This is an optimization exercise on Yosys and OpenROAD, whose aim is small area and a short achievable clock period, not a production implementation.
Not every run is shown, and edits may drop behaviour that the tests do not exercise.
No run shown here included a check of the RTL's function; only the layout flow was run.

[flow/design.v]
module multiplicacao_matrizes (
    input clk,
    input signed [199:0] A_in,
    input signed [199:0] B_in,
    input [1:0] matrix_size_in,   
    output reg [199:0] C_out,
    output reg overflow_flag_out
);
    reg [4:0] en;
    always @(*) begin
        case (matrix_size_in)
            2'b00: en = 5'b00011;
            2'b01: en = 5'b00111;
            2'b10: en = 5'b01111;
            default: en = 5'b11111;
        endcase
    end
    reg [199:0] Am, Bm;
    integer r, c;
    always @(*) begin
        for (r = 0; r < 5; r = r + 1)
            for (c = 0; c < 5; c = c + 1) begin
                Am[(r*5+c)*8 +: 8] = A_in[(r*5+c)*8 +: 8] & {8{en[r] & en[c]}};
                Bm[(r*5+c)*8 +: 8] = B_in[(r*5+c)*8 +: 8] & {8{en[r] & en[c]}};
            end
    end
    reg [299:0] Bd;
    integer e, d;
    reg [8:0] bx;
    always @(*) begin
        Bd = 300'd0;
        bx = 9'd0;
        for (e = 0; e < 25; e = e + 1) begin
            bx = {Bm[e*8 +: 8], 1'b0};
            for (d = 0; d < 4; d = d + 1) begin
                Bd[e*12 + d*3 + 0] = bx[2*d+1] ^ bx[2*d];
                Bd[e*12 + d*3 + 1] = (bx[2*d+2] ^ bx[2*d+1]) & ~(bx[2*d+1] ^ bx[2*d]);
                Bd[e*12 + d*3 + 2] = bx[2*d+2];
            end
        end
    end
    reg [199:0] A;
    reg [299:0] B;
    always @(posedge clk) begin
        A <= Am;
        B <= Bd;
    end
    wire [199:0] C;
    wire [24:0] ovf;
    genvar i, j;
    generate
        for (i = 0; i < 5; i = i + 1) begin : row
            for (j = 0; j < 5; j = j + 1) begin : col
                dot5 u (
                    .a0(A[(i*5+0)*8 +: 8]), .a1(A[(i*5+1)*8 +: 8]), .a2(A[(i*5+2)*8 +: 8]),
                    .a3(A[(i*5+3)*8 +: 8]), .a4(A[(i*5+4)*8 +: 8]),
                    .d0(B[(0*5+j)*12 +: 12]), .d1(B[(1*5+j)*12 +: 12]), .d2(B[(2*5+j)*12 +: 12]),
                    .d3(B[(3*5+j)*12 +: 12]), .d4(B[(4*5+j)*12 +: 12]),
                    .c(C[(i*5+j)*8 +: 8]), .ovf(ovf[i*5+j])
                );
            end
        end
    endgenerate
    reg [24:0] ovf_q;
    always @(posedge clk) begin
        C_out <= C;
        ovf_q <= ovf;
    end
    always @(*) overflow_flag_out = |ovf_q;
endmodule
module dot5 (
    input [7:0] a0, a1, a2, a3, a4,
    input [11:0] d0, d1, d2, d3, d4,
    output [7:0] c,    
    output ovf         
);
    wire [8:0] pp0 [0:3];
    wire [8:0] pp1 [0:3];
    wire [8:0] pp2 [0:3];
    wire [8:0] pp3 [0:3];
    wire [8:0] pp4 [0:3];
    wire [3:0] ng0 = {d0[11], d0[8], d0[5], d0[2]};
    wire [3:0] ng1 = {d1[11], d1[8], d1[5], d1[2]};
    wire [3:0] ng2 = {d2[11], d2[8], d2[5], d2[2]};
    wire [3:0] ng3 = {d3[11], d3[8], d3[5], d3[2]};
    wire [3:0] ng4 = {d4[11], d4[8], d4[5], d4[2]};
    genvar g;
    for (g = 0; g < 4; g = g + 1) begin : rows
        assign pp0[g] = (({a0[7], a0} & {9{d0[g*3]}}) | ({a0, 1'b0} & {9{d0[g*3+1]}})) ^ {9{d0[g*3+2]}};
        assign pp1[g] = (({a1[7], a1} & {9{d1[g*3]}}) | ({a1, 1'b0} & {9{d1[g*3+1]}})) ^ {9{d1[g*3+2]}};
        assign pp2[g] = (({a2[7], a2} & {9{d2[g*3]}}) | ({a2, 1'b0} & {9{d2[g*3+1]}})) ^ {9{d2[g*3+2]}};
        assign pp3[g] = (({a3[7], a3} & {9{d3[g*3]}}) | ({a3, 1'b0} & {9{d3[g*3+1]}})) ^ {9{d3[g*3+2]}};
        assign pp4[g] = (({a4[7], a4} & {9{d4[g*3]}}) | ({a4, 1'b0} & {9{d4[g*3+1]}})) ^ {9{d4[g*3+2]}};
    end
    wire p0_0_0 = pp0[0][0];
    wire p0_0_1 = pp0[0][1];
    wire p0_0_2 = pp0[0][2];
    wire p0_0_3 = pp0[0][3];
    wire p0_0_4 = pp0[0][4];
    wire p0_0_5 = pp0[0][5];
    wire p0_0_6 = pp0[0][6];
    wire p0_0_7 = pp0[0][7];
    wire p0_0_8 = ~(pp0[0][8]);
    wire p0_1_0 = pp0[1][0];
    wire p0_1_1 = pp0[1][1];
    wire p0_1_2 = pp0[1][2];
    wire p0_1_3 = pp0[1][3];
    wire p0_1_4 = pp0[1][4];
    wire p0_1_5 = pp0[1][5];
    wire p0_1_6 = pp0[1][6];
    wire p0_1_7 = pp0[1][7];
    wire p0_1_8 = ~(pp0[1][8]);
    wire p0_2_0 = pp0[2][0];
    wire p0_2_1 = pp0[2][1];
    wire p0_2_2 = pp0[2][2];
    wire p0_2_3 = pp0[2][3];
    wire p0_2_4 = pp0[2][4];
    wire p0_2_5 = pp0[2][5];
    wire p0_2_6 = pp0[2][6];
    wire p0_2_7 = pp0[2][7];
    wire p0_2_8 = ~(pp0[2][8]);
    wire p0_3_0 = pp0[3][0];
    wire p0_3_1 = pp0[3][1];
    wire p0_3_2 = pp0[3][2];
    wire p0_3_3 = pp0[3][3];
    wire p0_3_4 = pp0[3][4];
    wire p0_3_5 = pp0[3][5];
    wire p0_3_6 = pp0[3][6];
    wire p0_3_7 = pp0[3][7];
    wire p0_3_8 = ~(pp0[3][8]);
    wire p1_0_0 = pp1[0][0];
    wire p1_0_1 = pp1[0][1];
    wire p1_0_2 = pp1[0][2];
    wire p1_0_3 = pp1[0][3];
    wire p1_0_4 = pp1[0][4];
    wire p1_0_5 = pp1[0][5];
    wire p1_0_6 = pp1[0][6];
    wire p1_0_7 = pp1[0][7];
    wire p1_0_8 = ~(pp1[0][8]);
    wire p1_1_0 = pp1[1][0];
    wire p1_1_1 = pp1[1][1];
    wire p1_1_2 = pp1[1][2];
    wire p1_1_3 = pp1[1][3];
    wire p1_1_4 = pp1[1][4];
    wire p1_1_5 = pp1[1][5];
    wire p1_1_6 = pp1[1][6];
    wire p1_1_7 = pp1[1][7];
    wire p1_1_8 = ~(pp1[1][8]);
    wire p1_2_0 = pp1[2][0];
    wire p1_2_1 = pp1[2][1];
    wire p1_2_2 = pp1[2][2];
    wire p1_2_3 = pp1[2][3];
    wire p1_2_4 = pp1[2][4];
    wire p1_2_5 = pp1[2][5];
    wire p1_2_6 = pp1[2][6];
    wire p1_2_7 = pp1[2][7];
    wire p1_2_8 = ~(pp1[2][8]);
    wire p1_3_0 = pp1[3][0];
    wire p1_3_1 = pp1[3][1];
    wire p1_3_2 = pp1[3][2];
    wire p1_3_3 = pp1[3][3];
    wire p1_3_4 = pp1[3][4];
    wire p1_3_5 = pp1[3][5];
    wire p1_3_6 = pp1[3][6];
    wire p1_3_7 = pp1[3][7];
    wire p1_3_8 = ~(pp1[3][8]);
    wire p2_0_0 = pp2[0][0];
    wire p2_0_1 = pp2[0][1];
    wire p2_0_2 = pp2[0][2];
    wire p2_0_3 = pp2[0][3];
    wire p2_0_4 = pp2[0][4];
    wire p2_0_5 = pp2[0][5];
    wire p2_0_6 = pp2[0][6];
    wire p2_0_7 = pp2[0][7];
    wire p2_0_8 = ~(pp2[0][8]);
    wire p2_1_0 = pp2[1][0];
    wire p2_1_1 = pp2[1][1];
    wire p2_1_2 = pp2[1][2];
    wire p2_1_3 = pp2[1][3];
    wire p2_1_4 = pp2[1][4];
    wire p2_1_5 = pp2[1][5];
    wire p2_1_6 = pp2[1][6];
    wire p2_1_7 = pp2[1][7];
    wire p2_1_8 = ~(pp2[1][8]);
    wire p2_2_0 = pp2[2][0];
    wire p2_2_1 = pp2[2][1];
    wire p2_2_2 = pp2[2][2];
    wire p2_2_3 = pp2[2][3];
    wire p2_2_4 = pp2[2][4];
    wire p2_2_5 = pp2[2][5];
    wire p2_2_6 = pp2[2][6];
    wire p2_2_7 = pp2[2][7];
    wire p2_2_8 = ~(pp2[2][8]);
    wire p2_3_0 = pp2[3][0];
    wire p2_3_1 = pp2[3][1];
    wire p2_3_2 = pp2[3][2];
    wire p2_3_3 = pp2[3][3];
    wire p2_3_4 = pp2[3][4];
    wire p2_3_5 = pp2[3][5];
    wire p2_3_6 = pp2[3][6];
    wire p2_3_7 = pp2[3][7];
    wire p2_3_8 = ~(pp2[3][8]);
    wire p3_0_0 = pp3[0][0];
    wire p3_0_1 = pp3[0][1];
    wire p3_0_2 = pp3[0][2];
    wire p3_0_3 = pp3[0][3];
    wire p3_0_4 = pp3[0][4];
    wire p3_0_5 = pp3[0][5];
    wire p3_0_6 = pp3[0][6];
    wire p3_0_7 = pp3[0][7];
    wire p3_0_8 = ~(pp3[0][8]);
    wire p3_1_0 = pp3[1][0];
    wire p3_1_1 = pp3[1][1];
    wire p3_1_2 = pp3[1][2];
    wire p3_1_3 = pp3[1][3];
    wire p3_1_4 = pp3[1][4];
    wire p3_1_5 = pp3[1][5];
    wire p3_1_6 = pp3[1][6];
    wire p3_1_7 = pp3[1][7];
    wire p3_1_8 = ~(pp3[1][8]);
    wire p3_2_0 = pp3[2][0];
    wire p3_2_1 = pp3[2][1];
    wire p3_2_2 = pp3[2][2];
    wire p3_2_3 = pp3[2][3];
    wire p3_2_4 = pp3[2][4];
    wire p3_2_5 = pp3[2][5];
    wire p3_2_6 = pp3[2][6];
    wire p3_2_7 = pp3[2][7];
    wire p3_2_8 = ~(pp3[2][8]);
    wire p3_3_0 = pp3[3][0];
    wire p3_3_1 = pp3[3][1];
    wire p3_3_2 = pp3[3][2];
    wire p3_3_3 = pp3[3][3];
    wire p3_3_4 = pp3[3][4];
    wire p3_3_5 = pp3[3][5];
    wire p3_3_6 = pp3[3][6];
    wire p3_3_7 = pp3[3][7];
    wire p3_3_8 = ~(pp3[3][8]);
    wire p4_0_0 = pp4[0][0];
    wire p4_0_1 = pp4[0][1];
    wire p4_0_2 = pp4[0][2];
    wire p4_0_3 = pp4[0][3];
    wire p4_0_4 = pp4[0][4];
    wire p4_0_5 = pp4[0][5];
    wire p4_0_6 = pp4[0][6];
    wire p4_0_7 = pp4[0][7];
    wire p4_0_8 = ~(pp4[0][8]);
    wire p4_1_0 = pp4[1][0];
    wire p4_1_1 = pp4[1][1];
    wire p4_1_2 = pp4[1][2];
    wire p4_1_3 = pp4[1][3];
    wire p4_1_4 = pp4[1][4];
    wire p4_1_5 = pp4[1][5];
    wire p4_1_6 = pp4[1][6];
    wire p4_1_7 = pp4[1][7];
    wire p4_1_8 = ~(pp4[1][8]);
    wire p4_2_0 = pp4[2][0];
    wire p4_2_1 = pp4[2][1];
    wire p4_2_2 = pp4[2][2];
    wire p4_2_3 = pp4[2][3];
    wire p4_2_4 = pp4[2][4];
    wire p4_2_5 = pp4[2][5];
    wire p4_2_6 = pp4[2][6];
    wire p4_2_7 = pp4[2][7];
    wire p4_2_8 = ~(pp4[2][8]);
    wire p4_3_0 = pp4[3][0];
    wire p4_3_1 = pp4[3][1];
    wire p4_3_2 = pp4[3][2];
    wire p4_3_3 = pp4[3][3];
    wire p4_3_4 = pp4[3][4];
    wire p4_3_5 = pp4[3][5];
    wire p4_3_6 = pp4[3][6];
    wire p4_3_7 = pp4[3][7];
    wire p4_3_8 = ~(pp4[3][8]);
    wire s0, c0;
    fa f1 (ng0[0], ng1[0], ng2[0], s0, c0);
    wire s1, c1;
    fa f2 (ng3[0], ng4[0], p0_0_0, s1, c1);
    wire s2, c2;
    fa f3 (p1_0_0, p2_0_0, p3_0_0, s2, c2);
    wire s3, c3;
    fa f4 (p4_0_0, s0, s1, s3, c3);
    wire s4, c4;
    fa f5 (p0_0_1, p1_0_1, p2_0_1, s4, c4);
    wire s5, c5;
    fa f6 (p3_0_1, p4_0_1, c0, s5, c5);
    wire s6, c6;
    fa f7 (c1, c2, s4, s6, c6);
    wire s7, c7;
    ha h8 (s5, c3, s7, c7);
    wire s8, c8;
    fa f9 (ng0[1], ng1[1], ng2[1], s8, c8);
    wire s9, c9;
    fa f10 (ng3[1], ng4[1], p0_0_2, s9, c9);
    wire s10, c10;
    fa f11 (p0_1_0, p1_0_2, p1_1_0, s10, c10);
    wire s11, c11;
    fa f12 (p2_0_2, p2_1_0, p3_0_2, s11, c11);
    wire s12, c12;
    fa f13 (p3_1_0, p4_0_2, p4_1_0, s12, c12);
    wire s13, c13;
    fa f14 (s8, c4, s10, s13, c13);
    wire s14, c14;
    fa f15 (s11, s12, s9, s14, c14);
    wire s15, c15;
    fa f16 (c5, c6, s13, s15, c15);
    wire s16, c16;
    ha h17 (s14, c7, s16, c16);
    wire s17, c17;
    fa f18 (p0_0_3, p0_1_1, p1_0_3, s17, c17);
    wire s18, c18;
    fa f19 (p1_1_1, p2_0_3, p2_1_1, s18, c18);
    wire s19, c19;
    fa f20 (p3_0_3, p3_1_1, p4_0_3, s19, c19);
    wire s20, c20;
    fa f21 (p4_1_1, c8, c10, s20, c20);
    wire s21, c21;
    fa f22 (c11, c12, c9, s21, c21);
    wire s22, c22;
    fa f23 (s17, s18, s19, s22, c22);
    wire s23, c23;
    fa f24 (c13, c14, s20, s23, c23);
    wire s24, c24;
    fa f25 (s21, s22, c15, s24, c24);
    wire s25, c25;
    ha h26 (s23, c16, s25, c25);
    wire s26, c26;
    fa f27 (ng0[2], ng1[2], ng2[2], s26, c26);
    wire s27, c27;
    fa f28 (ng3[2], ng4[2], p0_0_4, s27, c27);
    wire s28, c28;
    fa f29 (p0_1_2, p0_2_0, p1_0_4, s28, c28);
    wire s29, c29;
    fa f30 (p1_1_2, p1_2_0, p2_0_4, s29, c29);
    wire s30, c30;
    fa f31 (p2_1_2, p2_2_0, p3_0_4, s30, c30);
    wire s31, c31;
    fa f32 (p3_1_2, p3_2_0, p4_0_4, s31, c31);
    wire s32, c32;
    fa f33 (p4_1_2, p4_2_0, s26, s32, c32);
    wire s33, c33;
    fa f34 (c17, c18, c19, s33, c33);
    wire s34, c34;
    fa f35 (s27, s28, s29, s34, c34);
    wire s35, c35;
    fa f36 (s30, s31, s32, s35, c35);
    wire s36, c36;
    fa f37 (c20, c21, c22, s36, c36);
    wire s37, c37;
    fa f38 (s33, s34, s35, s37, c37);
    wire s38, c38;
    fa f39 (c23, s36, c25, s38, c38);
    wire s39, c39;
    ha h40 (s37, c24, s39, c39);
    wire s40, c40;
    fa f41 (p0_0_5, p0_1_3, p0_2_1, s40, c40);
    wire s41, c41;
    fa f42 (p1_0_5, p1_1_3, p1_2_1, s41, c41);
    wire s42, c42;
    fa f43 (p2_0_5, p2_1_3, p2_2_1, s42, c42);
    wire s43, c43;
    fa f44 (p3_0_5, p3_1_3, p3_2_1, s43, c43);
    wire s44, c44;
    fa f45 (p4_0_5, p4_1_3, p4_2_1, s44, c44);
    wire s45, c45;
    fa f46 (c26, c27, c28, s45, c45);
    wire s46, c46;
    fa f47 (c29, c30, c31, s46, c46);
    wire s47, c47;
    fa f48 (s40, s41, s42, s47, c47);
    wire s48, c48;
    fa f49 (s43, s44, c32, s48, c48);
    wire s49, c49;
    fa f50 (c33, c34, s45, s49, c49);
    wire s50, c50;
    fa f51 (s46, s47, c35, s50, c50);
    wire s51, c51;
    fa f52 (s48, c36, s49, s51, c51);
    wire s52, c52;
    fa f53 (s50, c37, s51, s52, c52);
    wire s53, c53;
    ha h54 (c39, c38, s53, c53);
    wire s54, c54;
    fa f55 (ng0[3], ng1[3], ng2[3], s54, c54);
    wire s55, c55;
    fa f56 (ng3[3], ng4[3], p0_0_6, s55, c55);
    wire s56, c56;
    fa f57 (p0_1_4, p0_2_2, p0_3_0, s56, c56);
    wire s57, c57;
    fa f58 (p1_0_6, p1_1_4, p1_2_2, s57, c57);
    wire s58, c58;
    fa f59 (p1_3_0, p2_0_6, p2_1_4, s58, c58);
    wire s59, c59;
    fa f60 (p2_2_2, p2_3_0, p3_0_6, s59, c59);
    wire s60, c60;
    fa f61 (p3_1_4, p3_2_2, p3_3_0, s60, c60);
    wire s61, c61;
    fa f62 (p4_0_6, p4_1_4, p4_2_2, s61, c61);
    wire s62, c62;
    fa f63 (p4_3_0, s54, c40, s62, c62);
    wire s63, c63;
    fa f64 (c41, c42, c43, s63, c63);
    wire s64, c64;
    fa f65 (c44, s55, s56, s64, c64);
    wire s65, c65;
    fa f66 (s57, s58, s59, s65, c65);
    wire s66, c66;
    fa f67 (s60, s61, c45, s66, c66);
    wire s67, c67;
    fa f68 (c46, c47, s62, s67, c67);
    wire s68, c68;
    fa f69 (s63, s64, s65, s68, c68);
    wire s69, c69;
    fa f70 (c48, s66, c49, s69, c69);
    wire s70, c70;
    fa f71 (s67, s68, c50, s70, c70);
    wire s71, c71;
    fa f72 (c51, s69, s70, s71, c71);
    wire s72, c72;
    ha h73 (c52, c53, s72, c72);
    wire s73 = ~(p0_0_7 ^ p0_1_5);
    wire c73 = p0_0_7 | p0_1_5;
    wire s74, c74;
    fa f75 (p0_2_3, p0_3_1, p1_0_7, s74, c74);
    wire s75, c75;
    fa f76 (p1_1_5, p1_2_3, p1_3_1, s75, c75);
    wire s76, c76;
    fa f77 (p2_0_7, p2_1_5, p2_2_3, s76, c76);
    wire s77, c77;
    fa f78 (p2_3_1, p3_0_7, p3_1_5, s77, c77);
    wire s78, c78;
    fa f79 (p3_2_3, p3_3_1, p4_0_7, s78, c78);
    wire s79, c79;
    fa f80 (p4_1_5, p4_2_3, p4_3_1, s79, c79);
    wire s80, c80;
    fa f81 (c54, s73, c55, s80, c80);
    wire s81, c81;
    fa f82 (c56, c57, c58, s81, c81);
    wire s82, c82;
    fa f83 (c59, c60, c61, s82, c82);
    wire s83, c83;
    fa f84 (s74, s75, s76, s83, c83);
    wire s84, c84;
    fa f85 (s77, s78, s79, s84, c84);
    wire s85, c85;
    fa f86 (c62, c63, c64, s85, c85);
    wire s86, c86;
    fa f87 (c65, s80, s81, s86, c86);
    wire s87, c87;
    fa f88 (s82, s83, s84, s87, c87);
    wire s88, c88;
    fa f89 (c66, c67, c68, s88, c88);
    wire s89, c89;
    fa f90 (s85, s86, s87, s89, c89);
    wire s90, c90;
    fa f91 (c69, s88, s89, s90, c90);
    wire s91, c91;
    fa f92 (c70, s90, c71, s91, c91);
    wire s92 = ~(p0_0_8 ^ p0_1_6);
    wire c92 = p0_0_8 | p0_1_6;
    wire s93, c93;
    fa f94 (p0_2_4, p0_3_2, p1_0_8, s93, c93);
    wire s94, c94;
    fa f95 (p1_1_6, p1_2_4, p1_3_2, s94, c94);
    wire s95, c95;
    fa f96 (p2_0_8, p2_1_6, p2_2_4, s95, c95);
    wire s96, c96;
    fa f97 (p2_3_2, p3_0_8, p3_1_6, s96, c96);
    wire s97, c97;
    fa f98 (p3_2_4, p3_3_2, p4_0_8, s97, c97);
    wire s98, c98;
    fa f99 (p4_1_6, p4_2_4, p4_3_2, s98, c98);
    wire s99, c99;
    fa f100 (c73, s92, c74, s99, c99);
    wire s100, c100;
    fa f101 (c75, c76, c77, s100, c100);
    wire s101, c101;
    fa f102 (c78, c79, s93, s101, c101);
    wire s102, c102;
    fa f103 (s94, s95, s96, s102, c102);
    wire s103, c103;
    fa f104 (s97, s98, c80, s103, c103);
    wire s104, c104;
    fa f105 (c81, c82, c83, s104, c104);
    wire s105, c105;
    fa f106 (c84, s100, s99, s105, c105);
    wire s106, c106;
    fa f107 (s101, s102, s103, s106, c106);
    wire s107, c107;
    fa f108 (c85, c86, c87, s107, c107);
    wire s108, c108;
    fa f109 (s104, s105, c88, s108, c108);
    wire s109, c109;
    fa f110 (s106, c89, s107, s109, c109);
    wire s110, c110;
    fa f111 (s108, c90, s109, s110, c110);
    wire s111 = ~(p0_1_7 ^ p0_2_5);
    wire c111 = p0_1_7 | p0_2_5;
    wire s112, c112;
    fa f113 (p0_3_3, p1_1_7, p1_2_5, s112, c112);
    wire s113, c113;
    fa f114 (p1_3_3, p2_1_7, p2_2_5, s113, c113);
    wire s114, c114;
    fa f115 (p2_3_3, p3_1_7, p3_2_5, s114, c114);
    wire s115, c115;
    fa f116 (p3_3_3, p4_1_7, p4_2_5, s115, c115);
    wire s116, c116;
    fa f117 (p4_3_3, c92, s111, s116, c116);
    wire s117, c117;
    fa f118 (c93, c94, c95, s117, c117);
    wire s118, c118;
    fa f119 (c96, c97, c98, s118, c118);
    wire s119, c119;
    fa f120 (s112, s113, s114, s119, c119);
    wire s120, c120;
    fa f121 (s115, s116, c100, s120, c120);
    wire s121, c121;
    fa f122 (c99, c101, c102, s121, c121);
    wire s122, c122;
    fa f123 (s117, s118, s119, s122, c122);
    wire s123, c123;
    fa f124 (c103, s120, c104, s123, c123);
    wire s124, c124;
    fa f125 (c105, s121, s122, s124, c124);
    wire s125, c125;
    fa f126 (c106, c107, s123, s125, c125);
    wire s126, c126;
    fa f127 (s124, c108, c109, s126, c126);
    wire s127, c127;
    ha h128 (s125, c110, s127, c127);
    wire s128 = ~(p0_1_8 ^ p0_2_6);
    wire c128 = p0_1_8 | p0_2_6;
    wire s129, c129;
    fa f130 (p0_3_4, p1_1_8, p1_2_6, s129, c129);
    wire s130, c130;
    fa f131 (p1_3_4, p2_1_8, p2_2_6, s130, c130);
    wire s131, c131;
    fa f132 (p2_3_4, p3_1_8, p3_2_6, s131, c131);
    wire s132, c132;
    fa f133 (p3_3_4, p4_1_8, p4_2_6, s132, c132);
    wire s133, c133;
    fa f134 (p4_3_4, c111, s128, s133, c133);
    wire s134, c134;
    fa f135 (c112, c113, c114, s134, c134);
    wire s135, c135;
    fa f136 (c115, s129, s130, s135, c135);
    wire s136, c136;
    fa f137 (s131, s132, c116, s136, c136);
    wire s137, c137;
    fa f138 (s133, c117, c118, s137, c137);
    wire s138, c138;
    fa f139 (c119, s134, s135, s138, c138);
    wire s139, c139;
    fa f140 (s136, c120, s137, s139, c139);
    wire s140, c140;
    fa f141 (c121, c122, s138, s140, c140);
    wire s141, c141;
    fa f142 (c123, s139, c124, s141, c141);
    wire s142, c142;
    fa f143 (s140, c125, s141, s142, c142);
    wire s143, c143;
    ha h144 (c126, s142, s143, c143);
    wire s144, c144;
    fa f145 (p0_2_7, p0_3_5, p1_2_7, s144, c144);
    wire s145, c145;
    fa f146 (p1_3_5, p2_2_7, p2_3_5, s145, c145);
    wire s146, c146;
    fa f147 (p3_2_7, p3_3_5, p4_2_7, s146, c146);
    wire s147, c147;
    fa f148 (p4_3_5, c128, c129, s147, c147);
    wire s148, c148;
    fa f149 (c130, c131, c132, s148, c148);
    wire s149, c149;
    fa f150 (s144, s145, s146, s149, c149);
    wire s150, c150;
    fa f151 (c133, c134, c135, s150, c150);
    wire s151, c151;
    fa f152 (s147, s148, s149, s151, c151);
    wire s152, c152;
    fa f153 (c136, c137, c138, s152, c152);
    wire s153, c153;
    fa f154 (s150, s151, c139, s153, c153);
    wire s154, c154;
    fa f155 (c140, s152, s153, s154, c154);
    wire s155, c155;
    fa f156 (c141, s154, c142, s155, c155);
    wire s156 = ~(p0_2_8 ^ p0_3_6);
    wire c156 = p0_2_8 | p0_3_6;
    wire s157, c157;
    fa f158 (p1_2_8, p1_3_6, p2_2_8, s157, c157);
    wire s158, c158;
    fa f159 (p2_3_6, p3_2_8, p3_3_6, s158, c158);
    wire s159, c159;
    fa f160 (p4_2_8, p4_3_6, s156, s159, c159);
    wire s160, c160;
    fa f161 (c144, c145, c146, s160, c160);
    wire s161, c161;
    fa f162 (s157, s158, s159, s161, c161);
    wire s162, c162;
    fa f163 (c147, c148, c149, s162, c162);
    wire s163, c163;
    fa f164 (s160, s161, c150, s163, c163);
    wire s164, c164;
    fa f165 (c151, s162, c152, s164, c164);
    wire s165, c165;
    fa f166 (s163, c153, s164, s165, c165);
    wire s166, c166;
    ha h167 (c154, s165, s166, c166);
    wire s167, c167;
    fa f168 (p0_3_7, p1_3_7, p2_3_7, s167, c167);
    wire s168, c168;
    fa f169 (p3_3_7, p4_3_7, c156, s168, c168);
    wire s169, c169;
    fa f170 (c157, c158, s167, s169, c169);
    wire s170, c170;
    fa f171 (c159, s168, c160, s170, c170);
    wire s171, c171;
    fa f172 (s169, c161, s170, s171, c171);
    wire s172, c172;
    fa f173 (c162, c163, s171, s172, c172);
    wire s173, c173;
    fa f174 (c164, s172, c165, s173, c173);
    wire s174 = ~(p0_3_8 ^ p1_3_8);
    wire c174 = p0_3_8 | p1_3_8;
    wire s175, c175;
    fa f176 (p2_3_8, p3_3_8, p4_3_8, s175, c175);
    wire s176, c176;
    fa f177 (s174, c167, s175, s176, c176);
    wire s177, c177;
    fa f178 (c168, c169, s176, s177, c177);
    wire s178, c178;
    fa f179 (c170, s177, c171, s178, c178);
    wire s179, c179;
    ha h180 (c172, s178, s179, c179);
    wire s180 = c174 ^ c175 ^ c176;
    wire s181 = c177 ^ s180 ^ c178;
    wire [15:0] x = {c179, s179, c166, s166, c143, c127, s126, s110, c72, s71, s52, s39, s25, s15, s6, s2};
    wire [15:0] y = {s181, c173, s173, c155, s155, s143, s127, c91, s91, s72, s53, s38, s24, s16, s7, s3};
    wire [8:0] lo = x[7:0] + y[7:0];
    assign c = {~lo[7], lo[6:0]};
    wire [7:0] z;
    assign z[0] = lo[8] ~^ (x[8] ^ y[8]);
    for (g = 9; g < 16; g = g + 1) begin : zd
        assign z[g-8] = (x[g] ^ y[g]) ~^ (x[g-1] | y[g-1]);
    end
    assign ovf = ~&z;
endmodule
module fa (input a, input b, input c, output s, output co);
    assign s = a ^ b ^ c;
    assign co = (a & b) | (a & c) | (b & c);
endmodule
module ha (input a, input b, output s, output co);
    assign s = a ^ b;
    assign co = a & b;
endmodule
[flow/standard.sh]
#!/bin/bash
# synth_recipe.tcl (not shown) runs the flow's synth.tcl, then flattens the netlist and writes it again
# the make line also repeats each setting of config.mk as NAME=value (left out here)
make -C /OpenROAD-flow-scripts/flow DESIGN_CONFIG=/design/flow/config.mk WORK_HOME=/design/flow/orfs CLKGATE_MAP_FILE= SYNTH_SCRIPT=/design/flow/synth_recipe.tcl "${@:-finish}"
[flow/constraint.sdc]
create_clock -name core_clock -period 18.0 [get_ports {clk}]
set_input_delay 3.6000 -clock core_clock [delete_from_list [all_inputs] [get_ports {clk}]]
set_output_delay 3.6000 -clock core_clock [all_outputs]
set_load 0.01 [all_outputs]
[flow/config.mk]
export PLATFORM = sky130hd
export DESIGN_NAME = multiplicacao_matrizes
export DESIGN_NICKNAME = multiplicacao_matrizes
export VERILOG_FILES = /design/flow/design.v
export SDC_FILE = /design/flow/constraint.sdc
export NUM_CORES = 8
export LEC_CHECK = 0
export CAP_MARGIN = 20
export CORE_MARGIN = 2
export CORE_UTILIZATION = 50
export PLACE_DENSITY = 0.6
export SLEW_MARGIN = 20
export SYNTH_HIERARCHICAL = 1
[flow/flow/margin]
12
[flow/flow/run.sh]
#!/bin/bash
# The standard ORFS flow (standard.sh), with the timing repair asked to leave
# a setup margin, so that it works on paths well inside the clock period.
set -euo pipefail
MARGIN=$(cat flow/margin)
bash standard.sh SETUP_SLACK_MARGIN=$MARGIN > flow_make.log 2>&1
Fig. 1: run 1, nets reached from selected ports
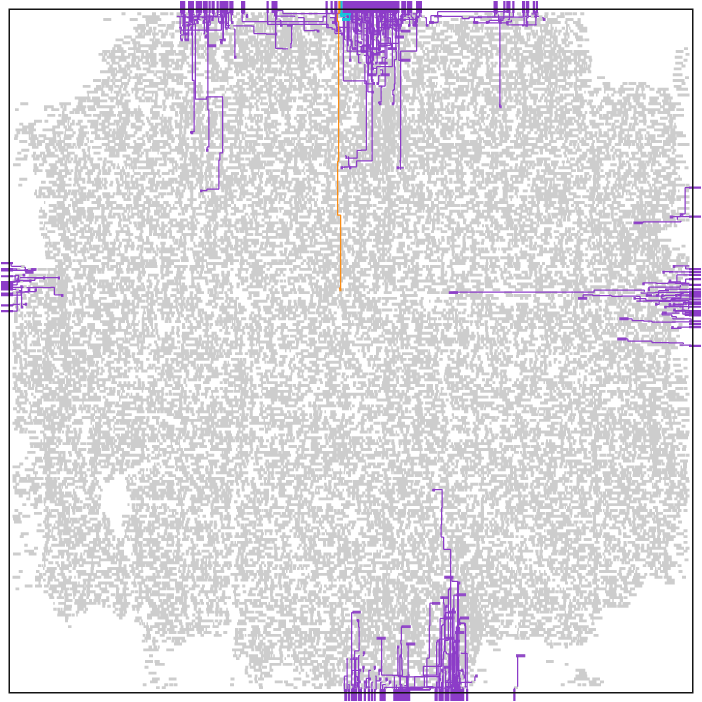
[orange] overflow_flag_out | bits: 1 | direction: output | end cells: 1 | buffers: 1 | wire: 267 µm
[cyan] matrix_size_in | bits: 2 | direction: input | end cells: 4 | buffers: 2 | wire: 42.3 µm
[purple] A_in | bits: 200 | direction: input | end cells: 200 | buffers: 200 | wire: 9,560 µm
number of port buffers: 603
total I/O pin count: 604

Fig. 2: run 1, the whole layout, all layers
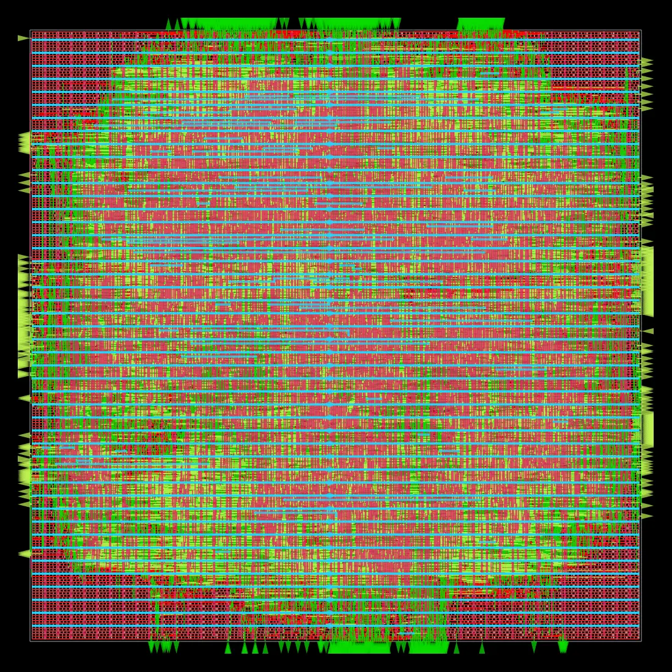
# rows: 233
die area: 0.4078 mm²

Fig. 3: run 1, register map, names as in the netlist
Other sequential cells in the stronger grey, the rest of the logic in the fainter grey.
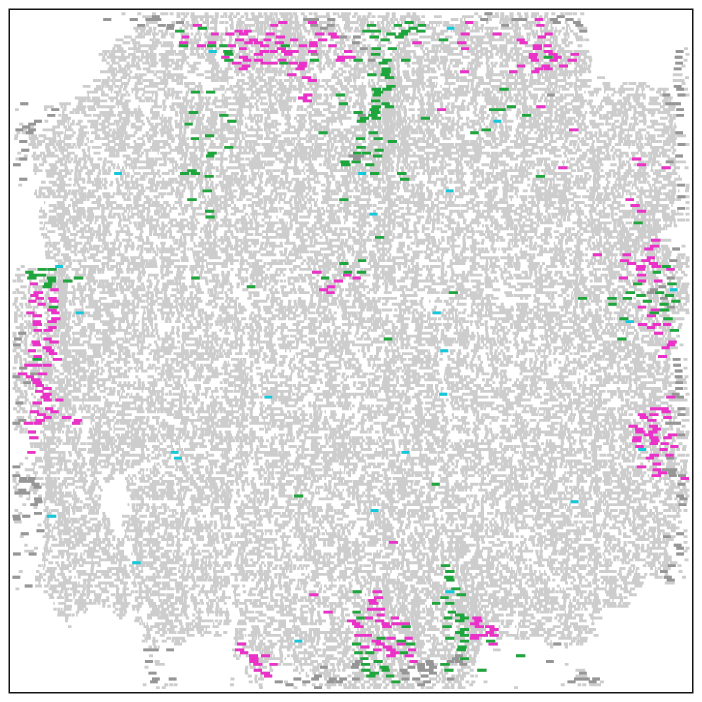
[green] A | sequential cells: 200 | where: widely spread
[cyan] ovf_q | sequential cells: 25
[magenta] B | sequential cells: 300 | where: widely spread
not coloured: 200
fin util: 0.5639
Reg area: 0.01598 mm²

Fig. 4: run 1, wire density map
The die is cut into 32 by 32 equal tiles; dark purple is low, yellow is high, scaled to the fullest tile. Values are wire area over tile area, all layers added.
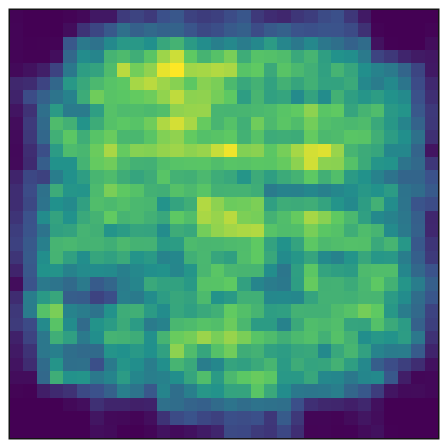
mean over tiles: 0.56
emptiest ninth of the die: south-west
fullest tile: 1.2
tiles over half the peak: 53%

==> reports/results.tsv, run 1 <==
stage	metric	value	unit
setup_path	CP Capture Type	primary output	
global_routing	largest net degree at the start of global routing	76	
drt	WL per Instance	45.91	µm
layout	FILL cells	34380	
worst_hold_path	Hold EP	C_out[136]$_DFF_P_	
logic_synthesis	Synth Flop Type	dfxtp_1	
cts	Longest Clk Path Bufs	4	
setup_path	reg-to-reg endpoint	ovf_q[11]$_DFF_P_	
logic_synthesis	post-synthesis mux area share	0.001367	
global_routing	met1 GRT Util	0.5819	
layout	invs w/o clock	653	
layout	clk_buf instances	120	
die	core area	0.4017	mm²
timing	post-route setup TNS	0	ps
logic_synthesis	post-synth top area share	0.4101	
flow_run	number of max-cap violations	0	
setup_path	path depth of the worst reg2reg path	16	
layout	Clock-cell share	0.01478	
timing	worst rel slew slack	0.1387	
drt	final WL	1128000	µm
cts	CTS Buf Count	101	
die	DIE HEIGHT	638.6	µm
logic_synthesis	Unique masters post-synth	42	
layout	buffering overhead	0.09633	
layout	commonest non-fill, non-tap cell in the layout	xnor2_1	
drt	Routed met2 length	418100	µm
layout	max reg flops	300	
cts	TritonCTS clock tree	done	
cts	Reg clk slew, reported paths	100	ps
placement	Placement Cell Area	0.2099	mm²
logic_synthesis	XOR/XNOR share of the synthesized area	0.2186	
cts	H-tree depth	3	
timing	final hold vios	0	
drt	Vias	188900	
timing	RSZ-0062 raised after global routing	yes	
logic_synthesis	Yosys top cell by area	fa_1	
timing	f_max	146.7	MHz
logic_synthesis	Synth Area in Compound Gates	0.1561	
setup_path	Slowest cell on crit path	nor4_4	
setup_path	sum of buffers and inverters on the critical path	1	
layout	share of cells above drive strength 1	0.1037	
timing	max-slew violations	0	
drt	total iterations of the first detailed-routing run	17	
global_routing	met2 Track Usage GR	0.6831	
layout	area of the multi-input gates	0.1757	mm²
drt	WL met3	212700	µm
setup_path	Setup crit start kind	flop	
logic_synthesis	Simple-Gate Fraction of Synth Area	0.03592	
timing	Hold WS	1021	ps
drt	DRT iter0 DRCs	38100	
cts	Worst-Skew Late Latency	1020	ps
layout	multi-input gates	15720	
setup_path	R2R Setup Slk	11870	ps
setup_path	worst setup path end	overflow_flag_out	
setup_path	crit-path cells	nor4_4 -> and4_1 -> nand4_1 -> buf_2	
die	initial core utilization	0.5012	
layout	Area Growth Syn to Fin	12.50	%
global_routing	total track usage	0.5212	
logic_synthesis	Cell Area, Synth	0.2014	mm²
logic_synthesis	#FFs+latches synth	725	
layout	post-route cell area	0.2265	mm²
logic_synthesis	Synth Instances	19510	
cts	Sink Count	725	
global_routing	vias in the first global route	181300	
drt	highest metal used	met5	
cts	Clock Tree Root	clkbuf_16	
logic_synthesis	Syn. warnings	8	
layout	most frequent cells in the layout	4,281 x xnor2_1, 4,112 x fa_1, 3,495 x a22oi_1	
timing	Layout Skew	127.3	ps
layout	antenna fix cells	262	
drt	remaining antenna violation count	1	
setup_path	Critical Path Max Stage Delay	620	ps
global_routing	initial antenna violation count	143	
setup_path	Worst EP arrival	3220	ps
die	Tap Cells	5287	
layout	multi-input gate share of total cell area	0.7754	
setup_path	Critical R2R Launch	A[100]$_DFF_P_	
placement	DP Cell Count	23490	
timing	slew of the pin with the lowest slew margin	1283	ps
logic_synthesis	Post-synth EDFFs	0	
worst_hold_path	Hold Crit Class	reg2reg	
cts	cts hold-fix bufs	0	
status	status	finished with violations	
cts	post-CTS sizing	732	
setup_path	Crit Path Category	reg2out	
global_routing	first-pass GRT wire length	1476000	µm
setup_path	Critical path origin	ovf_q[0]$_DFF_P_	
layout	sequential share of cell area	0.07053	
logic_synthesis	most frequent cells after synthesis	4,286 x xnor2_1, 4,125 x fa_1, 3,500 x a22oi_1, 1,641 x clkbuf_1, 778 x ha_1	
status	SO Faults	antenna violations	
logic_synthesis	Synth area leaders	fa_1 41%, xnor2_1 19%, a22oi_1 13%, dfxtp_1 7.2%, ha_1 4.8%	
drt	DRC	0	
logic_synthesis	post-synthesis adder-cell area fraction	0.4584	
logic_synthesis	Avg Synthesized Cell Area	10.32	µm²
cts	setup bufs post-CTS	250	
Fig. 5: run 1, the metal 2 layer
Bar = 200 µm.
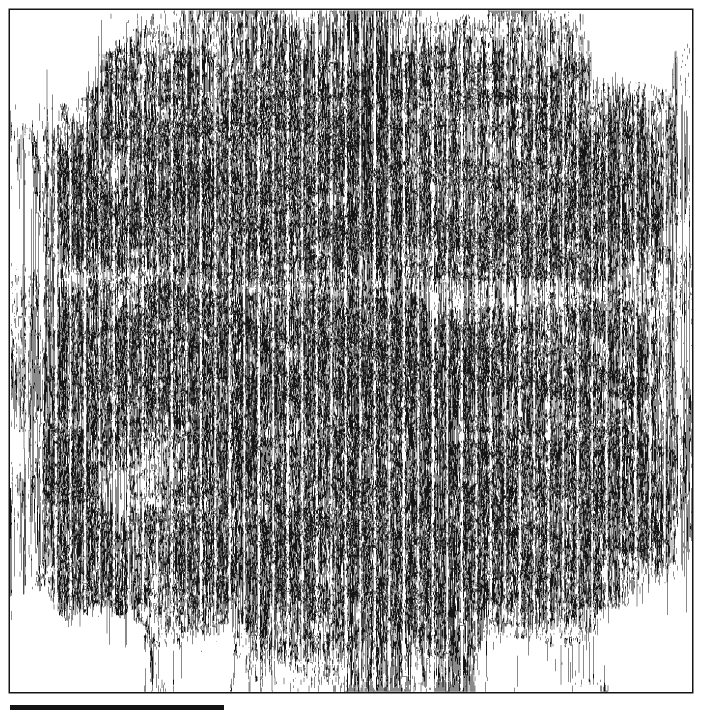

## Run 2: files that changed since run 1, shown whole
removed: flow/flow/run.sh
removed: flow/flow/margin
removed: flow/standard.sh
==> flow/design.v <==
module multiplicacao_matrizes (
    input clk,
    input signed [199:0] A_in,
    input signed [199:0] B_in,
    input [1:0] matrix_size_in,   
    output reg [199:0] C_out,
    output reg overflow_flag_out
);
    reg [4:0] en;
    always @(*) begin
        case (matrix_size_in)
            2'b00: en = 5'b00011;
            2'b01: en = 5'b00111;
            2'b10: en = 5'b01111;
            default: en = 5'b11111;
        endcase
    end
    reg [199:0] A, B;
    integer r, c;
    always @(posedge clk) begin
        for (r = 0; r < 5; r = r + 1)
            for (c = 0; c < 5; c = c + 1) begin
                A[(r*5+c)*8 +: 8] <= A_in[(r*5+c)*8 +: 8] & {8{en[r] & en[c]}};
                B[(r*5+c)*8 +: 8] <= B_in[(r*5+c)*8 +: 8] & {8{en[r] & en[c]}};
            end
    end
    wire [399:0] S;
    wire [24:0] ovf;
    genvar i, j;
    generate
        for (i = 0; i < 5; i = i + 1) begin : row
            for (j = 0; j < 5; j = j + 1) begin : col
                dot5 u (
                    .a0(A[(i*5+0)*8 +: 8]), .a1(A[(i*5+1)*8 +: 8]), .a2(A[(i*5+2)*8 +: 8]),
                    .a3(A[(i*5+3)*8 +: 8]), .a4(A[(i*5+4)*8 +: 8]),
                    .b0(B[(0*5+j)*8 +: 8]), .b1(B[(1*5+j)*8 +: 8]), .b2(B[(2*5+j)*8 +: 8]),
                    .b3(B[(3*5+j)*8 +: 8]), .b4(B[(4*5+j)*8 +: 8]),
                    .s(S[(i*5+j)*16 +: 16])
                );
                assign ovf[i*5+j] = ~((&S[(i*5+j)*16+7 +: 9]) | ~(|S[(i*5+j)*16+7 +: 9]));
            end
        end
    endgenerate
    integer e;
    always @(posedge clk) begin
        for (e = 0; e < 25; e = e + 1)
            C_out[e*8 +: 8] <= S[e*16 +: 8];
        overflow_flag_out <= |ovf;
    end
endmodule
module dot5 (
    input [7:0] a0, a1, a2, a3, a4,
    input [7:0] b0, b1, b2, b3, b4,
    output [15:0] s
);
    wire p0_0_0 = ~(a0[0] & b0[0]);
    wire p0_0_1 = ~(a0[0] & b0[1]);
    wire p0_0_2 = ~(a0[0] & b0[2]);
    wire p0_0_3 = ~(a0[0] & b0[3]);
    wire p0_0_4 = ~(a0[0] & b0[4]);
    wire p0_0_5 = ~(a0[0] & b0[5]);
    wire p0_0_6 = ~(a0[0] & b0[6]);
    wire p0_0_7 = a0[0] & b0[7];
    wire p0_1_0 = ~(a0[1] & b0[0]);
    wire p0_1_1 = ~(a0[1] & b0[1]);
    wire p0_1_2 = ~(a0[1] & b0[2]);
    wire p0_1_3 = ~(a0[1] & b0[3]);
    wire p0_1_4 = ~(a0[1] & b0[4]);
    wire p0_1_5 = ~(a0[1] & b0[5]);
    wire p0_1_6 = ~(a0[1] & b0[6]);
    wire p0_1_7 = a0[1] & b0[7];
    wire p0_2_0 = ~(a0[2] & b0[0]);
    wire p0_2_1 = ~(a0[2] & b0[1]);
    wire p0_2_2 = ~(a0[2] & b0[2]);
    wire p0_2_3 = ~(a0[2] & b0[3]);
    wire p0_2_4 = ~(a0[2] & b0[4]);
    wire p0_2_5 = ~(a0[2] & b0[5]);
    wire p0_2_6 = ~(a0[2] & b0[6]);
    wire p0_2_7 = a0[2] & b0[7];
    wire p0_3_0 = ~(a0[3] & b0[0]);
    wire p0_3_1 = ~(a0[3] & b0[1]);
    wire p0_3_2 = ~(a0[3] & b0[2]);
    wire p0_3_3 = ~(a0[3] & b0[3]);
    wire p0_3_4 = ~(a0[3] & b0[4]);
    wire p0_3_5 = ~(a0[3] & b0[5]);
    wire p0_3_6 = ~(a0[3] & b0[6]);
    wire p0_3_7 = a0[3] & b0[7];
    wire p0_4_0 = ~(a0[4] & b0[0]);
    wire p0_4_1 = ~(a0[4] & b0[1]);
    wire p0_4_2 = ~(a0[4] & b0[2]);
    wire p0_4_3 = ~(a0[4] & b0[3]);
    wire p0_4_4 = ~(a0[4] & b0[4]);
    wire p0_4_5 = ~(a0[4] & b0[5]);
    wire p0_4_6 = ~(a0[4] & b0[6]);
    wire p0_4_7 = a0[4] & b0[7];
    wire p0_5_0 = ~(a0[5] & b0[0]);
    wire p0_5_1 = ~(a0[5] & b0[1]);
    wire p0_5_2 = ~(a0[5] & b0[2]);
    wire p0_5_3 = ~(a0[5] & b0[3]);
    wire p0_5_4 = ~(a0[5] & b0[4]);
    wire p0_5_5 = ~(a0[5] & b0[5]);
    wire p0_5_6 = ~(a0[5] & b0[6]);
    wire p0_5_7 = a0[5] & b0[7];
    wire p0_6_0 = ~(a0[6] & b0[0]);
    wire p0_6_1 = ~(a0[6] & b0[1]);
    wire p0_6_2 = ~(a0[6] & b0[2]);
    wire p0_6_3 = ~(a0[6] & b0[3]);
    wire p0_6_4 = ~(a0[6] & b0[4]);
    wire p0_6_5 = ~(a0[6] & b0[5]);
    wire p0_6_6 = ~(a0[6] & b0[6]);
    wire p0_6_7 = a0[6] & b0[7];
    wire p0_7_0 = a0[7] & b0[0];
    wire p0_7_1 = a0[7] & b0[1];
    wire p0_7_2 = a0[7] & b0[2];
    wire p0_7_3 = a0[7] & b0[3];
    wire p0_7_4 = a0[7] & b0[4];
    wire p0_7_5 = a0[7] & b0[5];
    wire p0_7_6 = a0[7] & b0[6];
    wire p0_7_7 = ~(a0[7] & b0[7]);
    wire p1_0_0 = ~(a1[0] & b1[0]);
    wire p1_0_1 = ~(a1[0] & b1[1]);
    wire p1_0_2 = ~(a1[0] & b1[2]);
    wire p1_0_3 = ~(a1[0] & b1[3]);
    wire p1_0_4 = ~(a1[0] & b1[4]);
    wire p1_0_5 = ~(a1[0] & b1[5]);
    wire p1_0_6 = ~(a1[0] & b1[6]);
    wire p1_0_7 = a1[0] & b1[7];
    wire p1_1_0 = ~(a1[1] & b1[0]);
    wire p1_1_1 = ~(a1[1] & b1[1]);
    wire p1_1_2 = ~(a1[1] & b1[2]);
    wire p1_1_3 = ~(a1[1] & b1[3]);
    wire p1_1_4 = ~(a1[1] & b1[4]);
    wire p1_1_5 = ~(a1[1] & b1[5]);
    wire p1_1_6 = ~(a1[1] & b1[6]);
    wire p1_1_7 = a1[1] & b1[7];
    wire p1_2_0 = ~(a1[2] & b1[0]);
    wire p1_2_1 = ~(a1[2] & b1[1]);
    wire p1_2_2 = ~(a1[2] & b1[2]);
    wire p1_2_3 = ~(a1[2] & b1[3]);
    wire p1_2_4 = ~(a1[2] & b1[4]);
    wire p1_2_5 = ~(a1[2] & b1[5]);
    wire p1_2_6 = ~(a1[2] & b1[6]);
    wire p1_2_7 = a1[2] & b1[7];
    wire p1_3_0 = ~(a1[3] & b1[0]);
    wire p1_3_1 = ~(a1[3] & b1[1]);
    wire p1_3_2 = ~(a1[3] & b1[2]);
    wire p1_3_3 = ~(a1[3] & b1[3]);
    wire p1_3_4 = ~(a1[3] & b1[4]);
    wire p1_3_5 = ~(a1[3] & b1[5]);
    wire p1_3_6 = ~(a1[3] & b1[6]);
    wire p1_3_7 = a1[3] & b1[7];
    wire p1_4_0 = ~(a1[4] & b1[0]);
    wire p1_4_1 = ~(a1[4] & b1[1]);
    wire p1_4_2 = ~(a1[4] & b1[2]);
    wire p1_4_3 = ~(a1[4] & b1[3]);
    wire p1_4_4 = ~(a1[4] & b1[4]);
    wire p1_4_5 = ~(a1[4] & b1[5]);
    wire p1_4_6 = ~(a1[4] & b1[6]);
    wire p1_4_7 = a1[4] & b1[7];
    wire p1_5_0 = ~(a1[5] & b1[0]);
    wire p1_5_1 = ~(a1[5] & b1[1]);
    wire p1_5_2 = ~(a1[5] & b1[2]);
    wire p1_5_3 = ~(a1[5] & b1[3]);
    wire p1_5_4 = ~(a1[5] & b1[4]);
    wire p1_5_5 = ~(a1[5] & b1[5]);
    wire p1_5_6 = ~(a1[5] & b1[6]);
    wire p1_5_7 = a1[5] & b1[7];
    wire p1_6_0 = ~(a1[6] & b1[0]);
    wire p1_6_1 = ~(a1[6] & b1[1]);
    wire p1_6_2 = ~(a1[6] & b1[2]);
    wire p1_6_3 = ~(a1[6] & b1[3]);
    wire p1_6_4 = ~(a1[6] & b1[4]);
    wire p1_6_5 = ~(a1[6] & b1[5]);
    wire p1_6_6 = ~(a1[6] & b1[6]);
    wire p1_6_7 = a1[6] & b1[7];
    wire p1_7_0 = a1[7] & b1[0];
    wire p1_7_1 = a1[7] & b1[1];
    wire p1_7_2 = a1[7] & b1[2];
    wire p1_7_3 = a1[7] & b1[3];
    wire p1_7_4 = a1[7] & b1[4];
    wire p1_7_5 = a1[7] & b1[5];
    wire p1_7_6 = a1[7] & b1[6];
    wire p1_7_7 = ~(a1[7] & b1[7]);
    wire p2_0_0 = ~(a2[0] & b2[0]);
    wire p2_0_1 = ~(a2[0] & b2[1]);
    wire p2_0_2 = ~(a2[0] & b2[2]);
    wire p2_0_3 = ~(a2[0] & b2[3]);
    wire p2_0_4 = ~(a2[0] & b2[4]);
    wire p2_0_5 = ~(a2[0] & b2[5]);
    wire p2_0_6 = ~(a2[0] & b2[6]);
    wire p2_0_7 = a2[0] & b2[7];
    wire p2_1_0 = ~(a2[1] & b2[0]);
    wire p2_1_1 = ~(a2[1] & b2[1]);
    wire p2_1_2 = ~(a2[1] & b2[2]);
    wire p2_1_3 = ~(a2[1] & b2[3]);
    wire p2_1_4 = ~(a2[1] & b2[4]);
    wire p2_1_5 = ~(a2[1] & b2[5]);
    wire p2_1_6 = ~(a2[1] & b2[6]);
    wire p2_1_7 = a2[1] & b2[7];
    wire p2_2_0 = ~(a2[2] & b2[0]);
    wire p2_2_1 = ~(a2[2] & b2[1]);
    wire p2_2_2 = ~(a2[2] & b2[2]);
    wire p2_2_3 = ~(a2[2] & b2[3]);
    wire p2_2_4 = ~(a2[2] & b2[4]);
    wire p2_2_5 = ~(a2[2] & b2[5]);
    wire p2_2_6 = ~(a2[2] & b2[6]);
    wire p2_2_7 = a2[2] & b2[7];
    wire p2_3_0 = ~(a2[3] & b2[0]);
    wire p2_3_1 = ~(a2[3] & b2[1]);
    wire p2_3_2 = ~(a2[3] & b2[2]);
    wire p2_3_3 = ~(a2[3] & b2[3]);
    wire p2_3_4 = ~(a2[3] & b2[4]);
    wire p2_3_5 = ~(a2[3] & b2[5]);
    wire p2_3_6 = ~(a2[3] & b2[6]);
    wire p2_3_7 = a2[3] & b2[7];
    wire p2_4_0 = ~(a2[4] & b2[0]);
    wire p2_4_1 = ~(a2[4] & b2[1]);
    wire p2_4_2 = ~(a2[4] & b2[2]);
    wire p2_4_3 = ~(a2[4] & b2[3]);
    wire p2_4_4 = ~(a2[4] & b2[4]);
    wire p2_4_5 = ~(a2[4] & b2[5]);
    wire p2_4_6 = ~(a2[4] & b2[6]);
    wire p2_4_7 = a2[4] & b2[7];
    wire p2_5_0 = ~(a2[5] & b2[0]);
    wire p2_5_1 = ~(a2[5] & b2[1]);
    wire p2_5_2 = ~(a2[5] & b2[2]);
    wire p2_5_3 = ~(a2[5] & b2[3]);
    wire p2_5_4 = ~(a2[5] & b2[4]);
    wire p2_5_5 = ~(a2[5] & b2[5]);
    wire p2_5_6 = ~(a2[5] & b2[6]);
    wire p2_5_7 = a2[5] & b2[7];
    wire p2_6_0 = ~(a2[6] & b2[0]);
    wire p2_6_1 = ~(a2[6] & b2[1]);
    wire p2_6_2 = ~(a2[6] & b2[2]);
    wire p2_6_3 = ~(a2[6] & b2[3]);
    wire p2_6_4 = ~(a2[6] & b2[4]);
    wire p2_6_5 = ~(a2[6] & b2[5]);
    wire p2_6_6 = ~(a2[6] & b2[6]);
    wire p2_6_7 = a2[6] & b2[7];
    wire p2_7_0 = a2[7] & b2[0];
    wire p2_7_1 = a2[7] & b2[1];
    wire p2_7_2 = a2[7] & b2[2];
    wire p2_7_3 = a2[7] & b2[3];
    wire p2_7_4 = a2[7] & b2[4];
    wire p2_7_5 = a2[7] & b2[5];
    wire p2_7_6 = a2[7] & b2[6];
    wire p2_7_7 = ~(a2[7] & b2[7]);
    wire p3_0_0 = ~(a3[0] & b3[0]);
    wire p3_0_1 = ~(a3[0] & b3[1]);
    wire p3_0_2 = ~(a3[0] & b3[2]);
    wire p3_0_3 = ~(a3[0] & b3[3]);
    wire p3_0_4 = ~(a3[0] & b3[4]);
    wire p3_0_5 = ~(a3[0] & b3[5]);
    wire p3_0_6 = ~(a3[0] & b3[6]);
    wire p3_0_7 = a3[0] & b3[7];
    wire p3_1_0 = ~(a3[1] & b3[0]);
    wire p3_1_1 = ~(a3[1] & b3[1]);
    wire p3_1_2 = ~(a3[1] & b3[2]);
    wire p3_1_3 = ~(a3[1] & b3[3]);
    wire p3_1_4 = ~(a3[1] & b3[4]);
    wire p3_1_5 = ~(a3[1] & b3[5]);
    wire p3_1_6 = ~(a3[1] & b3[6]);
    wire p3_1_7 = a3[1] & b3[7];
    wire p3_2_0 = ~(a3[2] & b3[0]);
    wire p3_2_1 = ~(a3[2] & b3[1]);
    wire p3_2_2 = ~(a3[2] & b3[2]);
    wire p3_2_3 = ~(a3[2] & b3[3]);
    wire p3_2_4 = ~(a3[2] & b3[4]);
    wire p3_2_5 = ~(a3[2] & b3[5]);
    wire p3_2_6 = ~(a3[2] & b3[6]);
    wire p3_2_7 = a3[2] & b3[7];
    wire p3_3_0 = ~(a3[3] & b3[0]);
    wire p3_3_1 = ~(a3[3] & b3[1]);
    wire p3_3_2 = ~(a3[3] & b3[2]);
    wire p3_3_3 = ~(a3[3] & b3[3]);
    wire p3_3_4 = ~(a3[3] & b3[4]);
    wire p3_3_5 = ~(a3[3] & b3[5]);
    wire p3_3_6 = ~(a3[3] & b3[6]);
    wire p3_3_7 = a3[3] & b3[7];
    wire p3_4_0 = ~(a3[4] & b3[0]);
    wire p3_4_1 = ~(a3[4] & b3[1]);
    wire p3_4_2 = ~(a3[4] & b3[2]);
    wire p3_4_3 = ~(a3[4] & b3[3]);
    wire p3_4_4 = ~(a3[4] & b3[4]);
    wire p3_4_5 = ~(a3[4] & b3[5]);
    wire p3_4_6 = ~(a3[4] & b3[6]);
    wire p3_4_7 = a3[4] & b3[7];
    wire p3_5_0 = ~(a3[5] & b3[0]);
    wire p3_5_1 = ~(a3[5] & b3[1]);
    wire p3_5_2 = ~(a3[5] & b3[2]);
    wire p3_5_3 = ~(a3[5] & b3[3]);
    wire p3_5_4 = ~(a3[5] & b3[4]);
    wire p3_5_5 = ~(a3[5] & b3[5]);
    wire p3_5_6 = ~(a3[5] & b3[6]);
    wire p3_5_7 = a3[5] & b3[7];
    wire p3_6_0 = ~(a3[6] & b3[0]);
    wire p3_6_1 = ~(a3[6] & b3[1]);
    wire p3_6_2 = ~(a3[6] & b3[2]);
    wire p3_6_3 = ~(a3[6] & b3[3]);
    wire p3_6_4 = ~(a3[6] & b3[4]);
    wire p3_6_5 = ~(a3[6] & b3[5]);
    wire p3_6_6 = ~(a3[6] & b3[6]);
    wire p3_6_7 = a3[6] & b3[7];
    wire p3_7_0 = a3[7] & b3[0];
    wire p3_7_1 = a3[7] & b3[1];
    wire p3_7_2 = a3[7] & b3[2];
    wire p3_7_3 = a3[7] & b3[3];
    wire p3_7_4 = a3[7] & b3[4];
    wire p3_7_5 = a3[7] & b3[5];
    wire p3_7_6 = a3[7] & b3[6];
    wire p3_7_7 = ~(a3[7] & b3[7]);
    wire p4_0_0 = ~(a4[0] & b4[0]);
    wire p4_0_1 = ~(a4[0] & b4[1]);
    wire p4_0_2 = ~(a4[0] & b4[2]);
    wire p4_0_3 = ~(a4[0] & b4[3]);
    wire p4_0_4 = ~(a4[0] & b4[4]);
    wire p4_0_5 = ~(a4[0] & b4[5]);
    wire p4_0_6 = ~(a4[0] & b4[6]);
    wire p4_0_7 = a4[0] & b4[7];
    wire p4_1_0 = ~(a4[1] & b4[0]);
    wire p4_1_1 = ~(a4[1] & b4[1]);
    wire p4_1_2 = ~(a4[1] & b4[2]);
    wire p4_1_3 = ~(a4[1] & b4[3]);
    wire p4_1_4 = ~(a4[1] & b4[4]);
    wire p4_1_5 = ~(a4[1] & b4[5]);
    wire p4_1_6 = ~(a4[1] & b4[6]);
    wire p4_1_7 = a4[1] & b4[7];
    wire p4_2_0 = ~(a4[2] & b4[0]);
    wire p4_2_1 = ~(a4[2] & b4[1]);
    wire p4_2_2 = ~(a4[2] & b4[2]);
    wire p4_2_3 = ~(a4[2] & b4[3]);
    wire p4_2_4 = ~(a4[2] & b4[4]);
    wire p4_2_5 = ~(a4[2] & b4[5]);
    wire p4_2_6 = ~(a4[2] & b4[6]);
    wire p4_2_7 = a4[2] & b4[7];
    wire p4_3_0 = ~(a4[3] & b4[0]);
    wire p4_3_1 = ~(a4[3] & b4[1]);
    wire p4_3_2 = ~(a4[3] & b4[2]);
    wire p4_3_3 = ~(a4[3] & b4[3]);
    wire p4_3_4 = ~(a4[3] & b4[4]);
    wire p4_3_5 = ~(a4[3] & b4[5]);
    wire p4_3_6 = ~(a4[3] & b4[6]);
    wire p4_3_7 = a4[3] & b4[7];
    wire p4_4_0 = ~(a4[4] & b4[0]);
    wire p4_4_1 = ~(a4[4] & b4[1]);
    wire p4_4_2 = ~(a4[4] & b4[2]);
    wire p4_4_3 = ~(a4[4] & b4[3]);
    wire p4_4_4 = ~(a4[4] & b4[4]);
    wire p4_4_5 = ~(a4[4] & b4[5]);
    wire p4_4_6 = ~(a4[4] & b4[6]);
    wire p4_4_7 = a4[4] & b4[7];
    wire p4_5_0 = ~(a4[5] & b4[0]);
    wire p4_5_1 = ~(a4[5] & b4[1]);
    wire p4_5_2 = ~(a4[5] & b4[2]);
    wire p4_5_3 = ~(a4[5] & b4[3]);
    wire p4_5_4 = ~(a4[5] & b4[4]);
    wire p4_5_5 = ~(a4[5] & b4[5]);
    wire p4_5_6 = ~(a4[5] & b4[6]);
    wire p4_5_7 = a4[5] & b4[7];
    wire p4_6_0 = ~(a4[6] & b4[0]);
    wire p4_6_1 = ~(a4[6] & b4[1]);
    wire p4_6_2 = ~(a4[6] & b4[2]);
    wire p4_6_3 = ~(a4[6] & b4[3]);
    wire p4_6_4 = ~(a4[6] & b4[4]);
    wire p4_6_5 = ~(a4[6] & b4[5]);
    wire p4_6_6 = ~(a4[6] & b4[6]);
    wire p4_6_7 = a4[6] & b4[7];
    wire p4_7_0 = a4[7] & b4[0];
    wire p4_7_1 = a4[7] & b4[1];
    wire p4_7_2 = a4[7] & b4[2];
    wire p4_7_3 = a4[7] & b4[3];
    wire p4_7_4 = a4[7] & b4[4];
    wire p4_7_5 = a4[7] & b4[5];
    wire p4_7_6 = a4[7] & b4[6];
    wire p4_7_7 = ~(a4[7] & b4[7]);
    wire s0, c0;
    fa f1 (p0_0_0, p1_0_0, p2_0_0, s0, c0);
    wire s1, c1;
    ha h2 (p3_0_0, p4_0_0, s1, c1);
    wire s2, c2;
    fa f3 (1'b1, p0_0_1, p0_1_0, s2, c2);
    wire s3, c3;
    fa f4 (p1_0_1, p1_1_0, p2_0_1, s3, c3);
    wire s4, c4;
    fa f5 (p2_1_0, p3_0_1, p3_1_0, s4, c4);
    wire s5, c5;
    fa f6 (p4_0_1, p4_1_0, c1, s5, c5);
    wire s6, c6;
    fa f7 (c0, s2, s3, s6, c6);
    wire s7, c7;
    ha h8 (s4, s5, s7, c7);
    wire s8, c8;
    fa f9 (p0_0_2, p0_1_1, p0_2_0, s8, c8);
    wire s9, c9;
    fa f10 (p1_0_2, p1_1_1, p1_2_0, s9, c9);
    wire s10, c10;
    fa f11 (p2_0_2, p2_1_1, p2_2_0, s10, c10);
    wire s11, c11;
    fa f12 (p3_0_2, p3_1_1, p3_2_0, s11, c11);
    wire s12, c12;
    fa f13 (p4_0_2, p4_1_1, p4_2_0, s12, c12);
    wire s13, c13;
    fa f14 (c2, c3, c4, s13, c13);
    wire s14, c14;
    fa f15 (s10, s11, s12, s14, c14);
    wire s15, c15;
    fa f16 (s8, s9, c5, s15, c15);
    wire s16, c16;
    fa f17 (s13, c6, s14, s16, c16);
    wire s17, c17;
    ha h18 (c7, s15, s17, c17);
    wire s18, c18;
    fa f19 (1'b1, p0_0_3, p0_1_2, s18, c18);
    wire s19, c19;
    fa f20 (p0_2_1, p0_3_0, p1_0_3, s19, c19);
    wire s20, c20;
    fa f21 (p1_1_2, p1_2_1, p1_3_0, s20, c20);
    wire s21, c21;
    fa f22 (p2_0_3, p2_1_2, p2_2_1, s21, c21);
    wire s22, c22;
    fa f23 (p2_3_0, p3_0_3, p3_1_2, s22, c22);
    wire s23, c23;
    fa f24 (p3_2_1, p3_3_0, p4_0_3, s23, c23);
    wire s24, c24;
    fa f25 (p4_1_2, p4_2_1, p4_3_0, s24, c24);
    wire s25, c25;
    fa f26 (c10, c11, c12, s25, c25);
    wire s26, c26;
    fa f27 (c8, c9, s18, s26, c26);
    wire s27, c27;
    fa f28 (s19, s20, s21, s27, c27);
    wire s28, c28;
    fa f29 (s22, s23, s24, s28, c28);
    wire s29, c29;
    fa f30 (c13, s25, c14, s29, c29);
    wire s30, c30;
    fa f31 (s26, s27, s28, s30, c30);
    wire s31, c31;
    fa f32 (c15, c16, s29, s31, c31);
    wire s32, c32;
    ha h33 (c17, s30, s32, c32);
    wire s33, c33;
    fa f34 (1'b1, p0_0_4, p0_1_3, s33, c33);
    wire s34, c34;
    fa f35 (p0_2_2, p0_3_1, p0_4_0, s34, c34);
    wire s35, c35;
    fa f36 (p1_0_4, p1_1_3, p1_2_2, s35, c35);
    wire s36, c36;
    fa f37 (p1_3_1, p1_4_0, p2_0_4, s36, c36);
    wire s37, c37;
    fa f38 (p2_1_3, p2_2_2, p2_3_1, s37, c37);
    wire s38, c38;
    fa f39 (p2_4_0, p3_0_4, p3_1_3, s38, c38);
    wire s39, c39;
    fa f40 (p3_2_2, p3_3_1, p3_4_0, s39, c39);
    wire s40, c40;
    fa f41 (p4_0_4, p4_1_3, p4_2_2, s40, c40);
    wire s41, c41;
    fa f42 (p4_3_1, p4_4_0, c18, s41, c41);
    wire s42, c42;
    fa f43 (c19, c20, c21, s42, c42);
    wire s43, c43;
    fa f44 (c22, c23, c24, s43, c43);
    wire s44, c44;
    fa f45 (s33, s34, s35, s44, c44);
    wire s45, c45;
    fa f46 (s36, s37, s38, s45, c45);
    wire s46, c46;
    fa f47 (s39, s40, c25, s46, c46);
    wire s47, c47;
    fa f48 (s41, s42, s43, s47, c47);
    wire s48, c48;
    fa f49 (c26, c27, c28, s48, c48);
    wire s49, c49;
    fa f50 (s44, s45, c29, s49, c49);
    wire s50, c50;
    fa f51 (s46, c30, s47, s50, c50);
    wire s51, c51;
    fa f52 (s48, c32, s49, s51, c51);
    wire s52, c52;
    ha h53 (c31, s50, s52, c52);
    wire s53, c53;
    fa f54 (1'b1, p0_0_5, p0_1_4, s53, c53);
    wire s54, c54;
    fa f55 (p0_2_3, p0_3_2, p0_4_1, s54, c54);
    wire s55, c55;
    fa f56 (p0_5_0, p1_0_5, p1_1_4, s55, c55);
    wire s56, c56;
    fa f57 (p1_2_3, p1_3_2, p1_4_1, s56, c56);
    wire s57, c57;
    fa f58 (p1_5_0, p2_0_5, p2_1_4, s57, c57);
    wire s58, c58;
    fa f59 (p2_2_3, p2_3_2, p2_4_1, s58, c58);
    wire s59, c59;
    fa f60 (p2_5_0, p3_0_5, p3_1_4, s59, c59);
    wire s60, c60;
    fa f61 (p3_2_3, p3_3_2, p3_4_1, s60, c60);
    wire s61, c61;
    fa f62 (p3_5_0, p4_0_5, p4_1_4, s61, c61);
    wire s62, c62;
    fa f63 (p4_2_3, p4_3_2, p4_4_1, s62, c62);
    wire s63, c63;
    fa f64 (p4_5_0, c33, c34, s63, c63);
    wire s64, c64;
    fa f65 (c35, c36, c37, s64, c64);
    wire s65, c65;
    fa f66 (c38, c39, c40, s65, c65);
    wire s66, c66;
    fa f67 (s53, s54, s55, s66, c66);
    wire s67, c67;
    fa f68 (s56, s57, s58, s67, c67);
    wire s68, c68;
    fa f69 (s59, s60, s61, s68, c68);
    wire s69, c69;
    fa f70 (s62, c41, c42, s69, c69);
    wire s70, c70;
    fa f71 (c43, s63, s64, s70, c70);
    wire s71, c71;
    fa f72 (s65, c44, c45, s71, c71);
    wire s72, c72;
    fa f73 (s66, s67, s68, s72, c72);
    wire s73, c73;
    fa f74 (c46, c47, c48, s73, c73);
    wire s74, c74;
    fa f75 (s69, s70, s71, s74, c74);
    wire s75, c75;
    fa f76 (s72, c49, c50, s75, c75);
    wire s76, c76;
    fa f77 (s73, s74, c52, s76, c76);
    wire s77, c77;
    ha h78 (c51, s75, s77, c77);
    wire s78, c78;
    fa f79 (1'b1, p0_0_6, p0_1_5, s78, c78);
    wire s79, c79;
    fa f80 (p0_2_4, p0_3_3, p0_4_2, s79, c79);
    wire s80, c80;
    fa f81 (p0_5_1, p0_6_0, p1_0_6, s80, c80);
    wire s81, c81;
    fa f82 (p1_1_5, p1_2_4, p1_3_3, s81, c81);
    wire s82, c82;
    fa f83 (p1_4_2, p1_5_1, p1_6_0, s82, c82);
    wire s83, c83;
    fa f84 (p2_0_6, p2_1_5, p2_2_4, s83, c83);
    wire s84, c84;
    fa f85 (p2_3_3, p2_4_2, p2_5_1, s84, c84);
    wire s85, c85;
    fa f86 (p2_6_0, p3_0_6, p3_1_5, s85, c85);
    wire s86, c86;
    fa f87 (p3_2_4, p3_3_3, p3_4_2, s86, c86);
    wire s87, c87;
    fa f88 (p3_5_1, p3_6_0, p4_0_6, s87, c87);
    wire s88, c88;
    fa f89 (p4_1_5, p4_2_4, p4_3_3, s88, c88);
    wire s89, c89;
    fa f90 (p4_4_2, p4_5_1, p4_6_0, s89, c89);
    wire s90, c90;
    fa f91 (c53, c54, c55, s90, c90);
    wire s91, c91;
    fa f92 (c56, c57, c58, s91, c91);
    wire s92, c92;
    fa f93 (c59, c60, c61, s92, c92);
    wire s93, c93;
    fa f94 (c62, s78, s79, s93, c93);
    wire s94, c94;
    fa f95 (s80, s81, s82, s94, c94);
    wire s95, c95;
    fa f96 (s83, s84, s85, s95, c95);
    wire s96, c96;
    fa f97 (s86, s87, s88, s96, c96);
    wire s97, c97;
    fa f98 (s89, c63, c64, s97, c97);
    wire s98, c98;
    fa f99 (c65, s90, s91, s98, c98);
    wire s99, c99;
    fa f100 (s92, c66, c67, s99, c99);
    wire s100, c100;
    fa f101 (c68, s93, s94, s100, c100);
    wire s101, c101;
    fa f102 (s95, s96, c69, s101, c101);
    wire s102, c102;
    fa f103 (c70, c71, s97, s102, c102);
    wire s103, c103;
    fa f104 (c72, s98, s99, s103, c103);
    wire s104, c104;
    fa f105 (s100, c73, s101, s104, c104);
    wire s105, c105;
    fa f106 (s102, c74, s103, s105, c105);
    wire s106, c106;
    fa f107 (c75, s104, s105, s106, c106);
    wire s107, c107;
    ha h108 (c76, c77, s107, c107);
    wire s108, c108;
    fa f109 (1'b1, p0_0_7, p0_1_6, s108, c108);
    wire s109, c109;
    fa f110 (p0_2_5, p0_3_4, p0_4_3, s109, c109);
    wire s110, c110;
    fa f111 (p0_5_2, p0_6_1, p0_7_0, s110, c110);
    wire s111, c111;
    fa f112 (p1_0_7, p1_1_6, p1_2_5, s111, c111);
    wire s112, c112;
    fa f113 (p1_3_4, p1_4_3, p1_5_2, s112, c112);
    wire s113, c113;
    fa f114 (p1_6_1, p1_7_0, p2_0_7, s113, c113);
    wire s114, c114;
    fa f115 (p2_1_6, p2_2_5, p2_3_4, s114, c114);
    wire s115, c115;
    fa f116 (p2_4_3, p2_5_2, p2_6_1, s115, c115);
    wire s116, c116;
    fa f117 (p2_7_0, p3_0_7, p3_1_6, s116, c116);
    wire s117, c117;
    fa f118 (p3_2_5, p3_3_4, p3_4_3, s117, c117);
    wire s118, c118;
    fa f119 (p3_5_2, p3_6_1, p3_7_0, s118, c118);
    wire s119, c119;
    fa f120 (p4_0_7, p4_1_6, p4_2_5, s119, c119);
    wire s120, c120;
    fa f121 (p4_3_4, p4_4_3, p4_5_2, s120, c120);
    wire s121, c121;
    fa f122 (p4_6_1, p4_7_0, c78, s121, c121);
    wire s122, c122;
    fa f123 (c79, c80, c81, s122, c122);
    wire s123, c123;
    fa f124 (c82, c83, c84, s123, c123);
    wire s124, c124;
    fa f125 (c85, c86, c87, s124, c124);
    wire s125, c125;
    fa f126 (c88, c89, s108, s125, c125);
    wire s126, c126;
    fa f127 (s109, s110, s111, s126, c126);
    wire s127, c127;
    fa f128 (s112, s113, s114, s127, c127);
    wire s128, c128;
    fa f129 (s115, s116, s117, s128, c128);
    wire s129, c129;
    fa f130 (s118, s119, s120, s129, c129);
    wire s130, c130;
    fa f131 (c90, c91, c92, s130, c130);
    wire s131, c131;
    fa f132 (s121, s122, s123, s131, c131);
    wire s132, c132;
    fa f133 (s124, c93, c94, s132, c132);
    wire s133, c133;
    fa f134 (c95, c96, s125, s133, c133);
    wire s134, c134;
    fa f135 (s126, s127, s128, s134, c134);
    wire s135, c135;
    fa f136 (s129, c97, c98, s135, c135);
    wire s136, c136;
    fa f137 (c99, s130, c100, s136, c136);
    wire s137, c137;
    fa f138 (s131, s132, s133, s137, c137);
    wire s138, c138;
    fa f139 (s134, c101, c102, s138, c138);
    wire s139, c139;
    fa f140 (s135, c103, s136, s139, c139);
    wire s140, c140;
    fa f141 (s137, c104, s138, s140, c140);
    wire s141, c141;
    fa f142 (c105, s139, s140, s141, c141);
    wire s142, c142;
    ha h143 (c106, c107, s142, c142);
    wire s143, c143;
    fa f144 (p0_1_7, p0_2_6, p0_3_5, s143, c143);
    wire s144, c144;
    fa f145 (p0_4_4, p0_5_3, p0_6_2, s144, c144);
    wire s145, c145;
    fa f146 (p0_7_1, p1_1_7, p1_2_6, s145, c145);
    wire s146, c146;
    fa f147 (p1_3_5, p1_4_4, p1_5_3, s146, c146);
    wire s147, c147;
    fa f148 (p1_6_2, p1_7_1, p2_1_7, s147, c147);
    wire s148, c148;
    fa f149 (p2_2_6, p2_3_5, p2_4_4, s148, c148);
    wire s149, c149;
    fa f150 (p2_5_3, p2_6_2, p2_7_1, s149, c149);
    wire s150, c150;
    fa f151 (p3_1_7, p3_2_6, p3_3_5, s150, c150);
    wire s151, c151;
    fa f152 (p3_4_4, p3_5_3, p3_6_2, s151, c151);
    wire s152, c152;
    fa f153 (p3_7_1, p4_1_7, p4_2_6, s152, c152);
    wire s153, c153;
    fa f154 (p4_3_5, p4_4_4, p4_5_3, s153, c153);
    wire s154, c154;
    fa f155 (p4_6_2, p4_7_1, c108, s154, c154);
    wire s155, c155;
    fa f156 (c109, c110, c111, s155, c155);
    wire s156, c156;
    fa f157 (c112, c113, c114, s156, c156);
    wire s157, c157;
    fa f158 (c115, c116, c117, s157, c157);
    wire s158, c158;
    fa f159 (c118, c119, c120, s158, c158);
    wire s159, c159;
    fa f160 (s143, s144, s145, s159, c159);
    wire s160, c160;
    fa f161 (s146, s147, s148, s160, c160);
    wire s161, c161;
    fa f162 (s149, s150, s151, s161, c161);
    wire s162, c162;
    fa f163 (s152, s153, c121, s162, c162);
    wire s163, c163;
    fa f164 (c122, c123, c124, s163, c163);
    wire s164, c164;
    fa f165 (s154, s155, s156, s164, c164);
    wire s165, c165;
    fa f166 (s157, s158, c125, s165, c165);
    wire s166, c166;
    fa f167 (c126, c127, c128, s166, c166);
    wire s167, c167;
    fa f168 (c129, s159, s160, s167, c167);
    wire s168, c168;
    fa f169 (s161, c130, c131, s168, c168);
    wire s169, c169;
    fa f170 (c132, s162, s163, s169, c169);
    wire s170, c170;
    fa f171 (c133, c134, s164, s170, c170);
    wire s171, c171;
    fa f172 (s165, s166, s167, s171, c171);
    wire s172, c172;
    fa f173 (c135, c136, s168, s172, c172);
    wire s173, c173;
    fa f174 (s169, s170, c137, s173, c173);
    wire s174, c174;
    fa f175 (s171, c138, c139, s174, c174);
    wire s175, c175;
    fa f176 (s172, s173, c140, s175, c175);
    wire s176, c176;
    fa f177 (s174, c142, c141, s176, c176);
    wire s177, c177;
    fa f178 (p0_2_7, p0_3_6, p0_4_5, s177, c177);
    wire s178, c178;
    fa f179 (p0_5_4, p0_6_3, p0_7_2, s178, c178);
    wire s179, c179;
    fa f180 (p1_2_7, p1_3_6, p1_4_5, s179, c179);
    wire s180, c180;
    fa f181 (p1_5_4, p1_6_3, p1_7_2, s180, c180);
    wire s181, c181;
    fa f182 (p2_2_7, p2_3_6, p2_4_5, s181, c181);
    wire s182, c182;
    fa f183 (p2_5_4, p2_6_3, p2_7_2, s182, c182);
    wire s183, c183;
    fa f184 (p3_2_7, p3_3_6, p3_4_5, s183, c183);
    wire s184, c184;
    fa f185 (p3_5_4, p3_6_3, p3_7_2, s184, c184);
    wire s185, c185;
    fa f186 (p4_2_7, p4_3_6, p4_4_5, s185, c185);
    wire s186, c186;
    fa f187 (p4_5_4, p4_6_3, p4_7_2, s186, c186);
    wire s187, c187;
    fa f188 (c143, c144, c145, s187, c187);
    wire s188, c188;
    fa f189 (c146, c147, c148, s188, c188);
    wire s189, c189;
    fa f190 (c149, c150, c151, s189, c189);
    wire s190, c190;
    fa f191 (c152, c153, s177, s190, c190);
    wire s191, c191;
    fa f192 (s178, s179, s180, s191, c191);
    wire s192, c192;
    fa f193 (s181, s182, s183, s192, c192);
    wire s193, c193;
    fa f194 (s184, s185, s186, s193, c193);
    wire s194, c194;
    fa f195 (c154, c155, c156, s194, c194);
    wire s195, c195;
    fa f196 (c157, c158, s187, s195, c195);
    wire s196, c196;
    fa f197 (s188, s189, c159, s196, c196);
    wire s197, c197;
    fa f198 (c160, c161, s190, s197, c197);
    wire s198, c198;
    fa f199 (s191, s192, s193, s198, c198);
    wire s199, c199;
    fa f200 (c162, c163, c164, s199, c199);
    wire s200, c200;
    fa f201 (c165, c166, s194, s200, c200);
    wire s201, c201;
    fa f202 (c167, s195, s196, s201, c201);
    wire s202, c202;
    fa f203 (s197, s198, c168, s202, c202);
    wire s203, c203;
    fa f204 (c169, c170, s199, s203, c203);
    wire s204, c204;
    fa f205 (s200, c171, s201, s204, c204);
    wire s205, c205;
    fa f206 (c172, s202, c173, s205, c205);
    wire s206, c206;
    fa f207 (s203, s204, c174, s206, c206);
    wire s207, c207;
    fa f208 (s205, c175, s206, s207, c207);
    wire s208, c208;
    fa f209 (1'b1, p0_3_7, p0_4_6, s208, c208);
    wire s209, c209;
    fa f210 (p0_5_5, p0_6_4, p0_7_3, s209, c209);
    wire s210, c210;
    fa f211 (p1_3_7, p1_4_6, p1_5_5, s210, c210);
    wire s211, c211;
    fa f212 (p1_6_4, p1_7_3, p2_3_7, s211, c211);
    wire s212, c212;
    fa f213 (p2_4_6, p2_5_5, p2_6_4, s212, c212);
    wire s213, c213;
    fa f214 (p2_7_3, p3_3_7, p3_4_6, s213, c213);
    wire s214, c214;
    fa f215 (p3_5_5, p3_6_4, p3_7_3, s214, c214);
    wire s215, c215;
    fa f216 (p4_3_7, p4_4_6, p4_5_5, s215, c215);
    wire s216, c216;
    fa f217 (p4_6_4, p4_7_3, c177, s216, c216);
    wire s217, c217;
    fa f218 (c178, c179, c180, s217, c217);
    wire s218, c218;
    fa f219 (c181, c182, c183, s218, c218);
    wire s219, c219;
    fa f220 (c184, c185, c186, s219, c219);
    wire s220, c220;
    fa f221 (s208, s209, s210, s220, c220);
    wire s221, c221;
    fa f222 (s211, s212, s213, s221, c221);
    wire s222, c222;
    fa f223 (s214, s215, c187, s222, c222);
    wire s223, c223;
    fa f224 (c188, c189, s216, s223, c223);
    wire s224, c224;
    fa f225 (s217, s218, s219, s224, c224);
    wire s225, c225;
    fa f226 (c190, c191, c192, s225, c225);
    wire s226, c226;
    fa f227 (c193, s220, s221, s226, c226);
    wire s227, c227;
    fa f228 (c194, c195, c196, s227, c227);
    wire s228, c228;
    fa f229 (s222, c197, c198, s228, c228);
    wire s229, c229;
    fa f230 (s223, s224, s225, s229, c229);
    wire s230, c230;
    fa f231 (s226, c199, c200, s230, c230);
    wire s231, c231;
    fa f232 (s227, c201, s228, s231, c231);
    wire s232, c232;
    fa f233 (s229, c202, c203, s232, c232);
    wire s233, c233;
    fa f234 (s230, c204, s231, s233, c233);
    wire s234, c234;
    fa f235 (c205, s232, s233, s234, c234);
    wire s235, c235;
    ha h236 (c206, s234, s235, c235);
    wire s236, c236;
    fa f237 (p0_4_7, p0_5_6, p0_6_5, s236, c236);
    wire s237, c237;
    fa f238 (p0_7_4, p1_4_7, p1_5_6, s237, c237);
    wire s238, c238;
    fa f239 (p1_6_5, p1_7_4, p2_4_7, s238, c238);
    wire s239, c239;
    fa f240 (p2_5_6, p2_6_5, p2_7_4, s239, c239);
    wire s240, c240;
    fa f241 (p3_4_7, p3_5_6, p3_6_5, s240, c240);
    wire s241, c241;
    fa f242 (p3_7_4, p4_4_7, p4_5_6, s241, c241);
    wire s242, c242;
    fa f243 (p4_6_5, p4_7_4, c208, s242, c242);
    wire s243, c243;
    fa f244 (c209, c210, c211, s243, c243);
    wire s244, c244;
    fa f245 (c212, c213, c214, s244, c244);
    wire s245, c245;
    fa f246 (c215, s236, s237, s245, c245);
    wire s246, c246;
    fa f247 (s238, s239, s240, s246, c246);
    wire s247, c247;
    fa f248 (s241, c216, c217, s247, c247);
    wire s248, c248;
    fa f249 (c218, c219, s242, s248, c248);
    wire s249, c249;
    fa f250 (s243, s244, c220, s249, c249);
    wire s250, c250;
    fa f251 (c221, s245, s246, s250, c250);
    wire s251, c251;
    fa f252 (c222, c223, c224, s251, c251);
    wire s252, c252;
    fa f253 (c225, s247, c226, s252, c252);
    wire s253, c253;
    fa f254 (s248, s249, s250, s253, c253);
    wire s254, c254;
    fa f255 (c227, c228, s251, s254, c254);
    wire s255, c255;
    fa f256 (c229, s252, s253, s255, c255);
    wire s256, c256;
    fa f257 (c230, c231, s254, s256, c256);
    wire s257, c257;
    fa f258 (s255, c232, c233, s257, c257);
    wire s258, c258;
    fa f259 (s256, c234, s257, s258, c258);
    wire s259, c259;
    fa f260 (p0_5_7, p0_6_6, p0_7_5, s259, c259);
    wire s260, c260;
    fa f261 (p1_5_7, p1_6_6, p1_7_5, s260, c260);
    wire s261, c261;
    fa f262 (p2_5_7, p2_6_6, p2_7_5, s261, c261);
    wire s262, c262;
    fa f263 (p3_5_7, p3_6_6, p3_7_5, s262, c262);
    wire s263, c263;
    fa f264 (p4_5_7, p4_6_6, p4_7_5, s263, c263);
    wire s264, c264;
    fa f265 (c236, c237, c238, s264, c264);
    wire s265, c265;
    fa f266 (c239, c240, c241, s265, c265);
    wire s266, c266;
    fa f267 (s259, s260, s261, s266, c266);
    wire s267, c267;
    fa f268 (s262, s263, c242, s267, c267);
    wire s268, c268;
    fa f269 (c243, c244, s264, s268, c268);
    wire s269, c269;
    fa f270 (s265, c245, c246, s269, c269);
    wire s270, c270;
    fa f271 (s266, c247, c248, s270, c270);
    wire s271, c271;
    fa f272 (c249, s267, c250, s271, c271);
    wire s272, c272;
    fa f273 (s268, s269, c251, s272, c272);
    wire s273, c273;
    fa f274 (c252, s270, s271, s273, c273);
    wire s274, c274;
    fa f275 (c253, c254, s272, s274, c274);
    wire s275, c275;
    fa f276 (c255, s273, c256, s275, c275);
    wire s276, c276;
    fa f277 (s274, c257, s275, s276, c276);
    wire s277, c277;
    fa f278 (p0_6_7, p0_7_6, p1_6_7, s277, c277);
    wire s278, c278;
    fa f279 (p1_7_6, p2_6_7, p2_7_6, s278, c278);
    wire s279, c279;
    fa f280 (p3_6_7, p3_7_6, p4_6_7, s279, c279);
    wire s280, c280;
    fa f281 (p4_7_6, c259, c260, s280, c280);
    wire s281, c281;
    fa f282 (c261, c262, c263, s281, c281);
    wire s282, c282;
    fa f283 (s277, s278, s279, s282, c282);
    wire s283, c283;
    fa f284 (c264, c265, s280, s283, c283);
    wire s284, c284;
    fa f285 (s281, c266, s282, s284, c284);
    wire s285, c285;
    fa f286 (c267, c268, c269, s285, c285);
    wire s286, c286;
    fa f287 (s283, s284, c270, s286, c286);
    wire s287, c287;
    fa f288 (c271, s285, c272, s287, c287);
    wire s288, c288;
    fa f289 (s286, c273, c274, s288, c288);
    wire s289, c289;
    fa f290 (s287, c275, s288, s289, c289);
    wire s290, c290;
    fa f291 (p0_7_7, p1_7_7, p2_7_7, s290, c290);
    wire s291, c291;
    fa f292 (p3_7_7, p4_7_7, c277, s291, c291);
    wire s292, c292;
    fa f293 (c278, c279, s290, s292, c292);
    wire s293, c293;
    fa f294 (c280, c281, s291, s293, c293);
    wire s294, c294;
    fa f295 (c282, s292, c283, s294, c294);
    wire s295, c295;
    fa f296 (c284, s293, c285, s295, c295);
    wire s296, c296;
    fa f297 (s294, c286, s295, s296, c296);
    wire s297, c297;
    fa f298 (c287, s296, c288, s297, c297);
    wire s298 = 1'b1 ^ c290 ^ c291;
    wire s299 = c292 ^ c293 ^ s298;
    wire s300 = c294 ^ s299 ^ c295;
    wire s301 = c296 ^ s300 ^ c297;
    wire [15:0] x = {s301, c289, c276, c258, c235, c207, c176, s175, s142, s106, s76, s52, s32, s16, s6, s1};
    wire [15:0] y = {1'b0, s297, s289, s276, s258, s235, s207, s176, s141, s107, s77, s51, s31, s17, s7, s0};
    assign s = ~(x + y);
endmodule
module fa (input a, input b, input c, output s, output co);
    assign s = a ^ b ^ c;
    assign co = (a & b) | (a & c) | (b & c);
endmodule
module ha (input a, input b, output s, output co);
    assign s = a ^ b;
    assign co = a & b;
endmodule
==> flow/run.sh <==
#!/bin/bash
# synth_recipe.tcl (not shown) runs the flow's synth.tcl, then flattens the netlist and writes it again
# the make line also repeats each setting of config.mk as NAME=value (left out here)
make -C /OpenROAD-flow-scripts/flow DESIGN_CONFIG=/design/flow/config.mk WORK_HOME=/design/flow/orfs CLKGATE_MAP_FILE= SYNTH_SCRIPT=/design/flow/synth_recipe.tcl finish
Fig. 6: run 2, the metal 2 layer
Bar = 200 µm.
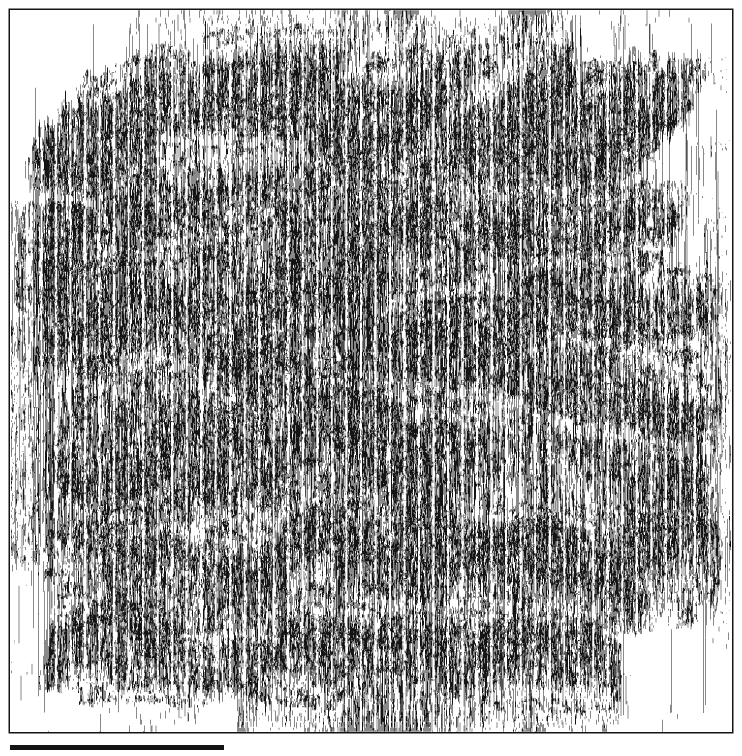
nets with wire on the layer: 25,973
share of all routed wire: 41%
wire length on this layer: 432 mm
main direction: vertical
longest straight run: 176 µm
met2 Track Usage GR: 0.6501
final WL: 1,060,000 µm
Vias: 183,500

==> reports/results.tsv, run 2 <==
stage	metric	value	unit	change
status	status	finished with violations		
setup_path	Setup crit start kind	flop		
timing	f_max	99.28	MHz	-32%
drt	remaining antenna violation count	0		-1
setup_path	Worst EP arrival	10860	ps	+7640 ps
timing	RSZ-0062 raised after global routing	no		
drt	Routed met2 length	431500	µm	+3.2%
layout	Clock-cell share	0.01297		-0.001815
logic_synthesis	Simple-Gate Fraction of Synth Area	0.1929		+0.1570
drt	DRC	0		unchanged
layout	Area Growth Syn to Fin	6.969	%	
setup_path	Slowest cell on crit path	dfxtp_2		
layout	commonest non-fill, non-tap cell in the layout	fa_1		
layout	multi-input gates	18860		+20%
flow_run	number of max-cap violations	1		+1
die	initial core utilization	0.5017		about the same
cts	Clock Tree Root	clkbuf_16		
logic_synthesis	Synth Instances	21290		+9.1%
global_routing	vias in the first global route	196600		+8.5%
layout	clk_buf instances	101		-16%
die	Tap Cells	5952		+13%
timing	max-slew violations	24		+24
timing	slew of the pin with the lowest slew margin	1745	ps	+462.4 ps
cts	Reg clk slew, reported paths	80	ps	-20 ps
global_routing	largest net degree at the start of global routing	100		+32%
cts	Longest Clk Path Bufs	4		unchanged
layout	multi-input gate share of total cell area	0.8571		+0.08167
layout	buffering overhead	0.04156		-0.05477
cts	setup bufs post-CTS	0		-100%
cts	H-tree depth	3		unchanged
cts	Worst-Skew Late Latency	1020	ps	about the same
logic_synthesis	XOR/XNOR share of the synthesized area	0.01265		-0.2059
cts	TritonCTS clock tree	done		
drt	WL met3	171100	µm	-20%
cts	CTS Buf Count	89		-12%
die	core area	0.4485	mm²	+12%
layout	Reg area	0.01265	mm²	-21%
layout	most frequent cells in the layout	7,250 x fa_1, 6,475 x nand2_1, 1,887 x and2_1		
setup_path	CP Capture Type	flop		
layout	invs w/o clock	175		-73%
drt	DRT iter0 DRCs	25630		-33%
timing	post-route setup TNS	0	ps	unchanged
setup_path	reg-to-reg endpoint	overflow_flag_out$_DFF_P_		
drt	total iterations of the first detailed-routing run	9		-8
logic_synthesis	Unique masters post-synth	45		+7.1%
setup_path	worst setup path end	overflow_flag_out$_DFF_P_		
logic_synthesis	post-synthesis mux area share	0.001112		-0.0002548
logic_synthesis	Synth Area in Compound Gates	0.02804		-0.1281
status	SO Faults	max-capacitance violations, max-slew violations		
worst_hold_path	Hold EP	C_out[136]$_DFF_P_		
setup_path	R2R Setup Slk	7930	ps	-3940 ps
logic_synthesis	Syn. warnings	7		-1
cts	post-CTS sizing	0		-100%
logic_synthesis	Post-synth EDFFs	0		unchanged
drt	highest metal used	met5		
logic_synthesis	Synth Flop Type	dfxtp_1		
timing	Hold WS	837.6	ps	-183.6 ps
placement	number of port buffers	603		unchanged
Fig. 7: run 2, wire density map
The die is cut into 34 by 34 equal tiles; dark purple is low, yellow is high, scaled to the fullest tile. Values are wire area over tile area, all layers added.
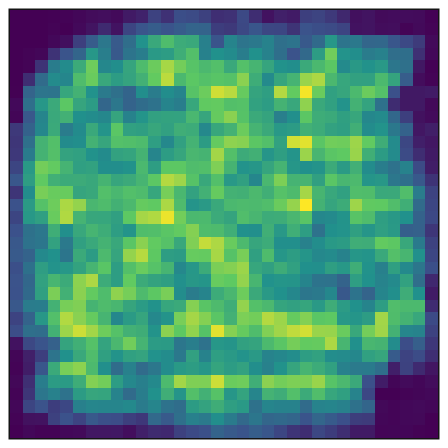
tiles over half the peak: 57%
fullest tile: 0.90
nearly empty tiles: 4.4%
densest ninth of the die: centre
mean over tiles: 0.44
WL per Instance: 39.15 µm
total track usage: 0.4693

## static timing again, ports no longer ideal
Ports are ideal in the flow. The routed layouts listed here were re-timed in OpenROAD.
Step 1 (the two cells are an assumption about what drives the block):
set clk [get_ports {clk}]
set_driving_cell -lib_cell sky130_fd_sc_hd__clkbuf_16 $clk
set_driving_cell -lib_cell sky130_fd_sc_hd__buf_2 [delete_from_list [all_inputs] $clk]
Step 2, shift: input delay + t, output delay - t, t = (earliest + latest rising clock arrival at the registers) / 2. This alone moves slack from input paths to output paths.
Slacks: ideal / step 1 / step 2; pairs: ideal / step 1.
run | t, ns | setup WS [ns] | worst setup path after step 2 | pins driven straight from the clock port
run 1 | 1.089 | 11.183 / 11.055 / 11.377 | input to register | 1
run 2 | 1.102 | 7.928 / 7.928 / 7.928 | register to register | 1
